From an optimization exercise on the open Yosys and OpenROAD flow, aimed at small area and a short achievable clock period; shortcuts taken in it are not production practice. In this exercise RTL edits were held to simulation tests only and were not proved equivalent to the original. The series may have gaps, and a smaller design here may also do less where the tests do not look.

--- flow/design.v ---
`timescale 10ns/1ns
module div_q15q16 (  
    input signed [15:0] a, b,  
    output signed [15:0] y_s,  
    output [31:0] y_u
);
	reg signed 	[15:0] reg_a_s, reg_b_s;
	reg 		[15:0] reg_a_u, reg_b_u;
	reg signed 	[31:0] reg_y_s;
	reg signed 	[31:0] reg_y_s_correct;
	reg 	 	[31:0] reg_y_u;
	always @* begin
		reg_a_s = a;
		reg_b_s = b;
		reg_a_u = a;
		reg_b_u = b;
	end
	always @* begin
        if (reg_b_u == 0)
            reg_y_u = 32'hFFFFFFFF;     
        else
            reg_y_u = (reg_a_u <<< 16) / reg_b_u;
        if (reg_b_s == 0)	
            reg_y_s = (reg_a_s[15]) ? -32768 : 32767;  
        else
			reg_y_s = (reg_a_s <<< 15) / reg_b_s;
		if (reg_y_s < -32768) 	 
				reg_y_s_correct = -32768;
         else if (reg_y_s > 32767)  
				reg_y_s_correct = 32767;
		else reg_y_s_correct = reg_y_s;
    end
   assign y_u = (reg_y_u > 32'h0000FFFF) ? 16'hFFFF : reg_y_u[15:0];  
	assign y_s = reg_y_s_correct[15:0];
endmodule
module DSP_modules
(
	input 					clk,
	input 					reset,
	output 					done,
	input 			[15:0] 	in_a,
	input 			[15:0] 	in_b,
	output 		 	[31:0] 	out_a,
	output 		 	[31:0] 	out_b
);
	reg		[15:0]	a_r, b_r;
	reg				valid_r;
	reg		[31:0]	out_a_r, out_b_r;
	reg				done_r;
	wire signed	[15:0]	y_s;
	wire		[31:0]	y_u;
	div_q15q16 div_q15q16_inst(
		.a(a_r),
		.b(b_r),
		.y_s(y_s),
		.y_u(y_u)
	);
	always @(posedge clk) begin
		a_r     <= in_a;
		b_r     <= in_b;
		out_a_r <= {{16{y_s[15]}}, y_s};
		out_b_r <= y_u;
		if (reset) begin
			valid_r <= 1'b0;
			done_r  <= 1'b0;
		end else begin
			valid_r <= 1'b1;
			done_r  <= valid_r;
		end
	end
	assign out_a = out_a_r;
	assign out_b = out_b_r;
	assign done  = done_r;
endmodule
--- flow/config.mk ---
export PLATFORM = sky130hd
export DESIGN_NAME = DSP_modules
export DESIGN_NICKNAME = DSP_modules
export VERILOG_FILES = /design/flow/design.v
export SDC_FILE = /design/flow/constraint.sdc
export NUM_CORES = 4
export LEC_CHECK = 0
export CAP_MARGIN = 20
export CORE_MARGIN = 2
export CORE_UTILIZATION = 40
export SLEW_MARGIN = 20
--- flow/run.sh ---
#!/bin/bash
# synth_recipe.tcl (not shown) runs the flow's synth.tcl, then flattens the netlist and writes it again
# the make line also repeats each setting of config.mk as NAME=value (left out here)
make -C /OpenROAD-flow-scripts/flow DESIGN_CONFIG=/design/flow/config.mk WORK_HOME=/design/flow/orfs CLKGATE_MAP_FILE= SYNTH_SCRIPT=/design/flow/synth_recipe.tcl finish
--- flow/constraint.sdc ---
create_clock -name core_clock -period 120.0 [get_ports {clk}]
set_input_delay 24.0000 -clock core_clock [delete_from_list [all_inputs] [get_ports {clk}]]
set_output_delay 24.0000 -clock core_clock [all_outputs]
set_load 0.01 [all_outputs]
==> results_dict.tcl, run 1 <==
set metrics [dict create \
    place_ws_ns 1.040 \
    dp_hpwl_mm 139.3 \
    final.setup.tns_ns 0 \
    ys.flop_type "dfxtp_1" \
    grt_max_degree 54 \
    r2r-end "out_a_r[7]" \
    path_max_fanout 53 \
    final_nets 8849 \
    initial_core_util_pct 40.17 \
    synth.most_common_cell "ha_1" \
    vias 57150 \
    tightest_slew_ns 1.180 \
    crit_path_start "b_r[10]" \
    clk_latency_ns 0.46 \
    max_slew_margin_pct 20.73 \
    maxCapViolations 0 \
    r2r_slack_ns 9.11 \
    grt_use_total_pct 25.25 \
    gp_congestion 0.9365 \
    cpPeakStageDelay_ns 0.56 \
    path_class "flip-flop to flip-flop" \
    firstDrtPassIters 5 \
    setup_violations 0 \
    status "complete, no violations" \
    antenna_cells 0 \
    drcViolationCount 0 \
    crit-reg2reg-launch "b_r[10]" \
    yosysSeqAreaShare_pct 2.471 \
    die_area_sq_mm 0.1366 \
    synth_top_area_share_pct 20.92 \
    synth-edff-count 0 \
    async_flop_share_pct 0 \
    grt_pass1_wl_mm 283.5 \
    end_kind "flip-flop" \
    cts_root_buffer "clkbuf_16" \
    grt-ovfl-total 0 \
    ys_seq_elements 66 \
]
[run 1: metal layers]
layer,up-vias,GRT usage (%),wire (microns)
li1,28790,-,-
met1,26580,34.14,83580
met2,1509,42.15,81890
met3,272,2.201,9305
met4,0,7.903,5277
met5,-,0,0
[run 1: sequential cells by signal, indices dropped and copies added (netlist names)]
| register | count |
|---|---|
| a_r | 16 |
| b_r | 16 |
| done_r | 1 |
| out_a_r | 16 |
| out_b_r | 16 |
| valid_r | 1 |
[run 1: per-stage QoR]
stage                     utilization (%)
after global placement              42.66
after floorplan                         -
after detailed placement            42.66
after CTS                           42.88
after global routing                43.79
final                               43.79
[run 1: cell families (layout without fill, tap and decap cells)]
family	count (synthesis)	in the layout	share of synthesized area [%]
AOI/OAI and AO/OA	2555	2555	30.53
adders and majority gates	896	896	20.99
muxes	304	304	6.339
buffers and inverters	705	693	5.258
xor gates and xnor gates	537	537	8.864
and+or+nand+nor	2717	2720	25.53
other	2	153	0.01405
DFF	66	66	2.471
[run 1: timing repair]
action	in CTS	in global routing
setup endpoints to repair	0	19
resized for setup	0	241
setup buffers	0	60
[run 1: placed cells by master, fill, tap and decap left out, types with 75 or more instances in the layout]
cell type / synthesis / routed
mux2_2: 241 / 241
buf_4: 36 / 137
xnor2_1: 356 / 342
o21a_1: 238 / 235
clkdlybuf4s50_1: 0 / 82
xor2_1: 177 / 177
o21ai_0: 496 / 436
nand4_1: 132 / 132
o21ai_1: 36 / 75
nand2b_1: 277 / 275
inv_1: 433 / 426
and2_1: 95 / 95
nand2_1: 560 / 551
a21o_1: 390 / 388
nand3_1: 230 / 228
ha_1: 894 / 892
a21oi_1: 767 / 747
o31ai_1: 160 / 155
conb_1: 2 / 153
nor2_1: 732 / 725
nor3_1: 278 / 271
[run 1: cell type report]
class | count | area, sq um
inverter | 437 | 1669
clock buffer | 12 | 246.5
clock inverter | 4 | 51.30
timing repair buffer | 239 | 2133
fill | 13830 | 74820
multi-input combinational | 7165 | 50650
timing repair inverter | 1 | 5.005
sequential | 66 | 1329
tap | 1768 | 2212
### Cell sizes after repair, run 1

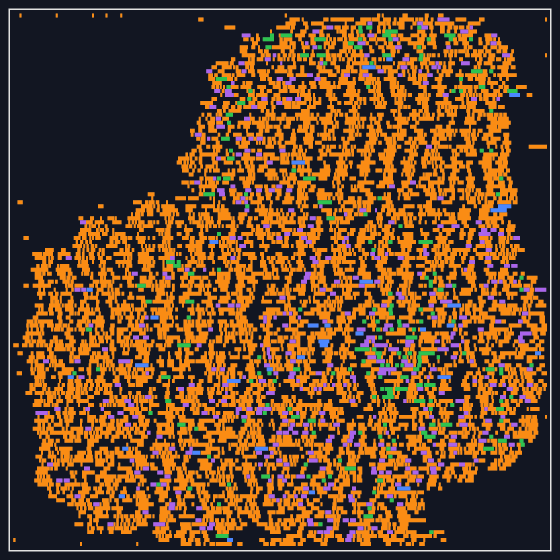
Orange shows x1 and smaller, cells 7223, share 91%. Purple shows x2, cells 459, share 5.8%. Blue shows x6 and larger, cells 32, share 0.40%. Green shows x3 and x4, cells 210, share 2.7%.
P&R area growth vs syn: 9.035%
Non-CTS buffers: 239

### Pin map, run 1

Pins as bars across the die edge, other pins in grey.
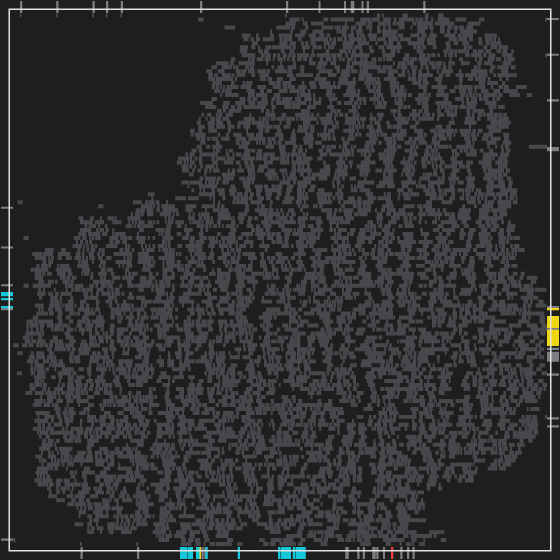
Red shows reset, pins 1, direction input, edge bottom. Cyan shows out_a, pins 32, direction output, edge 28 bottom, 4 left. Yellow shows in_b, pins 16, direction input, edge 15 right, 1 bottom.
All pins by edge: 45 bottom, 31 right, 14 top, 9 left.
die span in x: 369.6 microns
Die Height: 369.6 microns
Port-buffer cells: 82

### Placed cells, one colour a class, run 1

The bar under the picture is 100 microns long.
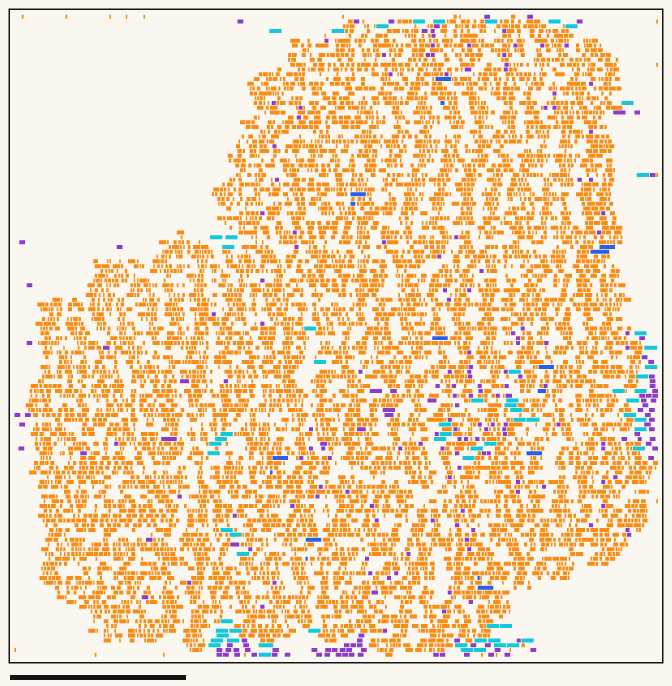
Orange shows remaining logic cells, cells 7603. Blue shows clock drivers and dummy loads, cells 16. Cyan shows registers, cells 66. Purple shows remaining buffers and delay cells, cells 239.
post-route cell area: 0.05830 sq mm
Seq/total area: 2.279%

### Clock routing, run 1

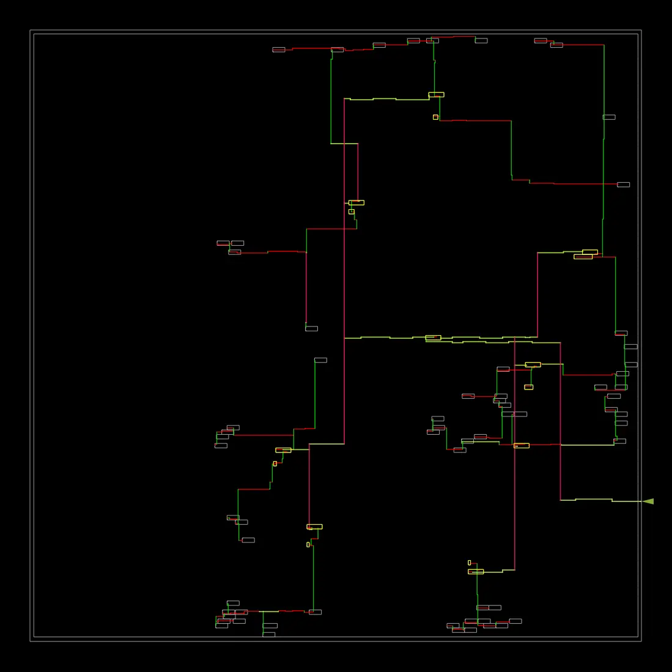

## Run 2: files that changed since run 1, shown whole
==> flow/design.v <==
module DSP_modules
(
	input			clk,
	input			reset,
	output			done,
	input	[15:0]	in_a,
	input	[15:0]	in_b,
	output	[31:0]	out_a,
	output	[31:0]	out_b
);
	reg [15:0] a_r, b_r;
	always @(posedge clk) begin
		a_r <= in_a;
		b_r <= in_b;
	end
	reg [4:0] vld;
	always @(posedge clk) begin
		if (reset) vld <= 5'd0;
		else vld <= {vld[3:0], 1'b1};
	end
	assign done = vld[4];
	wire a15 = a_r[15];
	wire b15 = b_r[15];
	wire [16:0] uc_c;
	assign uc_c[0] = 1'b1;
	genvar j;
	generate for (j = 0; j < 16; j = j + 1) begin : g_ucmp
		assign uc_c[j+1] = (a_r[j] & ~b_r[j]) | (a_r[j] & uc_c[j]) | (~b_r[j] & uc_c[j]);
	end endgenerate
	wire usat0 = uc_c[16];
	wire e1 = a15 & ~b15;
	wire [16:0] a1;
	wire [16:0] br;
	assign br[0] = e1;
	generate for (j = 0; j < 16; j = j + 1) begin : g_dec
		assign a1[j] = a_r[j] ^ br[j];
		assign br[j+1] = br[j] & ~a_r[j];
	end endgenerate
	assign a1[16] = a15 ^ br[16];
	wire [14:0] a1l = a1[14:0];
	wire inv1 = ~(a15 ^ b15);
	wire [15:0] x1 = b_r ^ {16{inv1}};
	wire [16:0] sc_c;
	assign sc_c[0] = ~a15 & ~b15;
	generate for (j = 0; j < 16; j = j + 1) begin : g_scmp
		assign sc_c[j+1] = (a1[j] & x1[j]) | (a1[j] & sc_c[j]) | (x1[j] & sc_c[j]);
	end endgenerate
	wire ssat0 = ~(a1[16] ^ x1[15] ^ sc_c[16] ^ a15);
	wire [15:0] u1_x = b_r ^ {16{1'b1}};
	wire [16:0] u1_c;
	wire [15:0] u1_r;
	assign u1_c[1] = 1'b1 & ~b_r[0];
	assign u1_r[0] = b_r[0];
	generate for (j = 1; j < 16; j = j + 1) begin : g_u1
		assign u1_r[j] = a_r[j-1] ^ u1_x[j] ^ u1_c[j];
		assign u1_c[j+1] = (a_r[j-1] & u1_x[j]) | (a_r[j-1] & u1_c[j]) | (u1_x[j] & u1_c[j]);
	end endgenerate
	wire u1_inv = ~(a_r[15] ^ 1'b1 ^ u1_c[16]);
	wire [15:0] u2_x = b_r ^ {16{u1_inv}};
	wire [16:0] u2_c;
	wire [15:0] u2_r;
	assign u2_c[1] = u1_inv & ~b_r[0];
	assign u2_r[0] = b_r[0];
	generate for (j = 1; j < 16; j = j + 1) begin : g_u2
		assign u2_r[j] = u1_r[j-1] ^ u2_x[j] ^ u2_c[j];
		assign u2_c[j+1] = (u1_r[j-1] & u2_x[j]) | (u1_r[j-1] & u2_c[j]) | (u2_x[j] & u2_c[j]);
	end endgenerate
	wire u2_inv = ~(u1_r[15] ^ u1_inv ^ u2_c[16]);
	wire [15:0] u3_x = b_r ^ {16{u2_inv}};
	wire [16:0] u3_c;
	wire [15:0] u3_r;
	assign u3_c[1] = u2_inv & ~b_r[0];
	assign u3_r[0] = b_r[0];
	generate for (j = 1; j < 16; j = j + 1) begin : g_u3
		assign u3_r[j] = u2_r[j-1] ^ u3_x[j] ^ u3_c[j];
		assign u3_c[j+1] = (u2_r[j-1] & u3_x[j]) | (u2_r[j-1] & u3_c[j]) | (u3_x[j] & u3_c[j]);
	end endgenerate
	wire u3_inv = ~(u2_r[15] ^ u2_inv ^ u3_c[16]);
	wire [15:0] u4_x = b_r ^ {16{u3_inv}};
	wire [16:0] u4_c;
	wire [15:0] u4_r;
	assign u4_c[1] = u3_inv & ~b_r[0];
	assign u4_r[0] = b_r[0];
	generate for (j = 1; j < 16; j = j + 1) begin : g_u4
		assign u4_r[j] = u3_r[j-1] ^ u4_x[j] ^ u4_c[j];
		assign u4_c[j+1] = (u3_r[j-1] & u4_x[j]) | (u3_r[j-1] & u4_c[j]) | (u4_x[j] & u4_c[j]);
	end endgenerate
	wire u4_inv = ~(u3_r[15] ^ u3_inv ^ u4_c[16]);
	wire [15:0] s1_x = b_r ^ {16{inv1}};
	wire [15:0] s1_c;
	wire [14:0] s1_r;
	assign s1_r[0] = ~b_r[15] ^ s1_x[0];
	assign s1_c[1] = ~b_r[15] & s1_x[0];
	generate for (j = 1; j < 15; j = j + 1) begin : g_s1
		assign s1_r[j] = a1l[j-1] ^ s1_x[j] ^ s1_c[j];
		assign s1_c[j+1] = (a1l[j-1] & s1_x[j]) | (a1l[j-1] & s1_c[j]) | (s1_x[j] & s1_c[j]);
	end endgenerate
	wire s1_inv = ~(a1l[14] ^ inv1 ^ s1_c[15]);
	wire [15:0] s2_x = b_r ^ {16{s1_inv}};
	wire [15:0] s2_c;
	wire [14:0] s2_r;
	assign s2_r[0] = a15 ^ b_r[0];
	assign s2_c[1] = (a15 & s2_x[0]) | (a15 & s1_inv) | (s2_x[0] & s1_inv);
	generate for (j = 1; j < 15; j = j + 1) begin : g_s2
		assign s2_r[j] = s1_r[j-1] ^ s2_x[j] ^ s2_c[j];
		assign s2_c[j+1] = (s1_r[j-1] & s2_x[j]) | (s1_r[j-1] & s2_c[j]) | (s2_x[j] & s2_c[j]);
	end endgenerate
	wire s2_inv = ~(s1_r[14] ^ s1_inv ^ s2_c[15]);
	wire [15:0] s3_x = b_r ^ {16{s2_inv}};
	wire [15:0] s3_c;
	wire [14:0] s3_r;
	assign s3_r[0] = a15 ^ b_r[0];
	assign s3_c[1] = (a15 & s3_x[0]) | (a15 & s2_inv) | (s3_x[0] & s2_inv);
	generate for (j = 1; j < 15; j = j + 1) begin : g_s3
		assign s3_r[j] = s2_r[j-1] ^ s3_x[j] ^ s3_c[j];
		assign s3_c[j+1] = (s2_r[j-1] & s3_x[j]) | (s2_r[j-1] & s3_c[j]) | (s3_x[j] & s3_c[j]);
	end endgenerate
	wire s3_inv = ~(s2_r[14] ^ s2_inv ^ s3_c[15]);
	wire [15:0] s4_x = b_r ^ {16{s3_inv}};
	wire [15:0] s4_c;
	wire [14:0] s4_r;
	assign s4_r[0] = a15 ^ b_r[0];
	assign s4_c[1] = (a15 & s4_x[0]) | (a15 & s3_inv) | (s4_x[0] & s3_inv);
	generate for (j = 1; j < 15; j = j + 1) begin : g_s4
		assign s4_r[j] = s3_r[j-1] ^ s4_x[j] ^ s4_c[j];
		assign s4_c[j+1] = (s3_r[j-1] & s4_x[j]) | (s3_r[j-1] & s4_c[j]) | (s4_x[j] & s4_c[j]);
	end endgenerate
	wire s4_inv = ~(s3_r[14] ^ s3_inv ^ s4_c[15]);
	reg [15:0] p1_ur;
	reg p1_uinv;
	reg p1_uq13;
	reg p1_uq14;
	reg p1_uq15;
	reg p1_usat;
	reg [14:0] p1_sr;
	reg p1_sinv;
	reg p1_sq12;
	reg p1_sq13;
	reg p1_sq14;
	reg p1_ssat;
	reg p1_a15;
	reg [15:0] p1_b;
	always @(posedge clk) begin
		p1_ur <= u4_r;
		p1_uinv <= u4_inv;
		p1_uq13 <= u3_inv;
		p1_uq14 <= u2_inv;
		p1_uq15 <= u1_inv;
		p1_usat <= usat0;
		p1_sr <= s4_r;
		p1_sinv <= s4_inv;
		p1_sq12 <= s3_inv;
		p1_sq13 <= s2_inv;
		p1_sq14 <= s1_inv;
		p1_ssat <= ssat0;
		p1_a15 <= a15;
		p1_b <= b_r;
	end
	wire [15:0] u5_x = p1_b ^ {16{p1_uinv}};
	wire [16:0] u5_c;
	wire [15:0] u5_r;
	assign u5_c[1] = p1_uinv & ~p1_b[0];
	assign u5_r[0] = p1_b[0];
	generate for (j = 1; j < 16; j = j + 1) begin : g_u5
		assign u5_r[j] = p1_ur[j-1] ^ u5_x[j] ^ u5_c[j];
		assign u5_c[j+1] = (p1_ur[j-1] & u5_x[j]) | (p1_ur[j-1] & u5_c[j]) | (u5_x[j] & u5_c[j]);
	end endgenerate
	wire u5_inv = ~(p1_ur[15] ^ p1_uinv ^ u5_c[16]);
	wire [15:0] u6_x = p1_b ^ {16{u5_inv}};
	wire [16:0] u6_c;
	wire [15:0] u6_r;
	assign u6_c[1] = u5_inv & ~p1_b[0];
	assign u6_r[0] = p1_b[0];
	generate for (j = 1; j < 16; j = j + 1) begin : g_u6
		assign u6_r[j] = u5_r[j-1] ^ u6_x[j] ^ u6_c[j];
		assign u6_c[j+1] = (u5_r[j-1] & u6_x[j]) | (u5_r[j-1] & u6_c[j]) | (u6_x[j] & u6_c[j]);
	end endgenerate
	wire u6_inv = ~(u5_r[15] ^ u5_inv ^ u6_c[16]);
	wire [15:0] u7_x = p1_b ^ {16{u6_inv}};
	wire [16:0] u7_c;
	wire [15:0] u7_r;
	assign u7_c[1] = u6_inv & ~p1_b[0];
	assign u7_r[0] = p1_b[0];
	generate for (j = 1; j < 16; j = j + 1) begin : g_u7
		assign u7_r[j] = u6_r[j-1] ^ u7_x[j] ^ u7_c[j];
		assign u7_c[j+1] = (u6_r[j-1] & u7_x[j]) | (u6_r[j-1] & u7_c[j]) | (u7_x[j] & u7_c[j]);
	end endgenerate
	wire u7_inv = ~(u6_r[15] ^ u6_inv ^ u7_c[16]);
	wire [15:0] u8_x = p1_b ^ {16{u7_inv}};
	wire [16:0] u8_c;
	wire [15:0] u8_r;
	assign u8_c[1] = u7_inv & ~p1_b[0];
	assign u8_r[0] = p1_b[0];
	generate for (j = 1; j < 16; j = j + 1) begin : g_u8
		assign u8_r[j] = u7_r[j-1] ^ u8_x[j] ^ u8_c[j];
		assign u8_c[j+1] = (u7_r[j-1] & u8_x[j]) | (u7_r[j-1] & u8_c[j]) | (u8_x[j] & u8_c[j]);
	end endgenerate
	wire u8_inv = ~(u7_r[15] ^ u7_inv ^ u8_c[16]);
	wire [15:0] s5_x = p1_b ^ {16{p1_sinv}};
	wire [15:0] s5_c;
	wire [14:0] s5_r;
	assign s5_r[0] = p1_a15 ^ p1_b[0];
	assign s5_c[1] = (p1_a15 & s5_x[0]) | (p1_a15 & p1_sinv) | (s5_x[0] & p1_sinv);
	generate for (j = 1; j < 15; j = j + 1) begin : g_s5
		assign s5_r[j] = p1_sr[j-1] ^ s5_x[j] ^ s5_c[j];
		assign s5_c[j+1] = (p1_sr[j-1] & s5_x[j]) | (p1_sr[j-1] & s5_c[j]) | (s5_x[j] & s5_c[j]);
	end endgenerate
	wire s5_inv = ~(p1_sr[14] ^ p1_sinv ^ s5_c[15]);
	wire [15:0] s6_x = p1_b ^ {16{s5_inv}};
	wire [15:0] s6_c;
	wire [14:0] s6_r;
	assign s6_r[0] = p1_a15 ^ p1_b[0];
	assign s6_c[1] = (p1_a15 & s6_x[0]) | (p1_a15 & s5_inv) | (s6_x[0] & s5_inv);
	generate for (j = 1; j < 15; j = j + 1) begin : g_s6
		assign s6_r[j] = s5_r[j-1] ^ s6_x[j] ^ s6_c[j];
		assign s6_c[j+1] = (s5_r[j-1] & s6_x[j]) | (s5_r[j-1] & s6_c[j]) | (s6_x[j] & s6_c[j]);
	end endgenerate
	wire s6_inv = ~(s5_r[14] ^ s5_inv ^ s6_c[15]);
	wire [15:0] s7_x = p1_b ^ {16{s6_inv}};
	wire [15:0] s7_c;
	wire [14:0] s7_r;
	assign s7_r[0] = p1_a15 ^ p1_b[0];
	assign s7_c[1] = (p1_a15 & s7_x[0]) | (p1_a15 & s6_inv) | (s7_x[0] & s6_inv);
	generate for (j = 1; j < 15; j = j + 1) begin : g_s7
		assign s7_r[j] = s6_r[j-1] ^ s7_x[j] ^ s7_c[j];
		assign s7_c[j+1] = (s6_r[j-1] & s7_x[j]) | (s6_r[j-1] & s7_c[j]) | (s7_x[j] & s7_c[j]);
	end endgenerate
	wire s7_inv = ~(s6_r[14] ^ s6_inv ^ s7_c[15]);
	wire [15:0] s8_x = p1_b ^ {16{s7_inv}};
	wire [15:0] s8_c;
	wire [14:0] s8_r;
	assign s8_r[0] = p1_a15 ^ p1_b[0];
	assign s8_c[1] = (p1_a15 & s8_x[0]) | (p1_a15 & s7_inv) | (s8_x[0] & s7_inv);
	generate for (j = 1; j < 15; j = j + 1) begin : g_s8
		assign s8_r[j] = s7_r[j-1] ^ s8_x[j] ^ s8_c[j];
		assign s8_c[j+1] = (s7_r[j-1] & s8_x[j]) | (s7_r[j-1] & s8_c[j]) | (s8_x[j] & s8_c[j]);
	end endgenerate
	wire s8_inv = ~(s7_r[14] ^ s7_inv ^ s8_c[15]);
	reg [15:0] p2_ur;
	reg p2_uinv;
	reg p2_uq9;
	reg p2_uq10;
	reg p2_uq11;
	reg p2_uq12;
	reg p2_uq13;
	reg p2_uq14;
	reg p2_uq15;
	reg p2_usat;
	reg [14:0] p2_sr;
	reg p2_sinv;
	reg p2_sq8;
	reg p2_sq9;
	reg p2_sq10;
	reg p2_sq11;
	reg p2_sq12;
	reg p2_sq13;
	reg p2_sq14;
	reg p2_ssat;
	reg p2_a15;
	reg [15:0] p2_b;
	always @(posedge clk) begin
		p2_ur <= u8_r;
		p2_uinv <= u8_inv;
		p2_uq9 <= u7_inv;
		p2_uq10 <= u6_inv;
		p2_uq11 <= u5_inv;
		p2_uq12 <= p1_uinv;
		p2_uq13 <= p1_uq13;
		p2_uq14 <= p1_uq14;
		p2_uq15 <= p1_uq15;
		p2_usat <= p1_usat;
		p2_sr <= s8_r;
		p2_sinv <= s8_inv;
		p2_sq8 <= s7_inv;
		p2_sq9 <= s6_inv;
		p2_sq10 <= s5_inv;
		p2_sq11 <= p1_sinv;
		p2_sq12 <= p1_sq12;
		p2_sq13 <= p1_sq13;
		p2_sq14 <= p1_sq14;
		p2_ssat <= p1_ssat;
		p2_a15 <= p1_a15;
		p2_b <= p1_b;
	end
	wire [15:0] u9_x = p2_b ^ {16{p2_uinv}};
	wire [16:0] u9_c;
	wire [15:0] u9_r;
	assign u9_c[1] = p2_uinv & ~p2_b[0];
	assign u9_r[0] = p2_b[0];
	generate for (j = 1; j < 16; j = j + 1) begin : g_u9
		assign u9_r[j] = p2_ur[j-1] ^ u9_x[j] ^ u9_c[j];
		assign u9_c[j+1] = (p2_ur[j-1] & u9_x[j]) | (p2_ur[j-1] & u9_c[j]) | (u9_x[j] & u9_c[j]);
	end endgenerate
	wire u9_inv = ~(p2_ur[15] ^ p2_uinv ^ u9_c[16]);
	wire [15:0] u10_x = p2_b ^ {16{u9_inv}};
	wire [16:0] u10_c;
	wire [15:0] u10_r;
	assign u10_c[1] = u9_inv & ~p2_b[0];
	assign u10_r[0] = p2_b[0];
	generate for (j = 1; j < 16; j = j + 1) begin : g_u10
		assign u10_r[j] = u9_r[j-1] ^ u10_x[j] ^ u10_c[j];
		assign u10_c[j+1] = (u9_r[j-1] & u10_x[j]) | (u9_r[j-1] & u10_c[j]) | (u10_x[j] & u10_c[j]);
	end endgenerate
	wire u10_inv = ~(u9_r[15] ^ u9_inv ^ u10_c[16]);
	wire [15:0] u11_x = p2_b ^ {16{u10_inv}};
	wire [16:0] u11_c;
	wire [15:0] u11_r;
	assign u11_c[1] = u10_inv & ~p2_b[0];
	assign u11_r[0] = p2_b[0];
	generate for (j = 1; j < 16; j = j + 1) begin : g_u11
		assign u11_r[j] = u10_r[j-1] ^ u11_x[j] ^ u11_c[j];
		assign u11_c[j+1] = (u10_r[j-1] & u11_x[j]) | (u10_r[j-1] & u11_c[j]) | (u11_x[j] & u11_c[j]);
	end endgenerate
	wire u11_inv = ~(u10_r[15] ^ u10_inv ^ u11_c[16]);
	wire [15:0] u12_x = p2_b ^ {16{u11_inv}};
	wire [16:0] u12_c;
	wire [15:0] u12_r;
	assign u12_c[1] = u11_inv & ~p2_b[0];
	assign u12_r[0] = p2_b[0];
	generate for (j = 1; j < 16; j = j + 1) begin : g_u12
		assign u12_r[j] = u11_r[j-1] ^ u12_x[j] ^ u12_c[j];
		assign u12_c[j+1] = (u11_r[j-1] & u12_x[j]) | (u11_r[j-1] & u12_c[j]) | (u12_x[j] & u12_c[j]);
	end endgenerate
	wire u12_inv = ~(u11_r[15] ^ u11_inv ^ u12_c[16]);
	wire [15:0] s9_x = p2_b ^ {16{p2_sinv}};
	wire [15:0] s9_c;
	wire [14:0] s9_r;
	assign s9_r[0] = p2_a15 ^ p2_b[0];
	assign s9_c[1] = (p2_a15 & s9_x[0]) | (p2_a15 & p2_sinv) | (s9_x[0] & p2_sinv);
	generate for (j = 1; j < 15; j = j + 1) begin : g_s9
		assign s9_r[j] = p2_sr[j-1] ^ s9_x[j] ^ s9_c[j];
		assign s9_c[j+1] = (p2_sr[j-1] & s9_x[j]) | (p2_sr[j-1] & s9_c[j]) | (s9_x[j] & s9_c[j]);
	end endgenerate
	wire s9_inv = ~(p2_sr[14] ^ p2_sinv ^ s9_c[15]);
	wire [15:0] s10_x = p2_b ^ {16{s9_inv}};
	wire [15:0] s10_c;
	wire [14:0] s10_r;
	assign s10_r[0] = p2_a15 ^ p2_b[0];
	assign s10_c[1] = (p2_a15 & s10_x[0]) | (p2_a15 & s9_inv) | (s10_x[0] & s9_inv);
	generate for (j = 1; j < 15; j = j + 1) begin : g_s10
		assign s10_r[j] = s9_r[j-1] ^ s10_x[j] ^ s10_c[j];
		assign s10_c[j+1] = (s9_r[j-1] & s10_x[j]) | (s9_r[j-1] & s10_c[j]) | (s10_x[j] & s10_c[j]);
	end endgenerate
	wire s10_inv = ~(s9_r[14] ^ s9_inv ^ s10_c[15]);
	wire [15:0] s11_x = p2_b ^ {16{s10_inv}};
	wire [15:0] s11_c;
	wire [14:0] s11_r;
	assign s11_r[0] = p2_a15 ^ p2_b[0];
	assign s11_c[1] = (p2_a15 & s11_x[0]) | (p2_a15 & s10_inv) | (s11_x[0] & s10_inv);
	generate for (j = 1; j < 15; j = j + 1) begin : g_s11
		assign s11_r[j] = s10_r[j-1] ^ s11_x[j] ^ s11_c[j];
		assign s11_c[j+1] = (s10_r[j-1] & s11_x[j]) | (s10_r[j-1] & s11_c[j]) | (s11_x[j] & s11_c[j]);
	end endgenerate
	wire s11_inv = ~(s10_r[14] ^ s10_inv ^ s11_c[15]);
	wire [15:0] s12_x = p2_b ^ {16{s11_inv}};
	wire [15:0] s12_c;
	wire [14:0] s12_r;
	assign s12_r[0] = p2_a15 ^ p2_b[0];
	assign s12_c[1] = (p2_a15 & s12_x[0]) | (p2_a15 & s11_inv) | (s12_x[0] & s11_inv);
	generate for (j = 1; j < 15; j = j + 1) begin : g_s12
		assign s12_r[j] = s11_r[j-1] ^ s12_x[j] ^ s12_c[j];
		assign s12_c[j+1] = (s11_r[j-1] & s12_x[j]) | (s11_r[j-1] & s12_c[j]) | (s12_x[j] & s12_c[j]);
	end endgenerate
	wire s12_inv = ~(s11_r[14] ^ s11_inv ^ s12_c[15]);
	reg [15:0] p3_ur;
	reg p3_uinv;
	reg p3_uq5;
	reg p3_uq6;
	reg p3_uq7;
	reg p3_uq8;
	reg p3_uq9;
	reg p3_uq10;
	reg p3_uq11;
	reg p3_uq12;
	reg p3_uq13;
	reg p3_uq14;
	reg p3_uq15;
	reg p3_usat;
	reg [14:0] p3_sr;
	reg p3_sinv;
	reg p3_sq4;
	reg p3_sq5;
	reg p3_sq6;
	reg p3_sq7;
	reg p3_sq8;
	reg p3_sq9;
	reg p3_sq10;
	reg p3_sq11;
	reg p3_sq12;
	reg p3_sq13;
	reg p3_sq14;
	reg p3_ssat;
	reg p3_a15;
	reg [15:0] p3_b;
	always @(posedge clk) begin
		p3_ur <= u12_r;
		p3_uinv <= u12_inv;
		p3_uq5 <= u11_inv;
		p3_uq6 <= u10_inv;
		p3_uq7 <= u9_inv;
		p3_uq8 <= p2_uinv;
		p3_uq9 <= p2_uq9;
		p3_uq10 <= p2_uq10;
		p3_uq11 <= p2_uq11;
		p3_uq12 <= p2_uq12;
		p3_uq13 <= p2_uq13;
		p3_uq14 <= p2_uq14;
		p3_uq15 <= p2_uq15;
		p3_usat <= p2_usat;
		p3_sr <= s12_r;
		p3_sinv <= s12_inv;
		p3_sq4 <= s11_inv;
		p3_sq5 <= s10_inv;
		p3_sq6 <= s9_inv;
		p3_sq7 <= p2_sinv;
		p3_sq8 <= p2_sq8;
		p3_sq9 <= p2_sq9;
		p3_sq10 <= p2_sq10;
		p3_sq11 <= p2_sq11;
		p3_sq12 <= p2_sq12;
		p3_sq13 <= p2_sq13;
		p3_sq14 <= p2_sq14;
		p3_ssat <= p2_ssat;
		p3_a15 <= p2_a15;
		p3_b <= p2_b;
	end
	wire [15:0] u13_x = p3_b ^ {16{p3_uinv}};
	wire [16:0] u13_c;
	wire [15:0] u13_r;
	assign u13_c[1] = p3_uinv & ~p3_b[0];
	assign u13_r[0] = p3_b[0];
	generate for (j = 1; j < 16; j = j + 1) begin : g_u13
		assign u13_r[j] = p3_ur[j-1] ^ u13_x[j] ^ u13_c[j];
		assign u13_c[j+1] = (p3_ur[j-1] & u13_x[j]) | (p3_ur[j-1] & u13_c[j]) | (u13_x[j] & u13_c[j]);
	end endgenerate
	wire u13_inv = ~(p3_ur[15] ^ p3_uinv ^ u13_c[16]);
	wire [15:0] u14_x = p3_b ^ {16{u13_inv}};
	wire [16:0] u14_c;
	wire [15:0] u14_r;
	assign u14_c[1] = u13_inv & ~p3_b[0];
	assign u14_r[0] = p3_b[0];
	generate for (j = 1; j < 16; j = j + 1) begin : g_u14
		assign u14_r[j] = u13_r[j-1] ^ u14_x[j] ^ u14_c[j];
		assign u14_c[j+1] = (u13_r[j-1] & u14_x[j]) | (u13_r[j-1] & u14_c[j]) | (u14_x[j] & u14_c[j]);
	end endgenerate
	wire u14_inv = ~(u13_r[15] ^ u13_inv ^ u14_c[16]);
	wire [15:0] u15_x = p3_b ^ {16{u14_inv}};
	wire [16:0] u15_c;
	wire [15:0] u15_r;
	assign u15_c[1] = u14_inv & ~p3_b[0];
	assign u15_r[0] = p3_b[0];
	generate for (j = 1; j < 16; j = j + 1) begin : g_u15
		assign u15_r[j] = u14_r[j-1] ^ u15_x[j] ^ u15_c[j];
		assign u15_c[j+1] = (u14_r[j-1] & u15_x[j]) | (u14_r[j-1] & u15_c[j]) | (u15_x[j] & u15_c[j]);
	end endgenerate
	wire u15_inv = ~(u14_r[15] ^ u14_inv ^ u15_c[16]);
	wire [15:0] u16_x = p3_b ^ {16{u15_inv}};
	wire [16:0] u16_c;
	wire [15:0] u16_r;
	assign u16_c[1] = u15_inv & ~p3_b[0];
	assign u16_r[0] = p3_b[0];
	generate for (j = 1; j < 16; j = j + 1) begin : g_u16
		assign u16_r[j] = u15_r[j-1] ^ u16_x[j] ^ u16_c[j];
		assign u16_c[j+1] = (u15_r[j-1] & u16_x[j]) | (u15_r[j-1] & u16_c[j]) | (u16_x[j] & u16_c[j]);
	end endgenerate
	wire u16_inv = ~(u15_r[15] ^ u15_inv ^ u16_c[16]);
	wire [15:0] s13_x = p3_b ^ {16{p3_sinv}};
	wire [15:0] s13_c;
	wire [14:0] s13_r;
	assign s13_r[0] = p3_a15 ^ p3_b[0];
	assign s13_c[1] = (p3_a15 & s13_x[0]) | (p3_a15 & p3_sinv) | (s13_x[0] & p3_sinv);
	generate for (j = 1; j < 15; j = j + 1) begin : g_s13
		assign s13_r[j] = p3_sr[j-1] ^ s13_x[j] ^ s13_c[j];
		assign s13_c[j+1] = (p3_sr[j-1] & s13_x[j]) | (p3_sr[j-1] & s13_c[j]) | (s13_x[j] & s13_c[j]);
	end endgenerate
	wire s13_inv = ~(p3_sr[14] ^ p3_sinv ^ s13_c[15]);
	wire [15:0] s14_x = p3_b ^ {16{s13_inv}};
	wire [15:0] s14_c;
	wire [14:0] s14_r;
	assign s14_r[0] = p3_a15 ^ p3_b[0];
	assign s14_c[1] = (p3_a15 & s14_x[0]) | (p3_a15 & s13_inv) | (s14_x[0] & s13_inv);
	generate for (j = 1; j < 15; j = j + 1) begin : g_s14
		assign s14_r[j] = s13_r[j-1] ^ s14_x[j] ^ s14_c[j];
		assign s14_c[j+1] = (s13_r[j-1] & s14_x[j]) | (s13_r[j-1] & s14_c[j]) | (s14_x[j] & s14_c[j]);
	end endgenerate
	wire s14_inv = ~(s13_r[14] ^ s13_inv ^ s14_c[15]);
	wire [15:0] s15_x = p3_b ^ {16{s14_inv}};
	wire [15:0] s15_c;
	wire [14:0] s15_r;
	assign s15_r[0] = p3_a15 ^ p3_b[0];
	assign s15_c[1] = (p3_a15 & s15_x[0]) | (p3_a15 & s14_inv) | (s15_x[0] & s14_inv);
	generate for (j = 1; j < 15; j = j + 1) begin : g_s15
		assign s15_r[j] = s14_r[j-1] ^ s15_x[j] ^ s15_c[j];
		assign s15_c[j+1] = (s14_r[j-1] & s15_x[j]) | (s14_r[j-1] & s15_c[j]) | (s15_x[j] & s15_c[j]);
	end endgenerate
	wire s15_inv = ~(s14_r[14] ^ s14_inv ^ s15_c[15]);
	wire neg = p3_a15 ^ p3_b[15];
	wire [14:0] sinvv = {p3_sq14, p3_sq13, p3_sq12, p3_sq11, p3_sq10, p3_sq9, p3_sq8, p3_sq7, p3_sq6, p3_sq5, p3_sq4, p3_sinv, s13_inv, s14_inv, s15_inv};
	wire [15:0] uqv = {p3_uq15, p3_uq14, p3_uq13, p3_uq12, p3_uq11, p3_uq10, p3_uq9, p3_uq8, p3_uq7, p3_uq6, p3_uq5, p3_uinv, u13_inv, u14_inv, u15_inv, u16_inv};
	wire [15:0] sinc;
	assign sinc[0] = neg;
	generate for (j = 1; j < 16; j = j + 1) begin : g_inc
		assign sinc[j] = neg & (&sinvv[j-1:0]);
	end endgenerate
	wire [15:0] smag = {neg, sinvv} ^ sinc;
	wire [15:0] ys = p3_ssat ? {neg, {15{~neg}}} : smag;
	wire [15:0] yu = uqv | {16{p3_usat}};
	reg [15:0] ya_r, yb_r;
	always @(posedge clk) begin
		ya_r <= ys;
		yb_r <= yu;
	end
	assign out_a = {{16{ya_r[15]}}, ya_r};
	assign out_b = {16'd0, yb_r};
endmodule
==> flow/config.mk <==
export PLATFORM = sky130hd
export DESIGN_NAME = DSP_modules
export DESIGN_NICKNAME = DSP_modules
export VERILOG_FILES = /design/flow/design.v
export SDC_FILE = /design/flow/constraint.sdc
export NUM_CORES = 4
export LEC_CHECK = 0
export CAP_MARGIN = 20
export CORE_MARGIN = 2
export CORE_UTILIZATION = 40
export CTS_BUF_LIST = sky130_fd_sc_hd__clkbuf_8
export CTS_CLUSTER_DIAMETER = 60
export CTS_CLUSTER_SIZE = 20
export SLEW_MARGIN = 20
### Clock routing, run 2

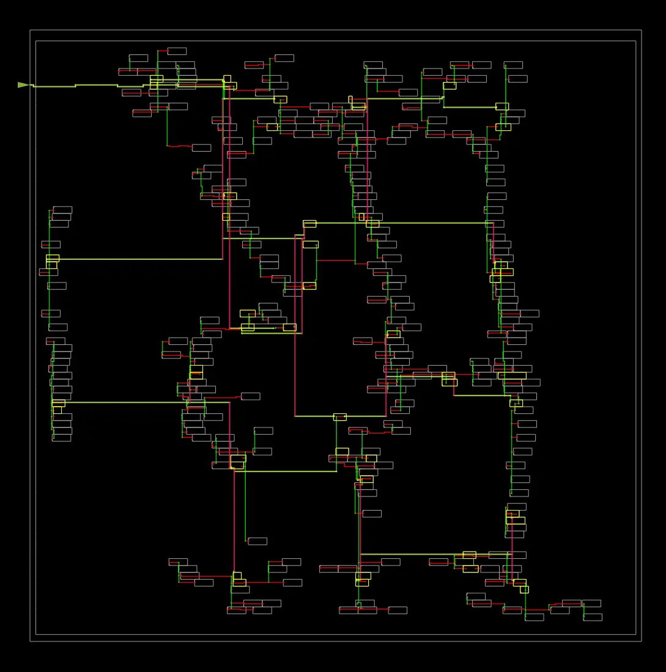
Seq cells: 264
Clock Latency Late Sink: 0.62 ns
clock sink count: 264

### Placed cells, one colour a class, run 2

The bar under the picture is 50 microns long.
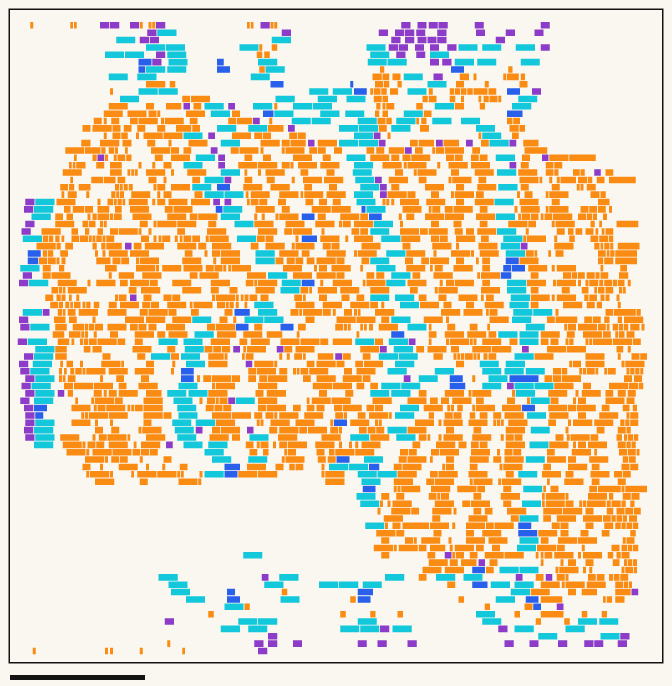
Cyan shows registers, cells 264. Purple shows remaining buffers and delay cells, cells 132. Blue shows clock drivers and dummy loads, cells 52. Orange shows remaining logic cells, cells 1583.
row cnt: 86
final core occ: 44.81%
core area: 0.05531 sq mm
Seq/total area: 21.33%
post-route cell area: 0.02478 sq mm

### PDN straps and rails, run 2

The bar under the picture is 50 microns long. Pins as bars on the die edge. Tap cells in grey.
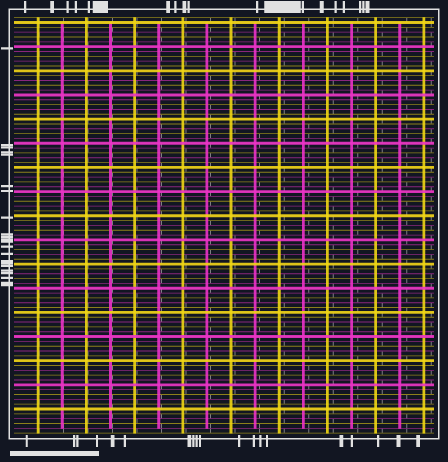
Magenta shows VDD. Yellow shows VSS.
17 straps on met4. The core has 86 rows.
die span in x: 241.0 microns
Die Height: 241.0 microns

==> run 2 against run 1 <==
  * Synthesized area is 58% lower
  * Cell area shrank 57%
  * Still clean
  * Critical endpoint is now p2_uinv
  * Critical path depth shrank 555
  * First-iteration DRC count is 91% lower
  * Synthesized cell count is 75% lower
  * Non-clock buffer count is 107 lower
  * Register-to-register slack better by 83 ns
  * Critical path type unchanged
  * Wire length shrank 76%
  * Final cell count down 71%
==> results_dict.tcl, run 2 <==
set metrics [dict create \
    initial_core_util_pct 40.60 \
    maxCapViolations 0 \
    max_slew_margin_pct 29.03 \
    ys_seq_elements 264 \
    port_buffers 82 \
    post_cts_buffers 0 \
    final_nets 2483 \
    cts_root_buffer "clkbuf_8" \
    cpPeakStageDelay_ns 0.93 \
    syn_to_final_growth_pct 10.35 \
    rsz0062_at_grt "no" \
    die_area_sq_mm 0.05806 \
    io_pins 99 \
    setup_violations 0 \
    grt_max_degree 31 \
    ctsResizeCount 0 \
    grt-ovfl-total 0 \
    netlist-cell-type-count 73 \
    status "complete, no violations" \
    cpMostUsedCell "fa_1" \
    nFillCells 5216 \
    ys.flop_type "dfxtp_1" \
    grt_antenna_before_repair 0 \
    end_kind "flip-flop" \
    tightest_slew_ns 1.063 \
    synth_top_area_share_pct 37.53 \
    synth.most_common_cell "fa_1" \
    crit_buf_inv 12 \
    final_cell_mix "421 x fa_1, 299 x xnor2_1, 281 x inv_1" \
    grt_pass1_wl_mm 72.13 \
    viasPerCell 4.579 \
    crit_family "adder cells" \
    avgSynthCellArea_sq_um 11.37 \
    synth-edff-count 0 \
    yosysSeqAreaShare_pct 23.53 \
    antenna_cells 0 \
    cts_buffers 28 \
    firstDrtPassIters 5 \
    vias 12730 \
    final_common_cell "fa_1" \
    grt_use_total_pct 15.69 \
    async_flop_share_pct 0 \
    drt_first_iter_violations 376 \
    final.setup.tns_ns 0 \
    yosysTopAreaCell "fa_1" \
    drcViolationCount 0 \
    gp_congestion 0.8300 \
    dp_hpwl_mm 34.66 \
    first_global_vias 14110 \
    path_max_fanout 18 \
    min_period_ns 27.57 \
    path_class "flip-flop to flip-flop" \
]
run 2: path summary, 6_finish.rpt:
path | start | end | slack, ns | cells past startpoint
max reg2reg | p1_uinv | p2_uinv | 92.43 | 84
min reg2reg | p2_ssat | p3_ssat | 0.32 | 0
max | p1_uinv | p2_uinv | 92.43 | 84
min | p2_ssat | p3_ssat | 0.32 | 0
run 2: per-stage QoR:
step	setup WS, ns	instances	hold slack, ns	instance area (sq um)
3_3_place_gp	92.17	2727	0.3123	24070
6_report	92.43	2779	0.3230	24780
2_1_floorplan	91.74	1990	0.3096	22510
3_5_place_dp	91.89	2727	0.3121	24070
4_1_cts	91.86	2779	0.3259	24760
5_1_grt	90.96	2779	0.3268	24780
run 2: worst reg2reg max path: cells and delay by family, from the launching register on:
kind / cells / cell delay [ns]
xor+xnor: 12 / 2.18
fa+ha+maj: 60 / 22.94
buf+inv: 12 / 1.50
flops: 1 / 0.93
run 2: layout make-up:
cell class                      count  area, sq um  area share [%]
Clock buffer                       30        412.9           1.666
Clock inverter                     22        275.3           1.111
Inverter                          289         1085           4.377
Multi-Input combinational cell   1294        15590           62.92
Sequential cell                   264         5285           21.33
Tap cell                          748        935.9           3.776
Timing Repair Buffer              132         1196           4.827
run 2: kinds of logic after synthesis:
| group | share of synthesized area (%) |
|---|---|
| AO/OA/AOI/OAI | 4.986 |
| AND/OR/NAND/NOR | 3.543 |
| buffers and inverters | 7.900 |
| multiplexers | 0.3566 |
| other | 0.01670 |
| adder cells (fa/ha/maj) | 38.81 |
| XOR/XNOR | 20.85 |
| flip-flops | 23.53 |
run 2: metal layers:
metal	vias to the layer above	share of wire [%]	wire length, microns	GRT usage, %
met1	6486	42	18070	18.97
met5	-	0	0	0
li1	6005	-	-	-
met4	0	2.4	1047	4.452
met2	172	53	23050	29.52
met3	63	2.8	1194	1.510
### Pin map, run 2

Pins as bars across the die edge, other pins in grey.
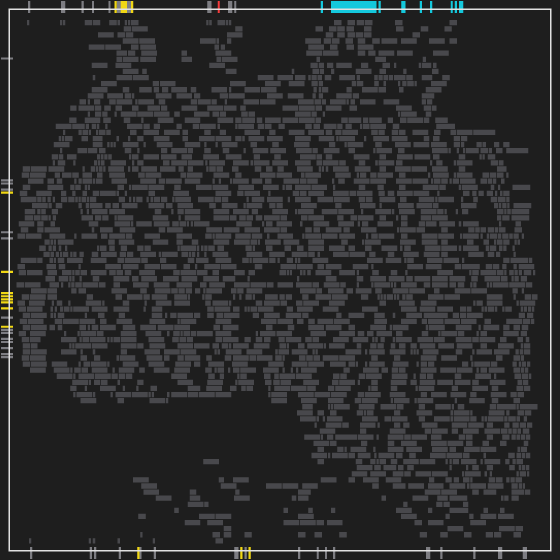

--- run 3 (diff from run 2) ---
--- a/flow/config.mk
+++ b/flow/config.mk
@@ -9,6 +9,3 @@
 export CORE_MARGIN = 2
 export CORE_UTILIZATION = 40
-export CTS_BUF_LIST = sky130_fd_sc_hd__clkbuf_8
-export CTS_CLUSTER_DIAMETER = 60
-export CTS_CLUSTER_SIZE = 20
 export SLEW_MARGIN = 20
### Pin map, run 3

Pins as bars across the die edge, other pins in grey.
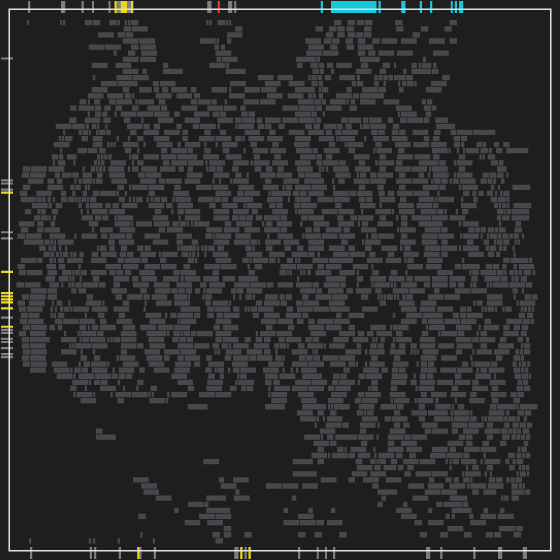

### Clock routing, run 3

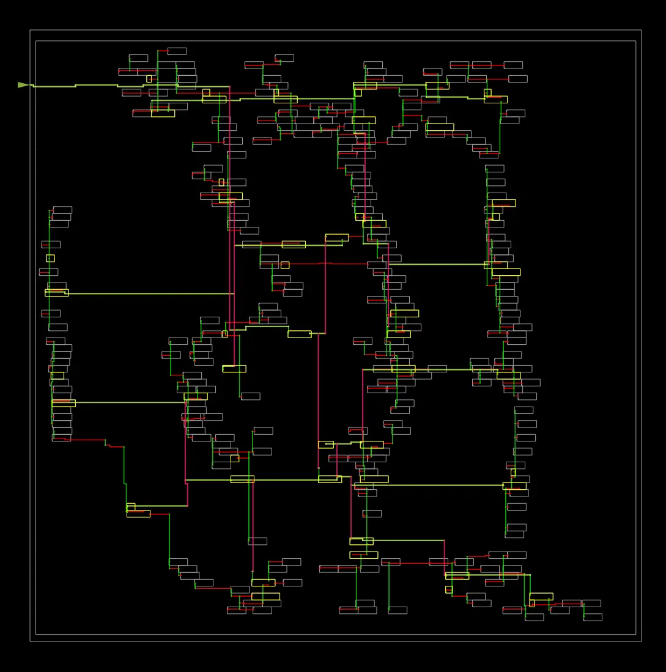
Worst Skew: 0.01183 ns
clkbuf count: 31
Clock Latency Late Sink: 0.57 ns
number of CTS-inserted buffers: 30

==> run 3 against run 2 <==
  * Count of clock-buffer cells in the layout up 1
  * Critical path depth unchanged
  * Highest routed layer unchanged
  * Via count barely moved
  * Wire length increased by 0.40%
==> results_dict.tcl, run 3 <==
set metrics [dict create \
    drt_first_iter_violations 378 \
    die_h_microns 241.0 \
    place_ws_ns 91.89 \
    grt_antenna_before_repair 0 \
    rsz0062_at_grt "no" \
    ys.flop_type "dfxtp_1" \
    viasPerCell 4.579 \
    final_nets 2485 \
    synth-edff-count 0 \
    path_class "flip-flop to flip-flop" \
    postRouteWirelength_mm 43.53 \
    synth.most_common_cell "fa_1" \
    final.setup.tns_ns 0 \
    initial_core_util_pct 40.60 \
    drcViolationCount 0 \
    cts.sinks 264 \
    nFillCells 5180 \
    status "complete, no violations" \
    die_x_microns 241.0 \
    maxCapViolations 0 \
    final_cell_mix "421 x fa_1, 299 x xnor2_1, 280 x inv_1" \
    ctsResizeCount 0 \
    path_max_fanout 18 \
    async_flop_share_pct 0 \
    tightest_slew_ns 1.032 \
    end_kind "flip-flop" \
    slew_violations 0 \
    grt_use_total_pct 15.73 \
    cpMostUsedCell "fa_1" \
    firstDrtPassIters 5 \
    cts_root_buffer "clkbuf_16" \
    netlist-cell-type-count 73 \
    first_global_vias 14140 \
    port_buffers 82 \
    grt_pass1_wl_mm 72.27 \
    grt_max_degree 31 \
    post_cts_buffers 0 \
    dp_hpwl_mm 34.66 \
    avgSynthCellArea_sq_um 11.37 \
    gp_congestion 0.8300 \
    rows 86 \
    yosysTopAreaCell "fa_1" \
    die_area_sq_mm 0.05806 \
    max_slew_margin_pct 31.11 \
    core_sq_mm 0.05531 \
    antenna_cells 0 \
    cpPeakStageDelay_ns 0.91 \
    ys_seq_elements 264 \
    final_common_cell "fa_1" \
]
### Cell sizes after repair, run 3

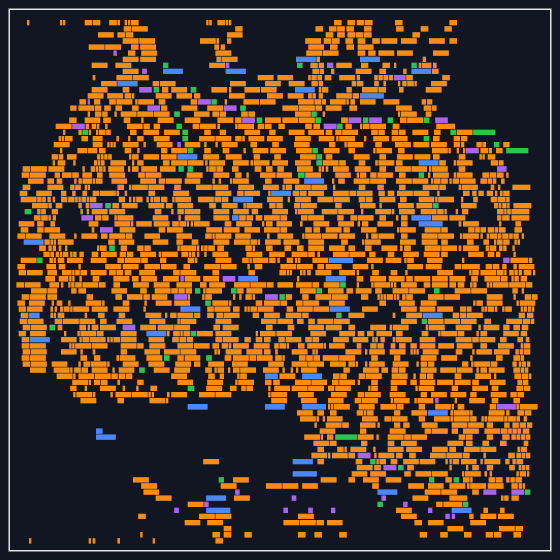
Orange shows x1 and smaller, cells 1886, share 93%. Purple shows x2, cells 46, share 2.3%. Green shows x3 and x4, cells 61, share 3.0%. Blue shows x6 and larger, cells 40, share 2.0%.
Non-CTS buffers: 132
post-route cell area: 0.02517 sq mm
P&R area growth vs syn: 12.06%
final worst setup slack: 92.44 ns

-- run 3: cell counts after synthesis --
Identical to the previous run, type by type.
-- run 3: critical path, delay by kind of cell (launching register included) --
family | cells | cell delay [ns]
xor+xnor | 12 | 2.12
fa+ha+maj | 60 | 22.92
flops | 1 | 0.91
buf+inv | 12 | 1.49
-- run 3: cell families (layout without fill, tap and decap cells) --
logic type,Yosys count,in the layout,share of synthesized area [%]
compound gates,158,158,4.986
xor+xnor,508,508,20.85
fa+ha+maj,445,445,38.81
buf+inv,432,475,7.900
flops,264,264,23.53
mux,8,8,0.3566
other cells,1,16,0.01670
simple gates,159,159,3.543
-- run 3: layout make-up --
cell class                 instances  area [sq um]  share of cell area [%]
sequential                       264          5285                   21.00
clock buffer                      31         764.5                   3.038
inverter                         289          1085                   4.310
timing repair buffer             132          1196                   4.753
clock inverter                    23         307.8                   1.223
tap                              748         935.9                   3.719
multi-input combinational       1294         15590                   61.96
-- run 3: metal layers --
layer	wire, microns	track usage, %	part of all wire (%)
met4	1078	4.508	2.5
met2	23110	29.58	53
met1	18130	18.91	42
met3	1213	1.658	2.8
met5	0	0	0
-- run 3: final timing paths --
kind	start	to	slack, ns	depth (start not counted)
worst min-delay path	p2_usat	p3_usat	0.33	0
worst min register to register	p2_usat	p3_usat	0.33	0
worst max register to register	p1_uinv	p2_uinv	92.44	84
worst max-delay path	p1_uinv	p2_uinv	92.44	84
-- run 3: stage by stage --
stage | hold WS [ns] | cell area (sq um) | std cells
2_1_floorplan | 0.3096 | 22510 | 1990
3_3_place_gp | 0.3123 | 24070 | 2727
3_5_place_dp | 0.3121 | 24070 | 2727
4_1_cts | 0.3269 | 25140 | 2781
5_1_grt | 0.3309 | 25170 | 2781
6_report | 0.3262 | 25170 | 2781
--- run 4 (diff from run 3) ---
==> flow/flow/run.sh (new file) <==
#!/bin/bash
# Own flow: the standard layout, unchanged (probe run).
bash standard.sh > standard.log 2>&1
==> flow/standard.sh (new file) <==
#!/bin/bash
# synth_recipe.tcl (not shown) runs the flow's synth.tcl, then flattens the netlist and writes it again
# the make line also repeats each setting of config.mk as NAME=value (left out here)
make -C /OpenROAD-flow-scripts/flow DESIGN_CONFIG=/design/flow/config.mk WORK_HOME=/design/flow/orfs CLKGATE_MAP_FILE= SYNTH_SCRIPT=/design/flow/synth_recipe.tcl "${@:-finish}"
removed: flow/run.sh
### Placed cells, one colour a class, run 4

The bar under the picture is 50 microns long.
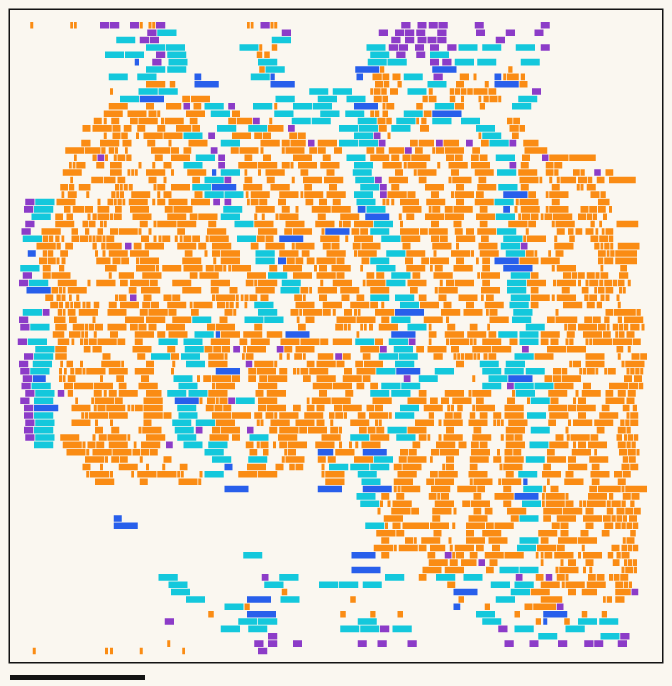
Cyan shows registers, cells 264. Blue shows clock drivers and dummy loads, cells 54. Purple shows remaining buffers and delay cells, cells 132. Orange shows remaining logic cells, cells 1583.
final core occ: 45.50%
Seq/total area: 21.00%

==> run 4 against run 3 <==
  * Fmax unchanged
  * Synthesized cell count did not move
  * First-iteration DRC count unchanged
  * Sequential cell count is the same
  * Critical endpoint unchanged
==> results_dict.tcl, run 4 <==
set metrics [dict create \
    status "complete, no violations" \
    multiInputGateArea_sq_mm 0.01559 \
    antenna_cells 0 \
    synth_top_family_by_area "adder cells" \
    synthSimpleGateAreaFrac_pct 3.543 \
    grt_max_degree 31 \
    synthMuxAreaShare_pct 0.3566 \
    async_flop_share_pct 0 \
    die_area_sq_mm 0.05806 \
    cts.sinks 264 \
    met3_usage_pct 1.658 \
    top_usage_layer "met2" \
    final_cell_mix "421 x fa_1, 299 x xnor2_1, 280 x inv_1" \
    drcViolationCount 0 \
    post_cts_buffers 0 \
    vias 12730 \
    crit_buf_inv 12 \
    avgSynthCellArea_sq_um 11.37 \
    worst_hold_slack_ns 0.3262 \
    grt-ovfl-total 0 \
    drt_first_iter_violations 378 \
    min_period_ns 27.56 \
    synth_xor_area_share_pct 20.85 \
    nFillCells 5180 \
    final_nets 2485 \
    ys.flop_type "dfxtp_1" \
    tightest_slew_ns 1.032 \
    slew_violations 0 \
]
-- run 4: cell counts after synthesis --
Identical to the previous run, type by type.
-- run 4: cells by family after synthesis --
logic type / Yosys count
multiplexers: 8
XOR/XNOR: 508
AND/OR/NAND/NOR: 159
flip-flops: 264
adder cells (fa/ha/maj): 445
buffers and inverters: 432
AO/OA/AOI/OAI: 158
other: 1
-- run 4: worst reg2reg max path, delay by kind of cell (launching register included) --
| family | cells | cell delay [ns] |
|---|---|---|
| flops | 1 | 0.91 |
| fa+ha+maj | 60 | 22.93 |
| buf+inv | 12 | 1.49 |
| xor+xnor | 12 | 2.15 |
-- run 4: cell type report --
type	count	share of cell area [%]
inverter	289	4.310
tap	748	3.719
clock inverter	23	1.223
sequential	264	21.00
timing repair buffer	132	4.753
clock buffer	31	3.038
multi-input combinational	1294	61.96
-- run 4: worst paths after layout --
path,start,endpoint,slack [ns],cells past startpoint
worst max-delay path,p1_uinv,p2_uinv,92.44,84
worst min-delay path,p2_usat,p3_usat,0.33,0
worst max register to register,p1_uinv,p2_uinv,92.44,84
worst min register to register,p2_usat,p3_usat,0.33,0
-- run 4: per-stage QoR --
step	cells	util (%)
2_1_floorplan	1990	-
3_3_place_gp	2727	43.52
3_5_place_dp	2727	43.52
4_1_cts	2781	45.46
5_1_grt	2781	45.50
6_report	2781	45.50
-- run 4: per-layer routing --
| layer | vias to the layer above | wire length, microns |
|---|---|---|
| li1 | 6010 | - |
| met5 | - | 0 |
| met4 | 0 | 1078 |
| met2 | 172 | 23110 |
| met3 | 67 | 1213 |
| met1 | 6484 | 18130 |
--- run 5: outline of the changes from run 4 ---
flow/design.v: 515 -> 3585 lines; modules unchanged: 0
  DSP_modules: edited, 515 -> 3585 lines
==> flow/run.sh (new file) <==
#!/bin/bash
# synth_recipe.tcl (not shown) runs the flow's synth.tcl, then flattens the netlist and writes it again
# the make line also repeats each setting of config.mk as NAME=value (left out here)
make -C /OpenROAD-flow-scripts/flow DESIGN_CONFIG=/design/flow/config.mk WORK_HOME=/design/flow/orfs CLKGATE_MAP_FILE= SYNTH_SCRIPT=/design/flow/synth_recipe.tcl finish
--- a/flow/config.mk
+++ b/flow/config.mk
@@ -9,3 +9,6 @@
 export CORE_MARGIN = 2
 export CORE_UTILIZATION = 40
+export CTS_BUF_LIST = sky130_fd_sc_hd__clkbuf_8
+export CTS_CLUSTER_DIAMETER = 60
+export CTS_CLUSTER_SIZE = 20
 export SLEW_MARGIN = 20
removed: flow/flow/run.sh
removed: flow/standard.sh
### PDN straps and rails, run 5

The bar under the picture is 50 microns long. Pins as bars on the die edge. Tap cells in grey.
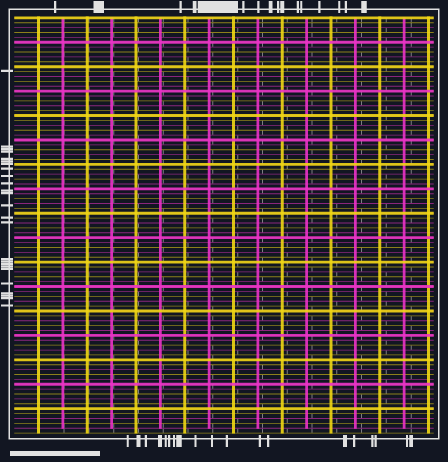
Yellow shows VSS. Magenta shows VDD.
17 straps on met4. The core has 85 rows. 86 met1 rails follow the rows. 696 tap cells. 99 signal pins sit on the boundary.
core area: 0.05403 sq mm
die span in x: 238.3 microns

### Placed cells, one colour a class, run 5

The bar under the picture is 50 microns long.
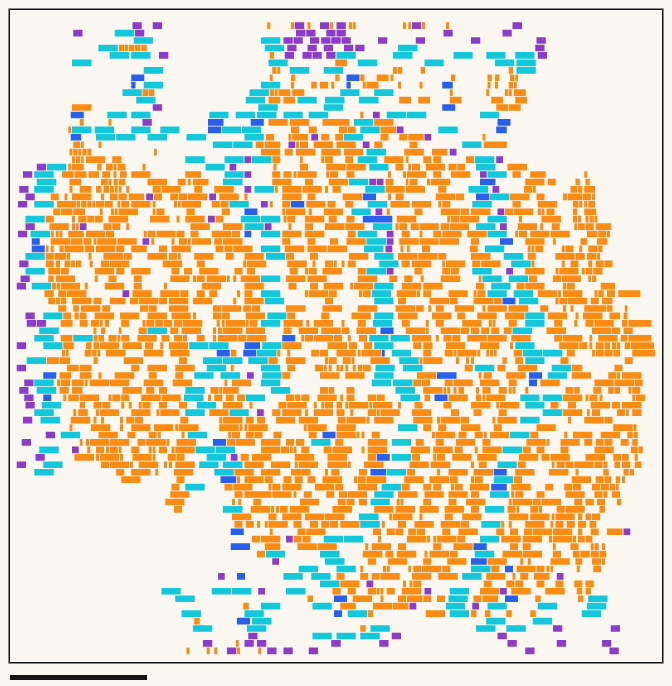
Orange shows remaining logic cells, cells 1514. Purple shows remaining buffers and delay cells, cells 129. Blue shows clock drivers and dummy loads, cells 53. Cyan shows registers, cells 264.
final core occ: 44.90%
post-route cell area: 0.02426 sq mm
row cnt: 85

### Clock routing, run 5

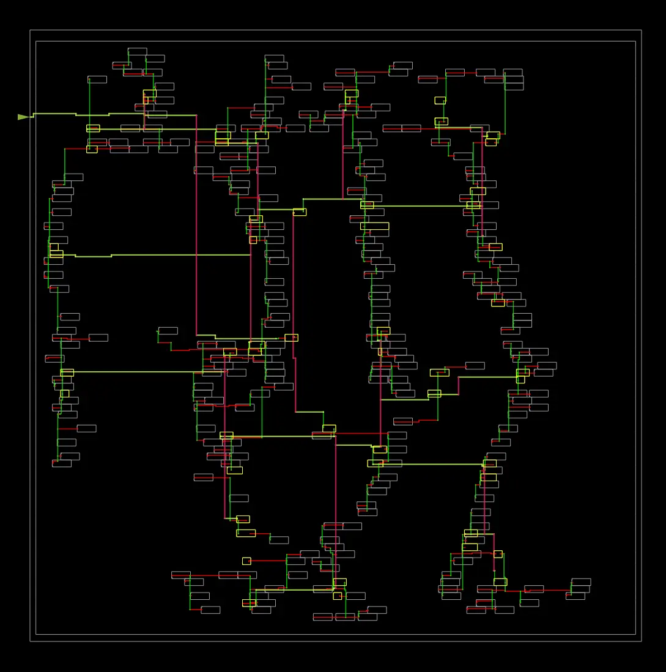
Clock Latency Late Sink: 0.64 ns
number of CTS-inserted buffers: 29
Worst Skew: 0.05484 ns
clkbuf count: 30

==> run 5 against run 4 <==
  * Synthesized area shrank 2.2%
  * Critical path type unchanged
  * Die area decreased by 2.2%
  * Register-to-register slack better by 1.3 ns
  * Sequential share of layout area is 0.79 points higher
  * Clock skew rose by 0.043 ns
  * Setup slack improved by 1.3 ns
==> results_dict.tcl, run 5 <==
set metrics [dict create \
    ys_seq_elements 264 \
    grt_max_degree 24 \
    place_ws_ns 93.30 \
    gp_congestion 0.8595 \
    final.setup.tns_ns 0 \
    r2r_slack_ns 93.77 \
    avgSynthCellArea_sq_um 11.57 \
    status "complete, no violations" \
    ys.flop_type "dfxtp_1" \
    max_slew_margin_pct 38.11 \
    final_cell_mix "421 x fa_1, 310 x inv_1, 285 x xnor2_1" \
    cpPeakStageDelay_ns 0.93 \
    nFillCells 5040 \
    rsz0062_at_grt "no" \
    fin_ws_ns 93.77 \
    die_area_sq_mm 0.05678 \
    netlist-cell-type-count 64 \
    post_cts_buffers 0 \
    min_period_ns 26.23 \
    first_global_vias 13570 \
    maxCapViolations 0 \
    io_pins 99 \
    viasPerCell 4.511 \
    end_kind "flip-flop" \
    min_to "r3_s1_inv" \
    tightest_slew_ns 0.9271 \
    instances_no_fill 2656 \
    yosysSeqAreaShare_pct 24.07 \
    rr_worst_depth 85 \
    synth_top_area_share_pct 38.39 \
    crit_path_start "r1_u4_inv" \
]
==> run 5: cell types whose count changed after synthesis, moves of 9 or more <==
cell	previous run	this run
nor3_1	14	3
nand3_1	11	2
nand2_1	32	18
inv_1	280	309
xor2_1	174	187
nor2_1	38	28
xnor2_1	314	303
ha_1	19	33
==> run 5: area by class of cell <==
| class | instances | share of cell area, % |
|---|---|---|
| clock buffer | 30 | 1.702 |
| sequential | 264 | 21.79 |
| clock inverter | 23 | 1.202 |
| timing repair buffer | 129 | 4.838 |
| tap | 696 | 3.590 |
| multi-input combinational | 1204 | 62.08 |
| inverter | 310 | 4.797 |
==> run 5: per-layer routing <==
| layer | up-vias | wire length (microns) | share of wire (%) | track usage [%] |
|---|---|---|---|---|
| met5 | - | 0 | 0 | 0 |
| met4 | 0 | 1199 | 3.0 | 4.735 |
| met3 | 77 | 1144 | 2.9 | 1.701 |
| met2 | 162 | 21390 | 54 | 28.23 |
| met1 | 6129 | 15900 | 40 | 17.24 |
| li1 | 5613 | - | - | - |
==> run 5: worst max-delay path, delay by kind of cell, from the launching register on <==
kind	cells	cell delay, ns
xor+xnor	12	2.52
fa+ha+maj	60	21.27
buf+inv	13	1.34
flops	1	0.93
==> run 5: logic make-up (layout without fill, tap and decap cells) <==
group / after synthesis / count (layout) / synth area share [%]
compound gates: 116 / 116 / 3.482
xor+xnor: 502 / 502 / 20.66
fa+ha+maj: 468 / 468 / 40.94
buf+inv: 444 / 492 / 8.309
flops: 264 / 264 / 24.07
mux: 7 / 7 / 0.3248
other cells: 1 / 16 / 0.01708
simple gates: 95 / 95 / 2.188
==> run 5: how the worst max path moves through the flow <==
stage,end,slack (ns)
final,r2_u8_inv,93.77
after global placement,r3_u12_inv,93.80
after global routing,r3_u12_inv,92.34
after detailed placement,r2_u8_inv,93.30
after floorplan,r1_u4_inv,93.20
after CTS,r2_u8_inv,93.28
### Cell sizes after repair, run 5

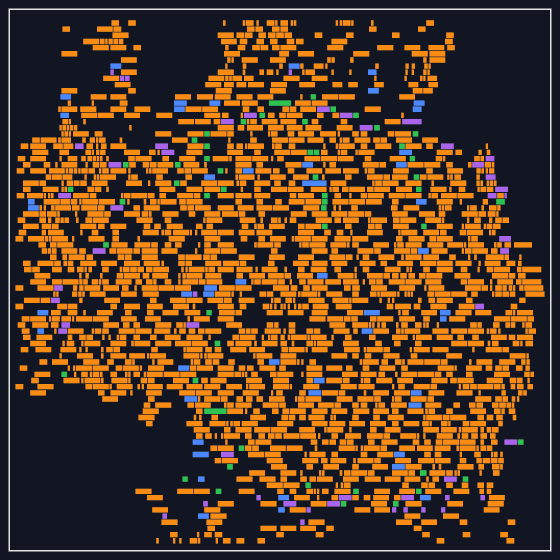

--- run 6 (diff from run 5) ---
==> flow/flow/run.sh (new file) <==
#!/bin/bash
# Own layout flow: the standard flow, with one netlist clean-up between
# synthesis and floorplan (flow/netopt.py: full-adder carry onto the CIN pin,
# a pure permutation of the adder's interchangeable inputs).
set -euo pipefail
R=$PWD/orfs/results/sky130hd/DSP_modules/base
bash standard.sh synth > synth.log 2>&1
cp $R/1_2_yosys.v $R/1_2_yosys.std.v
python3 flow/netopt.py $R/1_2_yosys.std.v $R/1_2_yosys.v --no-polarity > netopt.log 2>&1
touch $R/1_2_yosys.v
bash standard.sh > layout.log 2>&1
==> flow/flow/netopt.py (new file) <==
#!/usr/bin/env python3
"""Post-synthesis netlist clean-up for sky130hd full adders.

usage: netopt.py IN.v OUT.v [--no-polarity]

1. Polarity: a full adder is self-dual, FA(~a,~b,~c) = (~sum, ~cout), and
   xor2/xnor2 swap into each other when an input or the output is inverted.
   Greedily flip cells where that removes inverters.
2. Pin order: the three inputs of a full adder are interchangeable; put the
   input that comes from another adder's carry on CIN, the fastest pin.
Only combinational cells are touched; every flip-flop keeps its name, cell
and connections.
"""
import re, sys, collections

src = open(sys.argv[1]).read()
do_pol = '--no-polarity' not in sys.argv

# --- parse (yosys write_verilog -noattr style) ---
m = re.search(r'module\s+(\w+)', src)
head_end = None
cell_re = re.compile(r'\n(\s*)(sky130_fd_sc_hd__\w+)\s+(\S+)\s*\((.*?)\);', re.S)
cells = []          # dict(type, name, pins(OrderedDict))
spans = []
for mm in cell_re.finditer(src):
    pins = collections.OrderedDict((p, n.strip()) for p, n in re.findall(r'\.(\w+)\(([^()]*)\)', mm.group(4)))
    cells.append({'type': mm.group(2), 'name': mm.group(3), 'pins': pins})
    spans.append((mm.start(), mm.end()))
pre = src[:spans[0][0]]
post = src[spans[-1][1]:]
# text between cells (assigns etc.) kept in order
between = [src[spans[i][1]:spans[i + 1][0]] for i in range(len(spans) - 1)]
assert all(b.strip() == '' for b in between), 'unexpected text between cells'

OUTS = {'X', 'Y', 'Q', 'Q_N', 'COUT', 'SUM', 'HI', 'LO'}
def T(c): return c['type'][len('sky130_fd_sc_hd__'):]

alive = [True] * len(cells)
def rebuild():
    global drv, loads
    drv = {}
    loads = collections.defaultdict(list)
    for i, c in enumerate(cells):
        if not alive[i]:
            continue
        for p, n in c['pins'].items():
            if p in OUTS:
                drv[n] = (i, p)
            else:
                loads[n].append((i, p))
rebuild()

protected = set()
for line in re.findall(r'(?:input|output|inout)\s+(?:\[[^\]]*\]\s*)?([^;]+);', pre):
    for n in line.split(','):
        protected.add(n.strip())
for a, b in re.findall(r'assign\s+(.*?)\s*=\s*(.*?);', post + pre):
    protected.add(a.strip()); protected.add(b.strip())
def is_port(net):
    base = net.split('[')[0].strip()
    return base in protected or net in protected

newid = [0]
def fresh():
    newid[0] += 1
    return '_netopt_%d_' % newid[0]
inv_new = [0]

def is_inv(i):
    return alive[i] and T(cells[i]) in ('inv_1', 'clkinv_1', 'inv_2')

def flip_cost_delta(i):
    """Change in inverter count if cell i (fa / xor / xnor) is complemented on all
    inputs and outputs (fa) -- evaluated on the current netlist."""
    c = cells[i]
    d = 0
    for p, n in c['pins'].items():
        if p in OUTS:
            continue
        di = drv.get(n)
        if di and is_inv(di[0]):
            # net is ~m: we could take m directly; inverter dies if this is its only load
            if len(loads[n]) == 1:
                d -= 1
        else:
            d += 1  # need a new inverter (could share, ignore)
    for p, n in c['pins'].items():
        if p not in OUTS:
            continue
        ls = loads[n]
        if is_port(n):
            return 99
        if all(is_inv(j) for j, _ in ls) and ls:
            d -= len(ls)   # all loads are inverters: they vanish (their loads take our new output)
        else:
            d += 1         # need one inverter to restore
    return d

def complement_fa(i):
    c = cells[i]
    for p in list(c['pins']):
        n = c['pins'][p]
        if p in OUTS:
            continue
        di = drv.get(n)
        if di and is_inv(di[0]):
            c['pins'][p] = cells[di[0]]['pins']['A']
        else:
            nn = fresh()
            cells.append({'type': 'sky130_fd_sc_hd__inv_1', 'name': '_netopt_inv_%d_' % len(cells), 'pins': collections.OrderedDict([('A', n), ('Y', nn)])})
            alive.append(True)
            c['pins'][p] = nn
    for p in list(c['pins']):
        n = c['pins'][p]
        if p not in OUTS:
            continue
        ls = loads[n]
        if ls and all(is_inv(j) for j, _ in ls):
            # our output becomes the complement: the inverters' outputs are now our output
            keep = cells[ls[0][0]]['pins']['Y']
            c['pins'][p] = keep
            for j, _ in ls:
                y = cells[j]['pins']['Y']
                alive[j] = False
                if y != keep:
                    # merge net y into keep
                    for k, q in loads[y]:
                        cells[k]['pins'][q] = keep
            # old net n now has no driver and no loads
        else:
            nn = fresh()
            c['pins'][p] = nn
            cells.append({'type': 'sky130_fd_sc_hd__inv_1', 'name': '_netopt_inv_%d_' % len(cells), 'pins': collections.OrderedDict([('A', nn), ('Y', n)])})
            alive.append(True)
    rebuild()

def absorb_xor():
    """xor2/xnor2: drop inverters on inputs or on a sole-inverter output by swapping the type."""
    changed = False
    for i, c in enumerate(cells):
        if not alive[i] or T(c) not in ('xor2_1', 'xnor2_1'):
            continue
        for p in ('A', 'B'):
            n = c['pins'][p]
            di = drv.get(n)
            if di and is_inv(di[0]):
                c['pins'][p] = cells[di[0]]['pins']['A']
                c['type'] = 'sky130_fd_sc_hd__' + ('xnor2_1' if T(c) == 'xor2_1' else 'xor2_1')
                outp = 'X' if T(c) == 'xor2_1' else 'Y'
                # rename output pin
                pins = collections.OrderedDict()
                for q, v in c['pins'].items():
                    pins[{'X': 'Y', 'Y': 'X'}.get(q, q) if q in ('X', 'Y') else q] = v
                c['pins'] = pins
                changed = True
                rebuild()
                if len(loads[n]) == 0 and not is_port(n):
                    alive[di[0]] = False
                    rebuild()
        outp = 'X' if T(c) == 'xor2_1' else 'Y'
        n = c['pins'][outp]
        ls = loads[n]
        if len(ls) == 1 and is_inv(ls[0][0]) and not is_port(n):
            j = ls[0][0]
            c['pins'][outp] = cells[j]['pins']['Y']
            alive[j] = False
            c['type'] = 'sky130_fd_sc_hd__' + ('xnor2_1' if T(c) == 'xor2_1' else 'xor2_1')
            pins = collections.OrderedDict()
            for q, v in c['pins'].items():
                pins[{'X': 'Y', 'Y': 'X'}.get(q, q) if q in ('X', 'Y') else q] = v
            c['pins'] = pins
            changed = True
            rebuild()
    return changed

def remove_double_inv():
    changed = False
    for i, c in enumerate(cells):
        if not is_inv(i):
            continue
        a = c['pins']['A']
        di = drv.get(a)
        if di and is_inv(di[0]):
            src_net = cells[di[0]]['pins']['A']
            y = c['pins']['Y']
            if is_port(y):
                continue
            for k, q in loads[y]:
                cells[k]['pins'][q] = src_net
            alive[i] = False
            changed = True
            rebuild()
            if not loads[a] and not is_port(a):
                alive[di[0]] = False
                rebuild()
    return changed

def count_inv():
    return sum(1 for i in range(len(cells)) if is_inv(i))

before = count_inv()
if do_pol:
    for it in range(20):
        ch = False
        for i in range(len(cells)):
            if alive[i] and T(cells[i]) == 'fa_1':
                if flip_cost_delta(i) < 0:
                    complement_fa(i)
                    ch = True
        ch |= absorb_xor()
        ch |= remove_double_inv()
        if not ch:
            break
after = count_inv()

# --- pin order: carry onto CIN ---
def from_carry(n):
    d = drv.get(n)
    if not d:
        return False
    i, p = d
    if T(cells[i]) == 'fa_1' and p == 'COUT':
        return True
    return False
swaps = 0
for i, c in enumerate(cells):
    if not alive[i] or T(c) != 'fa_1':
        continue
    pins = c['pins']
    if from_carry(pins['CIN']):
        continue
    for p in ('A', 'B'):
        if from_carry(pins[p]):
            pins[p], pins['CIN'] = pins['CIN'], pins[p]
            swaps += 1
            break
rebuild()

# --- write ---
wires = set()
for i, c in enumerate(cells):
    if alive[i]:
        for n in c['pins'].values():
            if n.startswith('_netopt_'):
                wires.add(n)
out = [pre.rstrip('\n') + '\n']
for n in sorted(wires):
    out.append('  wire %s;\n' % n)
for i, c in enumerate(cells):
    if not alive[i]:
        continue
    out.append('  %s %s (\n%s\n  );\n' % (c['type'], c['name'], ',\n'.join('    .%s(%s%s)' % (p, n, ' ' if n.startswith('\\') else '') for p, n in c['pins'].items())))
out.append(post.lstrip('\n') if post.strip().startswith('endmodule') else post)
open(sys.argv[2], 'w').write(''.join(out))
sys.stderr.write('netopt: inverters %d -> %d, carry pin swaps %d\n' % (before, after, swaps))
==> flow/standard.sh (new file) <==
#!/bin/bash
# synth_recipe.tcl (not shown) runs the flow's synth.tcl, then flattens the netlist and writes it again
# the make line also repeats each setting of config.mk as NAME=value (left out here)
make -C /OpenROAD-flow-scripts/flow DESIGN_CONFIG=/design/flow/config.mk WORK_HOME=/design/flow/orfs CLKGATE_MAP_FILE= SYNTH_SCRIPT=/design/flow/synth_recipe.tcl "${@:-finish}"
removed: flow/run.sh
### Cell sizes after repair, run 6

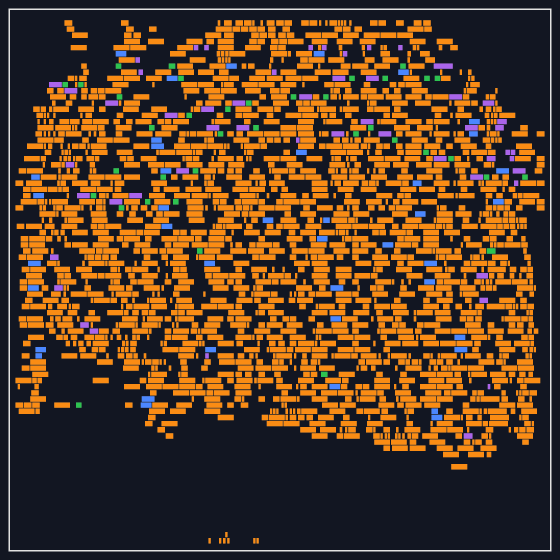
Purple shows x2, cells 53, share 2.7%. Orange shows x1 and smaller, cells 1808, share 93%. Blue shows x6 and larger, cells 40, share 2.1%. Green shows x3 and x4, cells 37, share 1.9%.
P&R area growth vs syn: 9.341%
Non-CTS buffers: 112
post-route cell area: 0.02401 sq mm
final worst setup slack: 94.16 ns

### Clock routing, run 6

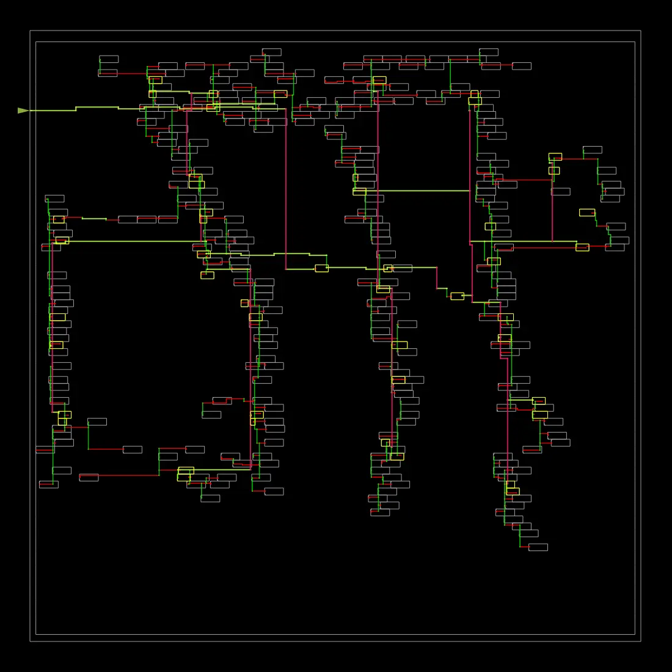
number of CTS-inserted buffers: 26
clkbuf count: 27

==> run 6 against run 5 <==
  * Critical path depth shrank 84
  * Still clean
  * Wire length shrank 3.7%
  * Critical path type is now flip-flop to output port
  * Largest cell class unchanged
  * Critical endpoint is now out_a[29]
  * Clock skew shrank 0.014 ns
==> results_dict.tcl, run 6 <==
set metrics [dict create \
    status "complete, no violations" \
    min_period_ns 25.84 \
    ys.flop_type "dfxtp_1" \
    instances_no_fill 2634 \
    initial_core_util_pct 40.64 \
    post_dp_cell_area_sq_mm 0.02340 \
    vias 11760 \
    die_area_sq_mm 0.05678 \
    crit-reg2reg-launch "r2_u8_inv" \
    cts_root_buffer "clkbuf_8" \
    path_class "flip-flop to output port" \
    antenna_cells 0 \
    post_cts_buffers 0 \
    yosysSeqAreaShare_pct 24.07 \
    nFillCells 5052 \
    cpPeakStageDelay_ns 0.63 \
    final.setup.tns_ns 0 \
    path_max_fanout 17 \
    die_x_microns 238.3 \
    final_nets 2406 \
    synth-edff-count 0 \
    grt_use_total_pct 14.44 \
    clk_latency_ns 0.62 \
    drcViolationCount 0 \
    synth_top_area_share_pct 38.39 \
    grt_max_degree 24 \
    grt_pass1_wl_mm 66.40 \
    ys_seq_elements 264 \
    setup_violations 0 \
    avgSynthCellArea_sq_um 11.57 \
    netlist-cell-type-count 64 \
    tightest_slew_ns 1.029 \
    io_pins 99 \
    place_ws_ns 94.71 \
    first_global_vias 13610 \
    postRouteWirelength_mm 38.15 \
    final_common_cell "fa_1" \
    firstDrtPassIters 4 \
    final_cell_mix "421 x fa_1, 309 x inv_1, 285 x xnor2_1" \
    port_buffers 82 \
    grt_antenna_before_repair 0 \
    postLayoutCoreUtil_pct 44.43 \
    end_kind "output port" \
    hold_path_startpoint "r1_usat" \
    grt-ovfl-total 0 \
]
### Pin map, run 6

Pins as bars across the die edge, other pins in grey.
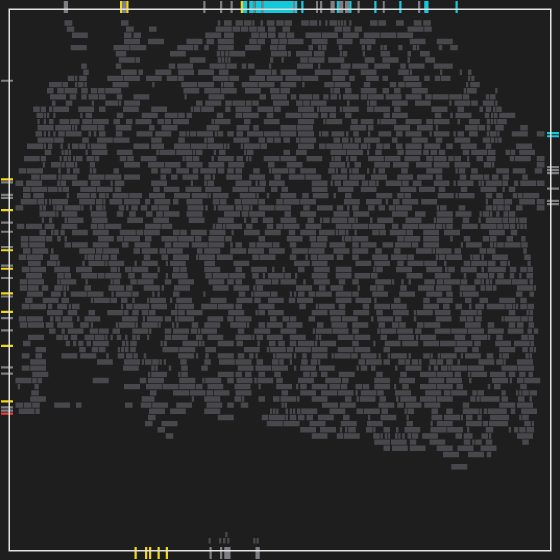
Cyan shows out_a, pins 32, direction output, edge 30 top, 2 right. Yellow shows in_b, pins 16, direction input, edge 8 left, 5 bottom, 3 top. Red shows reset, pins 1, direction input, edge left.
All pins by edge: 54 top, 25 left, 12 bottom, 8 right.
Die Height: 238.3 microns

run 6: cell counts after synthesis:
No cell type changed its count.
run 6: layout make-up:
| type | instances | area, sq um | area share (%) |
|---|---|---|---|
| multi-input cells | 1204 | 15040 | 62.64 |
| flip-flops and latches | 264 | 5285 | 22.02 |
| inverters | 310 | 1164 | 4.847 |
| repair buffers | 112 | 1046 | 4.357 |
| well taps | 696 | 870.8 | 3.628 |
| clock buffers | 27 | 371.6 | 1.548 |
| clock inverters | 21 | 231.5 | 0.9642 |
run 6: cell families after synthesis:
| kind of cell | after synthesis | synth area share, % |
|---|---|---|
| XOR/XNOR | 502 | 20.66 |
| multiplexers | 7 | 0.3248 |
| other | 1 | 0.01708 |
| AND/OR/NAND/NOR | 95 | 2.188 |
| buffers and inverters | 444 | 8.309 |
| AO/OA/AOI/OAI | 116 | 3.482 |
| flip-flops | 264 | 24.07 |
| adder cells (fa/ha/maj) | 468 | 40.94 |
run 6: worst paths after layout:
path                      to  slack (ns)  cells after the start
setup / recovery   out_a[29]       94.16                      1
setup reg to reg  r3_u12_inv       94.92                     86
hold / removal       r2_usat        0.33                      0
hold reg to reg      r2_usat        0.33                      0
run 6: metrics by stage:
stage / hold WS, ns
after floorplan: 0.3096
after global placement: 0.3113
after detailed placement: 0.3121
after CTS: 0.3300
after global routing: 0.3329
final: 0.3292
run 6: metal layers:
layer	vias up	track usage (%)	part of all wire, %	wire length, microns
met5	-	0	0	0
li1	5572	-	-	-
met1	6037	16.22	40	15170
met4	0	3.920	3.1	1196
met2	103	28.62	55	21020
met3	51	1.516	2.0	762
### Placed cells, one colour a class, run 6

The bar under the picture is 50 microns long.
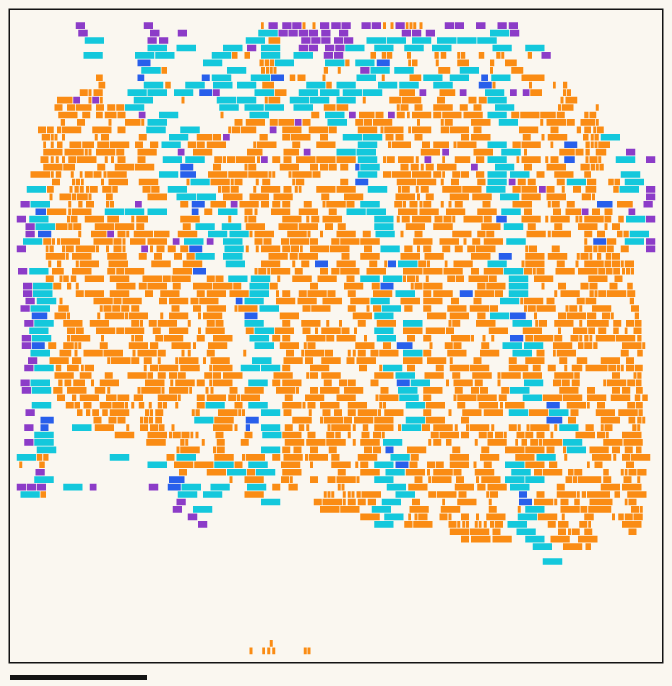

--- run 7 (diff from run 6) ---
==> flow/flow/run.sh (replaced) <==
#!/bin/bash
# Own layout flow: the standard flow (standard.sh) with two changes.
#  1. Between synthesis and floorplan, flow/netopt.py puts each full adder's
#     carry input on the adder's fast CIN pin (the three adder inputs are
#     interchangeable, so the logic is unchanged).
#  2. Ports are buffered with sky130_fd_sc_hd__buf_1 instead of the cell
#     buffer_ports picks by default (every port still gets its own buffer).
# Each step's full output goes to its own log file here.
set -euo pipefail
R=$PWD/orfs/results/sky130hd/DSP_modules/base
bash standard.sh synth > synth.log 2>&1
cp $R/1_2_yosys.v $R/1_2_yosys.std.v
python3 flow/netopt.py $R/1_2_yosys.std.v $R/1_2_yosys.v --no-polarity > netopt.log 2>&1
touch $R/1_2_yosys.v
bash standard.sh BUFFER_PORTS_ARGS="-buffer_cell sky130_fd_sc_hd__buf_1" finish > layout.log 2>&1
### Placed cells, one colour a class, run 7

The bar under the picture is 50 microns long.
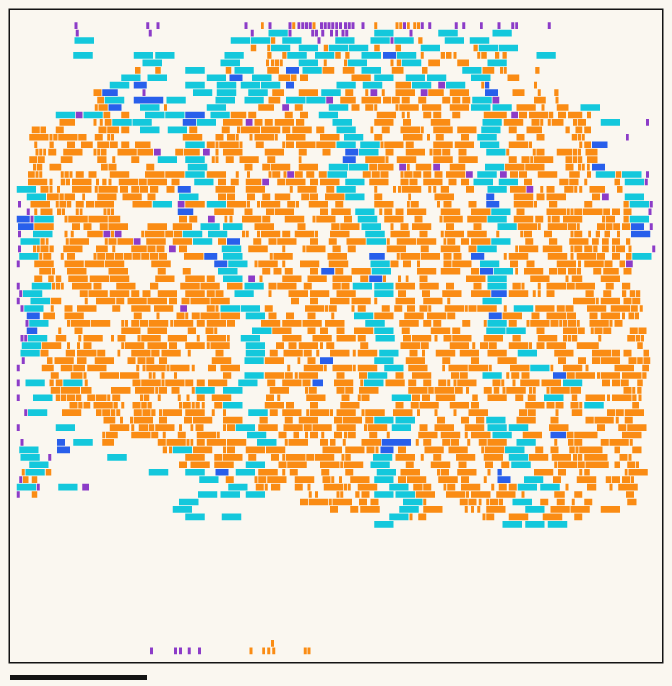
Purple shows remaining buffers and delay cells, cells 111. Orange shows remaining logic cells, cells 1514. Blue shows clock drivers and dummy loads, cells 47. Cyan shows registers, cells 264.
post-route cell area: 0.02355 sq mm
Seq/total area: 22.44%
final core occ: 43.60%

### Clock routing, run 7

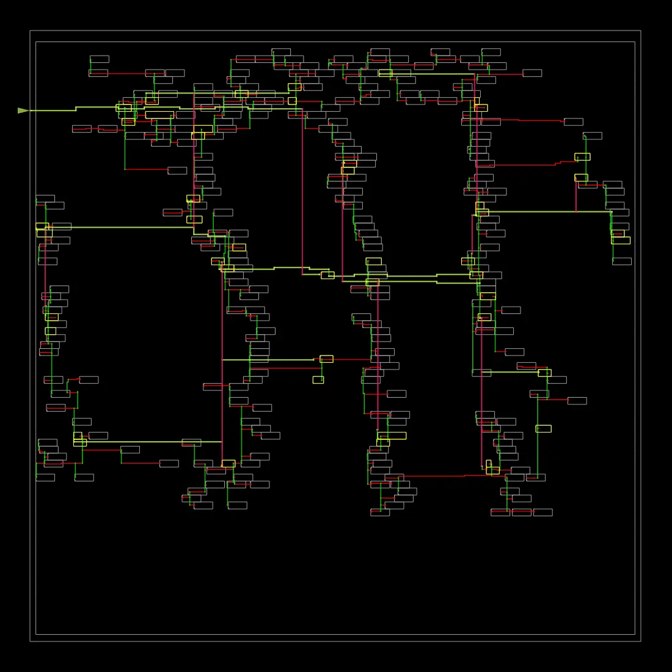
Clock Latency Late Sink: 0.61 ns
Worst Skew: 0.02850 ns
clkbuf count: 29

### Cell sizes after repair, run 7

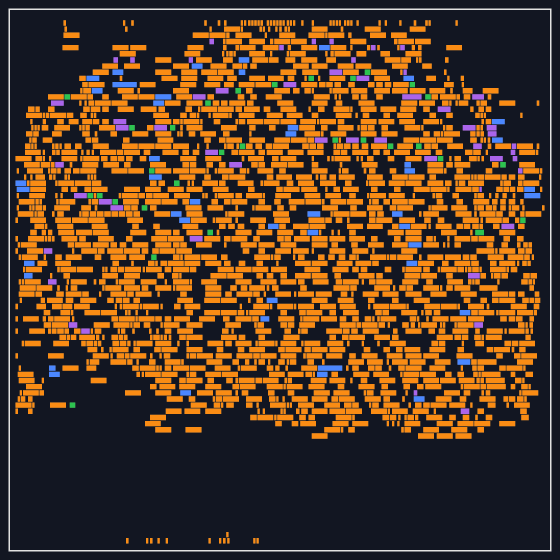
Non-CTS buffers: 111
final worst setup slack: 94.63 ns
P&R area growth vs syn: 7.283%

==> run 7 against run 6 <==
  * Non-clock buffer count shrank 1
  * Fmax grew 1.8%
  * Die area is the same
  * Clock skew shrank 0.012 ns
  * Wire length grew 2.0%
  * Still clean
  * Sequential share of layout area grew 0.42 points
  * Register-to-register slack gained 0.04 ns
  * Cell area shrank 1.9%
  * Via count grew 0.69%
  * Utilization shrank 0.84 points
==> results_dict.tcl, run 7 <==
set metrics [dict create \
    status "complete, no violations" \
    synth_top_area_share_pct 38.39 \
    cpPeakStageDelay_ns 0.57 \
    crit_buf_inv 1 \
    port_buffers 82 \
    wl_met2_mm 21.59 \
    vias 11840 \
    final.setup.tns_ns 0 \
    rsz0062_at_grt "no" \
    first_global_vias 13930 \
    nFillCells 5097 \
    path_max_fanout 17 \
    place_ws_ns 94.90 \
    io_pins 99 \
    top_layer "met4" \
    post_cts_buffers 0 \
    final_cell_mix "421 x fa_1, 309 x inv_1, 285 x xnor2_1" \
    viasPerCell 4.500 \
    die_area_sq_mm 0.05678 \
    max_slew_margin_pct 34.24 \
    die_h_microns 238.3 \
    grt-ovfl-total 0 \
    wl_met3_microns 957 \
    tightest_slew_ns 0.9850 \
    grt_antenna_before_repair 0 \
    firstDrtPassIters 5 \
    post_dp_cell_area_sq_mm 0.02288 \
    avgSynthCellArea_sq_um 11.57 \
    yosysTopAreaCell "fa_1" \
    postRouteWirelength_mm 38.91 \
    maxCapViolations 0 \
    rows 85 \
    grt_max_degree 24 \
    initial_core_util_pct 40.64 \
    slew_violations 0 \
]
[run 7: changes by cell type in the layout (fill, tap and decap cells not counted)]
cell and change:
inv_16 +2, buf_1 +82, inv_12 +3, buf_4 -1
clkbuf_8 +2, inv_8 -1, clkinvlp_4 -4, clkdlybuf4s50_1 -82
bufinv_16 +2, clkinv_8 -3, clkinv_4 -2
[run 7: final timing paths]
| check | startpoint | endpoint | slack, ns | depth (start not counted) |
|---|---|---|---|---|
| max | ya_r[15] | out_a[20] | 94.63 | 1 |
| min | r2_s6_inv | r3_s6_inv | 0.32 | 0 |
| max reg2reg | r2_u8_inv | r3_u12_inv | 94.96 | 86 |
| min reg2reg | r2_s6_inv | r3_s6_inv | 0.32 | 0 |
[run 7: final cells by class]
class / count / area [sq um] / area share, %
multi-input combinational: 1204 / 15040 / 63.84
sequential: 264 / 5285 / 22.44
inverter: 310 / 1164 / 4.940
tap: 696 / 870.8 / 3.697
timing repair buffer: 111 / 525.5 / 2.231
clock buffer: 29 / 399.1 / 1.695
clock inverter: 18 / 272.8 / 1.158
[run 7: kinds of logic (layout without fill, tap and decap cells)]
logic type	Yosys count	count (layout)	synth area share (%)
XOR/XNOR	502	502	20.66
other	1	16	0.01708
flip-flops	264	264	24.07
adder cells (fa/ha/maj)	468	468	40.94
AND/OR/NAND/NOR	95	95	2.188
AO/OA/AOI/OAI	116	116	3.482
buffers and inverters	444	468	8.309
multiplexers	7	7	0.3248
[run 7: through the flow]
| stage | instances | hold slack [ns] |
|---|---|---|
| after floorplan | 1912 | 0.3096 |
| after global placement | 2585 | 0.3130 |
| after detailed placement | 2585 | 0.3132 |
| after CTS | 2632 | 0.3258 |
| after global routing | 2632 | 0.3305 |
| final | 2632 | 0.3236 |
[run 7: routing by layer]
| layer | GRT usage, % | vias up |
|---|---|---|
| met3 | 1.851 | 48 |
| met1 | 16.66 | 6092 |
| met5 | 0 | - |
| met2 | 29.21 | 134 |
| li1 | - | 5570 |
| met4 | 2.973 | 0 |
### PDN straps and rails, run 7

The bar under the picture is 50 microns long. Pins as bars on the die edge. Tap cells in grey.
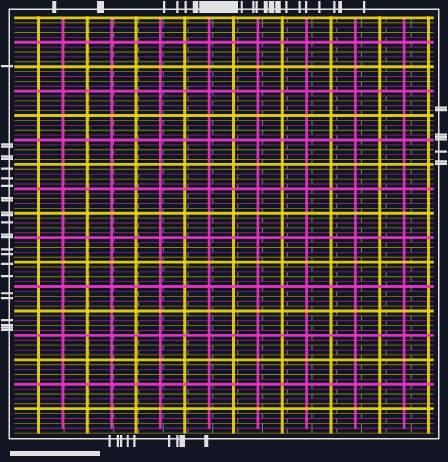

--- run 8 (diff from run 7) ---
==> flow/flow/run.sh (replaced) <==
#!/bin/bash
set -euo pipefail
R=$PWD/orfs/results/sky130hd/DSP_modules/base
bash standard.sh synth > synth.log 2>&1
cp $R/1_2_yosys.v $R/1_2_yosys.std.v
python3 flow/netopt.py $R/1_2_yosys.std.v $R/1_2_yosys.v > netopt.log 2>&1
touch $R/1_2_yosys.v
bash standard.sh BUFFER_PORTS_ARGS="-buffer_cell sky130_fd_sc_hd__buf_1" finish > layout.log 2>&1
==> flow/flow/netopt.py (replaced) <==
#!/usr/bin/env python3
"""Post-synthesis netlist clean-up for sky130hd full-adder arrays.

usage: netopt2.py IN.v OUT.v [--no-polarity] [--seed N]

Synthesis maps the adders to sky130_fd_sc_hd__fa_1 cells before the last
technology-mapping pass, which cannot see through them, so inverters and
buffers pile up around the adders. This pass:
 1. Collapses inverter/buffer chains into (source, parity) pairs.
 2. Chooses a polarity for every full adder (self-dual: FA(~a,~b,~c) =
    (~cout, ~sum)) and every xor/xnor cell (an inverted input or output only
    swaps xor2 <-> xnor2) so that as few inverters as possible are needed, then
    puts back one inverter per signal that still needs its complement.
    Buffers are left to the layout flow's repair_design.
 3. Puts each full adder's carry input on the fast CIN pin (the inputs are
    interchangeable).
Flip-flops, ports and every other cell keep their function and connections.
"""
import re, sys, collections, random

args = []
_skip = False
for _a in sys.argv[1:]:
    if _skip:
        _skip = False
        continue
    if _a in ('--seed', '--carry-weight', '--split'):
        _skip = True
        continue
    if _a.startswith('--'):
        continue
    args.append(_a)
do_pol = '--no-polarity' not in sys.argv
seed = 1
for i, a in enumerate(sys.argv):
    if a == '--seed':
        seed = int(sys.argv[i + 1])
random.seed(seed)
CARRY_W = 3
for i, a in enumerate(sys.argv):
    if a == "--carry-weight":
        CARRY_W = int(sys.argv[i + 1])
src = open(args[0]).read()

cell_re = re.compile(r'\n(\s*)(sky130_fd_sc_hd__\w+)\s+(\S+)\s*\((.*?)\);', re.S)
cells = []
spans = []
for mm in cell_re.finditer(src):
    pins = collections.OrderedDict((p, n.strip()) for p, n in re.findall(r'\.(\w+)\(([^()]*)\)', mm.group(4)))
    cells.append({'type': mm.group(2), 'name': mm.group(3), 'pins': pins})
    spans.append((mm.start(), mm.end()))
pre = src[:spans[0][0]]
post = src[spans[-1][1]:]
for i in range(len(spans) - 1):
    assert src[spans[i][1]:spans[i + 1][0]].strip() == '', 'unexpected text between cells'

OUTS = {'X', 'Y', 'Q', 'Q_N', 'COUT', 'SUM', 'HI', 'LO'}
def T(c): return c['type'][len('sky130_fd_sc_hd__'):]
def kind(c):
    t = T(c)
    if re.match(r'(clk)?inv_\d+$', t): return 'inv'
    if re.match(r'(clk)?buf_\d+$', t): return 'buf'
    if re.match(r'fa_\d+$', t): return 'fa'
    if re.match(r'x(n)?or[23]_\d+$', t): return 'xor'
    return 'fixed'

protected = set()
for decl in re.findall(r'\b(?:input|output|inout)\b([^;]*);', pre):
    for n in re.sub(r'\[[^\]]*\]', ' ', decl).replace(',', ' ').split():
        protected.add(n)
for a, b in re.findall(r'assign\s+(.*?)\s*=\s*(.*?);', pre + post):
    for n in re.findall(r'\\\S+|[A-Za-z_][\w$]*', a + ' ' + b):
        protected.add(n)
def is_prot(net):
    base = net.split('[')[0].strip() if not net.startswith('\\') else net.split(' ')[0]
    if base.startswith('\\'):
        base2 = base[1:].split('[')[0]
        return base in protected or base2 in protected
    return base in protected

drv = {}
loads = collections.defaultdict(list)
for i, c in enumerate(cells):
    for p, n in c['pins'].items():
        if p in OUTS:
            drv[n] = (i, p)
        else:
            loads[n].append((i, p))

# transparent cells: non-protected inverters and buffers
def transparent(i):
    c = cells[i]
    k = kind(c)
    if k not in ('inv', 'buf'):
        return False
    out = c['pins']['Y' if k == 'inv' else 'X']
    return not is_prot(out) and not is_prot(c['pins']['A'])

root_cache = {}
def root(n):
    if n in root_cache:
        return root_cache[n]
    d = drv.get(n)
    if d and transparent(d[0]):
        c = cells[d[0]]
        r, e = root(c['pins']['A'])
        res = (r, e ^ (1 if kind(c) == 'inv' else 0))
    else:
        res = (n, 0)
    root_cache[n] = res
    return res

# load list: (cell idx, pin, root, parity) for every non-transparent cell input
L = []
for i, c in enumerate(cells):
    if transparent(i):
        continue
    for p, n in c['pins'].items():
        if p in OUTS:
            continue
        r, e = root(n)
        L.append((i, p, r, e))
var = {}  # cell idx -> current flip
for i, c in enumerate(cells):
    if kind(c) in ('fa', 'xor'):
        outs = [n for p, n in c['pins'].items() if p in OUTS]
        if any(is_prot(n) for n in outs):
            continue
        # a transparent chain may lead from this output to a protected net: then keep it fixed
        var[i] = 0

loads_by_root = collections.defaultdict(list)
for (i, p, r, e) in L:
    loads_by_root[r].append((i, p, e))
# also protected nets reached through transparent chains act as loads needing their parity
for n in list(drv):
    pass
# root -> driving cell idx (or None)
def src_cell(r):
    d = drv.get(r)
    return d[0] if d else None
# any transparent chain ending at a protected/port net? transparent() excludes those, so a
# protected net is always a root or driven by a non-transparent cell: fine.

def p_of(i):
    return var.get(i, 0)
def need(r, i, e):
    """1 if load (cell i) on root r needs the complement of what r will carry."""
    if kind(cells[i]) == 'xor':
        return 0
    s = src_cell(r)
    return e ^ p_of(i) ^ (p_of(s) if s is not None else 0)
def cost(r):
    for (i, p, e) in loads_by_root[r]:
        if need(r, i, e):
            return 1
    return 0
roots_of_cell_in = collections.defaultdict(set)
for (i, p, r, e) in L:
    roots_of_cell_in[i].add(r)
roots_of_cell_out = collections.defaultdict(set)
for r in loads_by_root:
    s = src_cell(r)
    if s is not None:
        roots_of_cell_out[s].add(r)
def affected(i):
    a = set(roots_of_cell_out[i])
    if kind(cells[i]) == 'fa':
        a |= roots_of_cell_in[i]
    return a
def total():
    return sum(cost(r) for r in loads_by_root)

# groups: full adders joined by carry edges (COUT -> input of another adder)
parent = {}
def find(x):
    while parent.setdefault(x, x) != x:
        parent[x] = parent.setdefault(parent[x], parent[x])
        x = parent[x]
    return x
for (i, p, r, e) in L:
    s = src_cell(r)
    if s is not None and kind(cells[i]) == 'fa' and kind(cells[s]) == 'fa' and drv[r][1] == 'COUT' \
            and i in var and s in var:
        parent[find(i)] = find(s)
groups = collections.defaultdict(list)
for i in var:
    if kind(cells[i]) == 'fa':
        groups[find(i)].append(i)
group_list = [g for g in groups.values() if len(g) > 1]

def try_group(g):
    aff = set()
    for i in g:
        aff |= affected(i)
    before = sum(cost(r) for r in aff)
    for i in g:
        var[i] ^= 1
    after = sum(cost(r) for r in aff)
    if after < before:
        return True
    for i in g:
        var[i] ^= 1
    return False

start = total()
if do_pol:
    # weighted parity union-find: satisfy as many "no inverter" constraints as
    # possible, carry edges first (they are on the critical path)
    uf = {}
    par = {}
    def ufind(x):
        if uf.setdefault(x, x) == x:
            par.setdefault(x, 0)
            return x, 0
        r, pr = ufind(uf[x])
        par[x] ^= pr
        uf[x] = r
        return r, par[x]
    # chain position of every adder (number of adders before it along carries)
    carry_pred = {}
    for (i, p, r, e) in L:
        s = src_cell(r)
        if s is not None and kind(cells[i]) == 'fa' and kind(cells[s]) == 'fa' and drv[r][1] == 'COUT':
            carry_pred[i] = s
    pos_cache = {}
    def cpos(i):
        if i in pos_cache:
            return pos_cache[i]
        k = 0
        j = i
        while j in carry_pred and k < 64:
            j = carry_pred[j]
            k += 1
        pos_cache[i] = k
        return k
    SPLIT = None
    for ii, a in enumerate(sys.argv):
        if a == '--split':
            SPLIT = [int(x) for x in sys.argv[ii + 1].split(',')]
    edges = []
    for (i, p, r, e) in L:
        if kind(cells[i]) == 'xor':
            continue
        s = src_cell(r)
        u = i if i in var else 'ZERO'
        v = s if (s is not None and s in var) else 'ZERO'
        if u == v:
            continue
        w = 4 if 'ZERO' in (u, v) else 1
        if s is not None and kind(cells[s]) == 'fa' and drv[r][1] == 'COUT' and kind(cells[i]) == 'fa':
            w = int(CARRY_W)
            if SPLIT and cpos(i) in SPLIT:
                w = 5
                e ^= 1
        elif s is not None and kind(cells[s]) == 'fa' and kind(cells[i]) == 'fa':
            w = 2
        edges.append((w, u, v, e))
    edges.sort(key=lambda t: -t[0])
    for (w, u, v, e) in edges:
        ru, pu = ufind(u)
        rv, pv = ufind(v)
        if ru == rv:
            continue
        if ru == 'ZERO':
            ru, rv, pu, pv = rv, ru, pv, pu
        uf[ru] = rv
        par[ru] = pu ^ pv ^ e
    for i in var:
        r, pr = ufind(i)
        zr, zp = ufind('ZERO')
        var[i] = pr ^ zp if r == zr else pr
    for rnd in range(0 if SPLIT else 20):
        ch = False
        for g in group_list:
            ch |= try_group(g)
        for i in list(var):
            ch |= try_group([i])
        if not ch:
            break
    order = list(var)
    for rnd in range(0 if SPLIT else 60):
        improved = False
        random.shuffle(order)
        for i in order:
            aff = affected(i)
            before = sum(cost(r) for r in aff)
            var[i] ^= 1
            after = sum(cost(r) for r in aff)
            if after < before or (after == before and rnd < 40 and random.random() < 0.3):
                if after < before:
                    improved = True
            else:
                var[i] ^= 1
        if not improved and rnd >= 40:
            break
end = total()

# ---- rebuild ----
new_cells = []
inv_net = {}
wires = []
cnt = [0]
def inverted(r):
    if r not in inv_net:
        cnt[0] += 1
        nn = '_netopt_n%d_' % cnt[0]
        inv_net[r] = nn
        wires.append(nn)
        new_cells.append({'type': 'sky130_fd_sc_hd__inv_1', 'name': '_netopt_i%d_' % cnt[0],
                          'pins': collections.OrderedDict([('A', r), ('Y', nn)])})
    return inv_net[r]
xor_flip = collections.Counter()
for (i, p, r, e) in L:
    c = cells[i]
    s = src_cell(r)
    ps = p_of(s) if s is not None else 0
    if kind(c) == 'xor':
        c['pins'][p] = r
        xor_flip[i] ^= e ^ ps
    else:
        c['pins'][p] = inverted(r) if (e ^ p_of(i) ^ ps) else r
for i, c in enumerate(cells):
    if kind(c) == 'xor' and (xor_flip[i] ^ p_of(i)):
        t = T(c)
        m = re.match(r'(x(n)?or)([23])_(\d+)$', t)
        base, isn, nin, drive = m.group(1), m.group(2), m.group(3), m.group(4)
        nt = ('xor' if isn else 'xnor') + nin + '_' + drive
        # output pin names: xor2 X, xnor2 Y, xor3 X, xnor3 X
        oldout = [p for p in c['pins'] if p in OUTS][0]
        newout = 'Y' if nt.startswith('xnor2') else 'X'
        pins = collections.OrderedDict()
        for q, v in c['pins'].items():
            pins[newout if q == oldout else q] = v
        c['type'] = 'sky130_fd_sc_hd__' + nt
        c['pins'] = pins
out_cells = [c for i, c in enumerate(cells) if not transparent(i)] + new_cells

# ---- carry onto CIN ----
drv2 = {}
for i, c in enumerate(out_cells):
    for p, n in c['pins'].items():
        if p in OUTS:
            drv2[n] = (i, p)
def from_carry(n):
    d = drv2.get(n)
    if not d:
        return False
    i, p = d
    c = out_cells[i]
    if kind(c) == 'fa' and p == 'COUT':
        return True
    if kind(c) == 'inv':   # carry through one inverter still counts
        d2 = drv2.get(c['pins']['A'])
        return bool(d2) and kind(out_cells[d2[0]]) == 'fa' and d2[1] == 'COUT'
    return False
swaps = 0
for c in out_cells:
    if kind(c) != 'fa':
        continue
    pins = c['pins']
    if from_carry(pins['CIN']):
        continue
    for p in ('A', 'B'):
        if from_carry(pins[p]):
            pins[p], pins['CIN'] = pins['CIN'], pins[p]
            swaps += 1
            break

ninv0 = sum(1 for c in cells if kind(c) == 'inv')
nbuf0 = sum(1 for c in cells if kind(c) == 'buf')
ninv1 = sum(1 for c in out_cells if kind(c) == 'inv')
nbuf1 = sum(1 for c in out_cells if kind(c) == 'buf')

# ---- write ----
o = [pre.rstrip('\n') + '\n']
for n in wires:
    o.append('  wire %s;\n' % n)
for c in out_cells:
    o.append('  %s %s (\n%s\n  );\n' % (c['type'], c['name'], ',\n'.join(
        '    .%s(%s%s)' % (p, n, ' ' if n.startswith('\\') else '') for p, n in c['pins'].items())))
o.append(post.lstrip('\n'))
open(args[1], 'w').write(''.join(o))
sys.stderr.write('netopt2: inverters %d -> %d, buffers %d -> %d (cost %d -> %d), carry pin swaps %d\n'
                 % (ninv0, ninv1, nbuf0, nbuf1, start, end, swaps))
### PDN straps and rails, run 8

The bar under the picture is 50 microns long. Pins as bars on the die edge. Tap cells in grey.
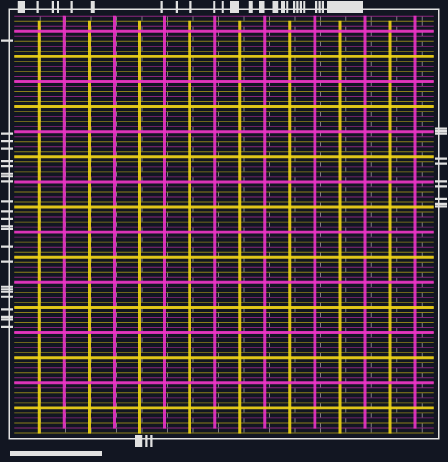
Yellow shows VSS. Magenta shows VDD.
16 straps on met5. 680 tap cells. 84 met1 rails follow the rows. The core has 83 rows.
core area: 0.05130 sq mm
Die Height: 231.8 microns

### Cell sizes after repair, run 8

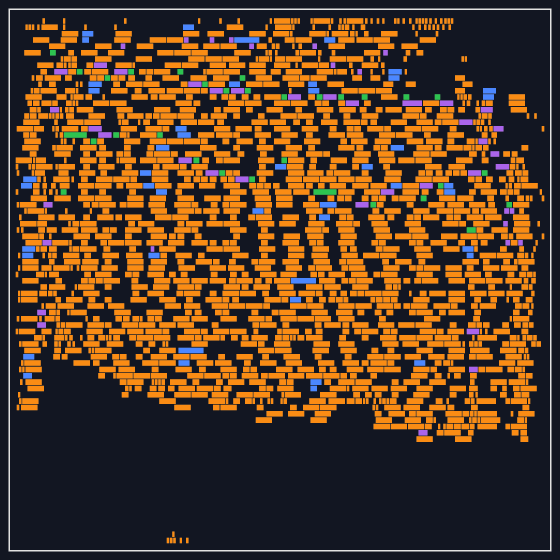
Blue shows x6 and larger, cells 45, share 2.6%. Green shows x3 and x4, cells 31, share 1.8%. Orange shows x1 and smaller, cells 1603, share 93%. Purple shows x2, cells 49, share 2.8%.
P&R area growth vs syn: 9.726%
Non-CTS buffers: 109

==> run 8 against run 7 <==
  * Highest routed layer unchanged
  * Utilization increased by 0.81 points
  * Cell area down 3.3%
  * Wire length down 4.7%
  * First-iteration DRC count decreased by 26%
  * Die area fell by 5.3%
  * Critical path depth up 72
  * Still clean on timing, DRC and antenna
  * Largest cell class unchanged
  * Register-to-register slack worse by 3.8 ns
  * Count of clock-buffer cells in the layout is 2 lower
  * Sequential share of layout area up 0.76 points
==> results_dict.tcl, run 8 <==
set metrics [dict create \
    r2r_slack_ns 91.15 \
    nFillCells 4768 \
    die_area_sq_mm 0.05375 \
    path_max_fanout 18 \
    critical_path_cell_count 73 \
    slew_violations 0 \
    grt_util_met2_pct 28.40 \
    crit_buf_inv 1 \
    end_kind "flip-flop" \
    die_x_microns 231.8 \
    grt_use_total_pct 14.63 \
    cts_buffers 26 \
    drcViolationCount 0 \
    crit_path_start "r2_u8_inv" \
    grt_max_degree 24 \
    path_class "flip-flop to flip-flop" \
    final_cell_mix "421 x fa_1, 372 x xor2_1, 264 x dfxtp_1" \
    first_global_vias 12560 \
    r2r-end "r3_u12_inv" \
    cts_root_buffer "clkbuf_8" \
    avgSynthCellArea_sq_um 13.07 \
    vias 11000 \
    tightest_slew_ns 1.013 \
    status "complete, no violations" \
    drt_first_iter_violations 290 \
    top_usage_layer "met2" \
]
### Clock routing, run 8

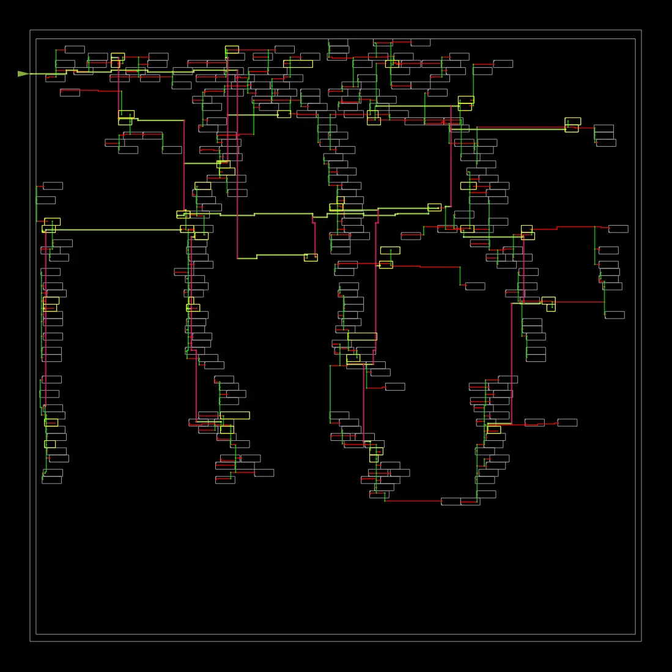
clkbuf count: 27
Worst Skew: 0.02950 ns

-- run 8: cell types whose count changed in the layout (fill, tap and decap cells not counted), sizes merged --
cell,delta
clkbuf,-2
xor2,+194
clkinv,+1
xnor2,-194
xnor3,-2
xor3,+2
inv,-207
clkinvlp,+1
bufinv,+1
buf,-2
-- run 8: final cells by class --
cell class	instances	area (sq um)	area share, %
Multi-Input combinational cell	1204	15060	66.11
Timing Repair Buffer	109	510.5	2.241
Clock buffer	27	371.6	1.631
Inverter	104	390.4	1.713
Sequential cell	264	5285	23.20
Tap cell	680	850.8	3.734
Clock inverter	20	312.8	1.373
-- run 8: worst min path at each step --
stage | depth (start not counted) | to | slack, ns
3_3_place_gp | 0 | r3_usat | 0.31
3_5_place_dp | 0 | r3_s1_inv | 0.31
5_1_grt | 0 | r3_s2_inv | 0.35
4_1_cts | 0 | r3_s6_inv | 0.33
6_report | 0 | r3_s6_inv | 0.33
2_1_floorplan | 0 | r2_s1_inv | 0.31
-- run 8: per-layer routing --
layer,vias to the layer above,part of all wire (%)
met5,-,0
met4,0,1.7
met3,36,2.0
met2,100,55
met1,5721,41
li1,5146,-
-- run 8: through the flow --
stage / cells / setup WS (ns) / cell area (sq um) / hold slack [ns]
final: 2408 / 91.15 / 22780 / 0.3255
after global routing: 2408 / 89.94 / 22780 / 0.3455
after CTS: 2408 / 91.00 / 22760 / 0.3288
after detailed placement: 2361 / 91.01 / 22080 / 0.3121
after global placement: 2361 / 91.60 / 22080 / 0.3116
after floorplan: 1604 / 91.07 / 20820 / 0.3096
### Pin map, run 8

Pins as bars across the die edge, other pins in grey.
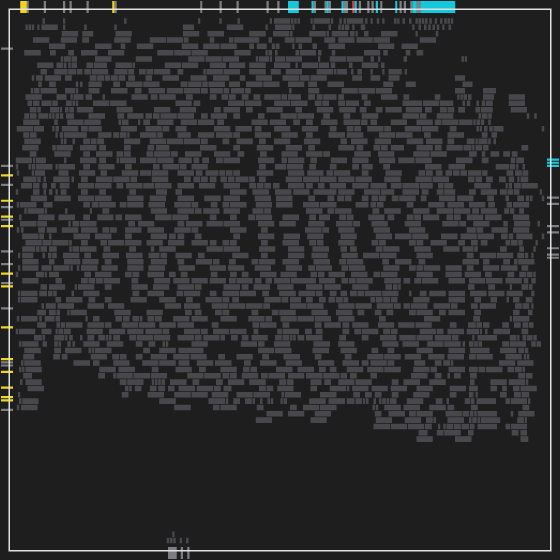

--- run 9 (diff from run 8) ---
==> flow/flow/run.sh (replaced) <==
#!/bin/bash
set -euo pipefail
R=$PWD/orfs/results/sky130hd/DSP_modules/base
bash standard.sh synth > synth.log 2>&1
cp $R/1_2_yosys.v $R/1_2_yosys.std.v
python3 flow/netopt.py $R/1_2_yosys.std.v $R/1_2_yosys.v --carry-weight 1 --split 7 > netopt.log 2>&1
touch $R/1_2_yosys.v
bash standard.sh BUFFER_PORTS_ARGS="-buffer_cell sky130_fd_sc_hd__buf_1" finish > layout.log 2>&1
### Pin map, run 9

Pins as bars across the die edge, other pins in grey.
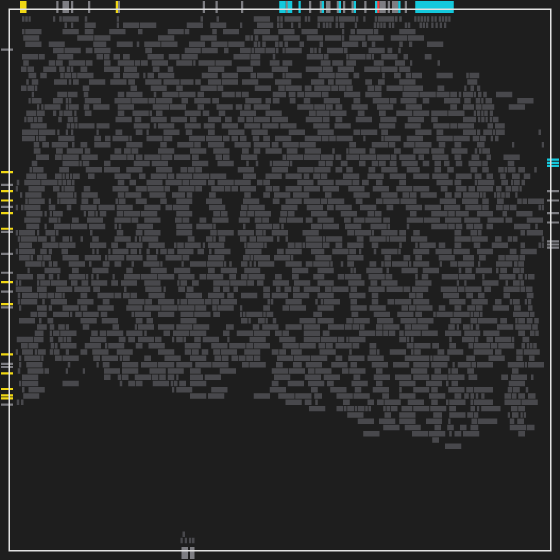
Yellow shows in_b, pins 16, direction input, edge 12 left, 4 top. Cyan shows out_a, pins 32, direction output, edge 29 top, 3 right. Red shows reset, pins 1, direction input, edge top.
die span in x: 233.8 microns
Die Height: 233.8 microns

### PDN straps and rails, run 9

The bar under the picture is 50 microns long. Pins as bars on the die edge. Tap cells in grey.
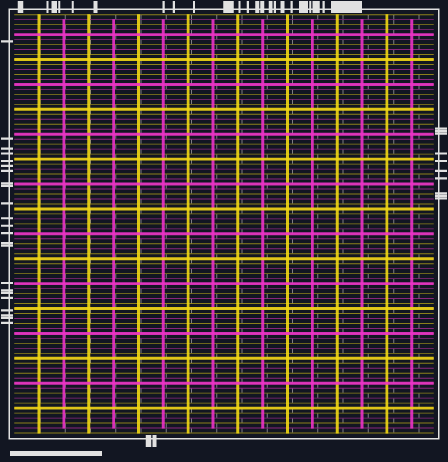
core area: 0.05234 sq mm

### Clock routing, run 9

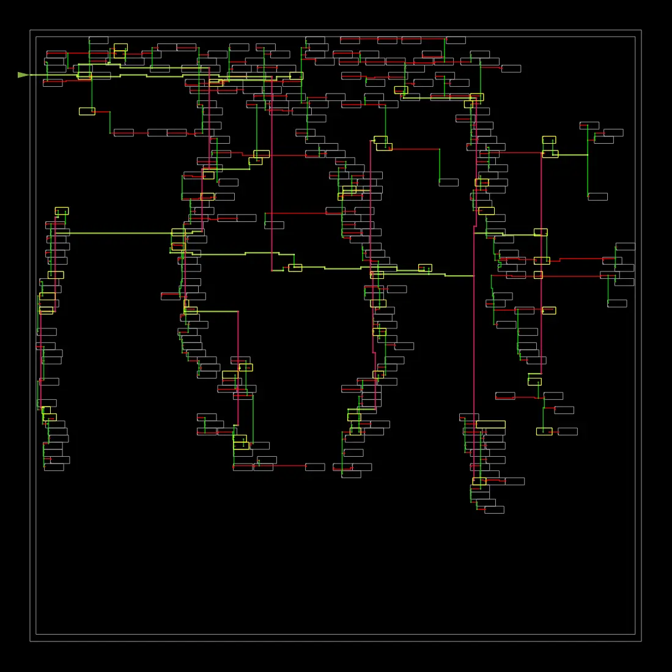
Worst Skew: 0.02749 ns
clkbuf count: 29

==> run 9 against run 8 <==
  * Sequential cell count unchanged
  * Final cell count rose by 4.5%
  * Die area up 1.7%
  * Still clean
  * Synthesized cell count rose by 5.9%
  * Synthesized area is 1.7% higher
  * Cell area rose by 1.7%
  * Register-to-register slack better by 1.9 ns
  * Setup slack better by 1.9 ns
  * Clock skew shrank 0.0020 ns
  * Via count increased by 3.9%
==> results_dict.tcl, run 9 <==
set metrics [dict create \
    slew_violations 0 \
    min_to "r3_usat" \
    status "complete, no violations" \
    grt_pass1_wl_mm 64.55 \
    setup_violations 0 \
    clk_share_pct 3.046 \
    grt_use_total_pct 14.65 \
    rows 84 \
    final_nets 2296 \
    path_max_fanout 18 \
    viasPerCell 4.543 \
    gp_congestion 0.8122 \
    r2r-end "r1_u4_inv" \
    cpMostUsedCell "fa_1" \
    ff_latch_area_sq_mm 0.005285 \
    final.setup.tns_ns 0 \
    multi_input_area_share_pct 64.92 \
    end_kind "flip-flop" \
    max_slew_margin_pct 49.48 \
    crit-reg2reg-launch "b_r[0]" \
    min_period_ns 26.93 \
    io_pins 99 \
    avgSynthCellArea_sq_um 12.55 \
    multiInputGateArea_sq_mm 0.01504 \
    nFillCells 4855 \
    antenna_cells 0 \
    cts.sinks 264 \
    first_global_vias 13060 \
    inverters_excl_clock 198 \
    hold_depth 0 \
    path_class "flip-flop to flip-flop" \
    dp_hpwl_mm 30.62 \
    port_buffers 82 \
    post_cts_buffers 0 \
    postLayoutCoreUtil_pct 44.26 \
    grt_max_degree 24 \
    sh_seq_area_pct 22.81 \
    grt-ovfl-total 0 \
    rr_worst_depth 84 \
    syn_to_final_growth_pct 9.711 \
    cts_root_buffer "clkbuf_8" \
    postRouteWirelength_mm 37.41 \
    rsz0062_at_grt "no" \
    buffers 112 \
    seq_cells 264 \
    buffer_area_share_pct 2.301 \
    top_area_cell_class "multi-input gates" \
    clk_latency_ns 0.63 \
    ctsResizeCount 0 \
    hold_path_startpoint "r2_usat" \
    grt_antenna_before_repair 0 \
    firstDrtPassIters 7 \
    cpPeakStageDelay_ns 0.75 \
    cts_buffers 28 \
    vias 11430 \
    drt_first_iter_violations 309 \
]
-- run 9: cell types whose count changed in the layout (fill, tap and decap cells not counted), moves of 2 or more --
cell	change
clkbuf_8	+2
clkinv_8	+2
xor2_2	-4
inv_1	+94
xnor2_2	+6
xor2_4	-2
inv_12	+2
bufinv_16	-2
xnor2_1	+53
xor2_1	-53
buf_4	+3
-- run 9: how the worst max path moves through the flow --
stage | from | endpoint | slack [ns] | cells after the start
2_1_floorplan | r2_u8_inv | r3_u12_inv | 91.82 | 82
3_3_place_gp | b_r[0] | r1_u4_inv | 93.24 | 84
3_5_place_dp | b_r[0] | r1_u4_inv | 92.95 | 84
4_1_cts | b_r[0] | r1_u4_inv | 92.92 | 84
5_1_grt | b_r[0] | r1_u4_inv | 91.79 | 84
6_report | b_r[0] | r1_u4_inv | 93.07 | 84
-- run 9: routing by layer --
| layer | global-route usage, % | up-vias | wire length (microns) |
|---|---|---|---|
| met3 | 1.727 | 62 | 826 |
| li1 | - | 5359 | - |
| met5 | 0 | - | 0 |
| met2 | 27.78 | 133 | 19820 |
| met1 | 17.26 | 5880 | 15530 |
| met4 | 4.292 | 0 | 1232 |
-- run 9: critical path, delay by kind of cell (launching register included) --
| kind | cells | cell delay, ns |
|---|---|---|
| XOR/XNOR | 9 | 1.52 |
| adder cells (fa/ha/maj) | 60 | 22.49 |
| flip-flops | 1 | 0.75 |
| AND/OR/NAND/NOR | 1 | 0.10 |
| buffers and inverters | 14 | 1.90 |
-- run 9: through the flow --
step | hold slack [ns] | setup WS, ns | area (sq um) | instances
2_1_floorplan | 0.3096 | 91.82 | 21170 | 1698
3_3_place_gp | 0.3108 | 93.24 | 22460 | 2466
3_5_place_dp | 0.3121 | 92.95 | 22460 | 2466
4_1_cts | 0.3196 | 92.92 | 23170 | 2517
5_1_grt | 0.3282 | 91.79 | 23170 | 2517
6_report | 0.3236 | 93.07 | 23170 | 2517

[port drivers added, routing unchanged]
In the flow no input, the clock included, has a driving cell. The finished layouts below were timed again as built, in two steps. Step 1 (the two cells are an assumption about what drives the block):
set clk [get_ports {clk}]
set_driving_cell -lib_cell sky130_fd_sc_hd__clkbuf_16 $clk
set_driving_cell -lib_cell sky130_fd_sc_hd__buf_2 [delete_from_list [all_inputs] $clk]
Step 2 adds t to the input delays and takes it off the output delays; t is the mean of the earliest and latest rising clock arrival at the registers after step 1. Input paths then give back, and output paths get back, about the clock's delay inside the block. Slacks: ideal ports / drivers / drivers and shift; pairs: ideal ports / drivers.
run | t (ns) | slack for setup (ns) | worst setup path at the end
run 1 | 0.509 | 9.114 / 9.114 / 9.114 | register to register
run 2 | 0.657 | 92.426 / 92.426 / 92.426 | register to register
run 3 | 0.622 | 92.436 / 92.436 / 92.436 | register to register
run 4 | 0.622 | 92.436 / 92.436 / 92.436 | register to register
run 5 | 0.664 | 93.765 / 93.765 / 93.765 | register to register
run 6 | 0.645 | 94.163 / 94.114 / 94.759 | register to output
run 7 | 0.647 | 94.628 / 94.580 / 94.959 | register to register
run 8 | 0.641 | 91.148 / 91.148 / 91.148 | register to register
run 9 | 0.656 | 93.066 / 93.066 / 93.066 | register to register
After both steps setup and hold are still met in every run listed.
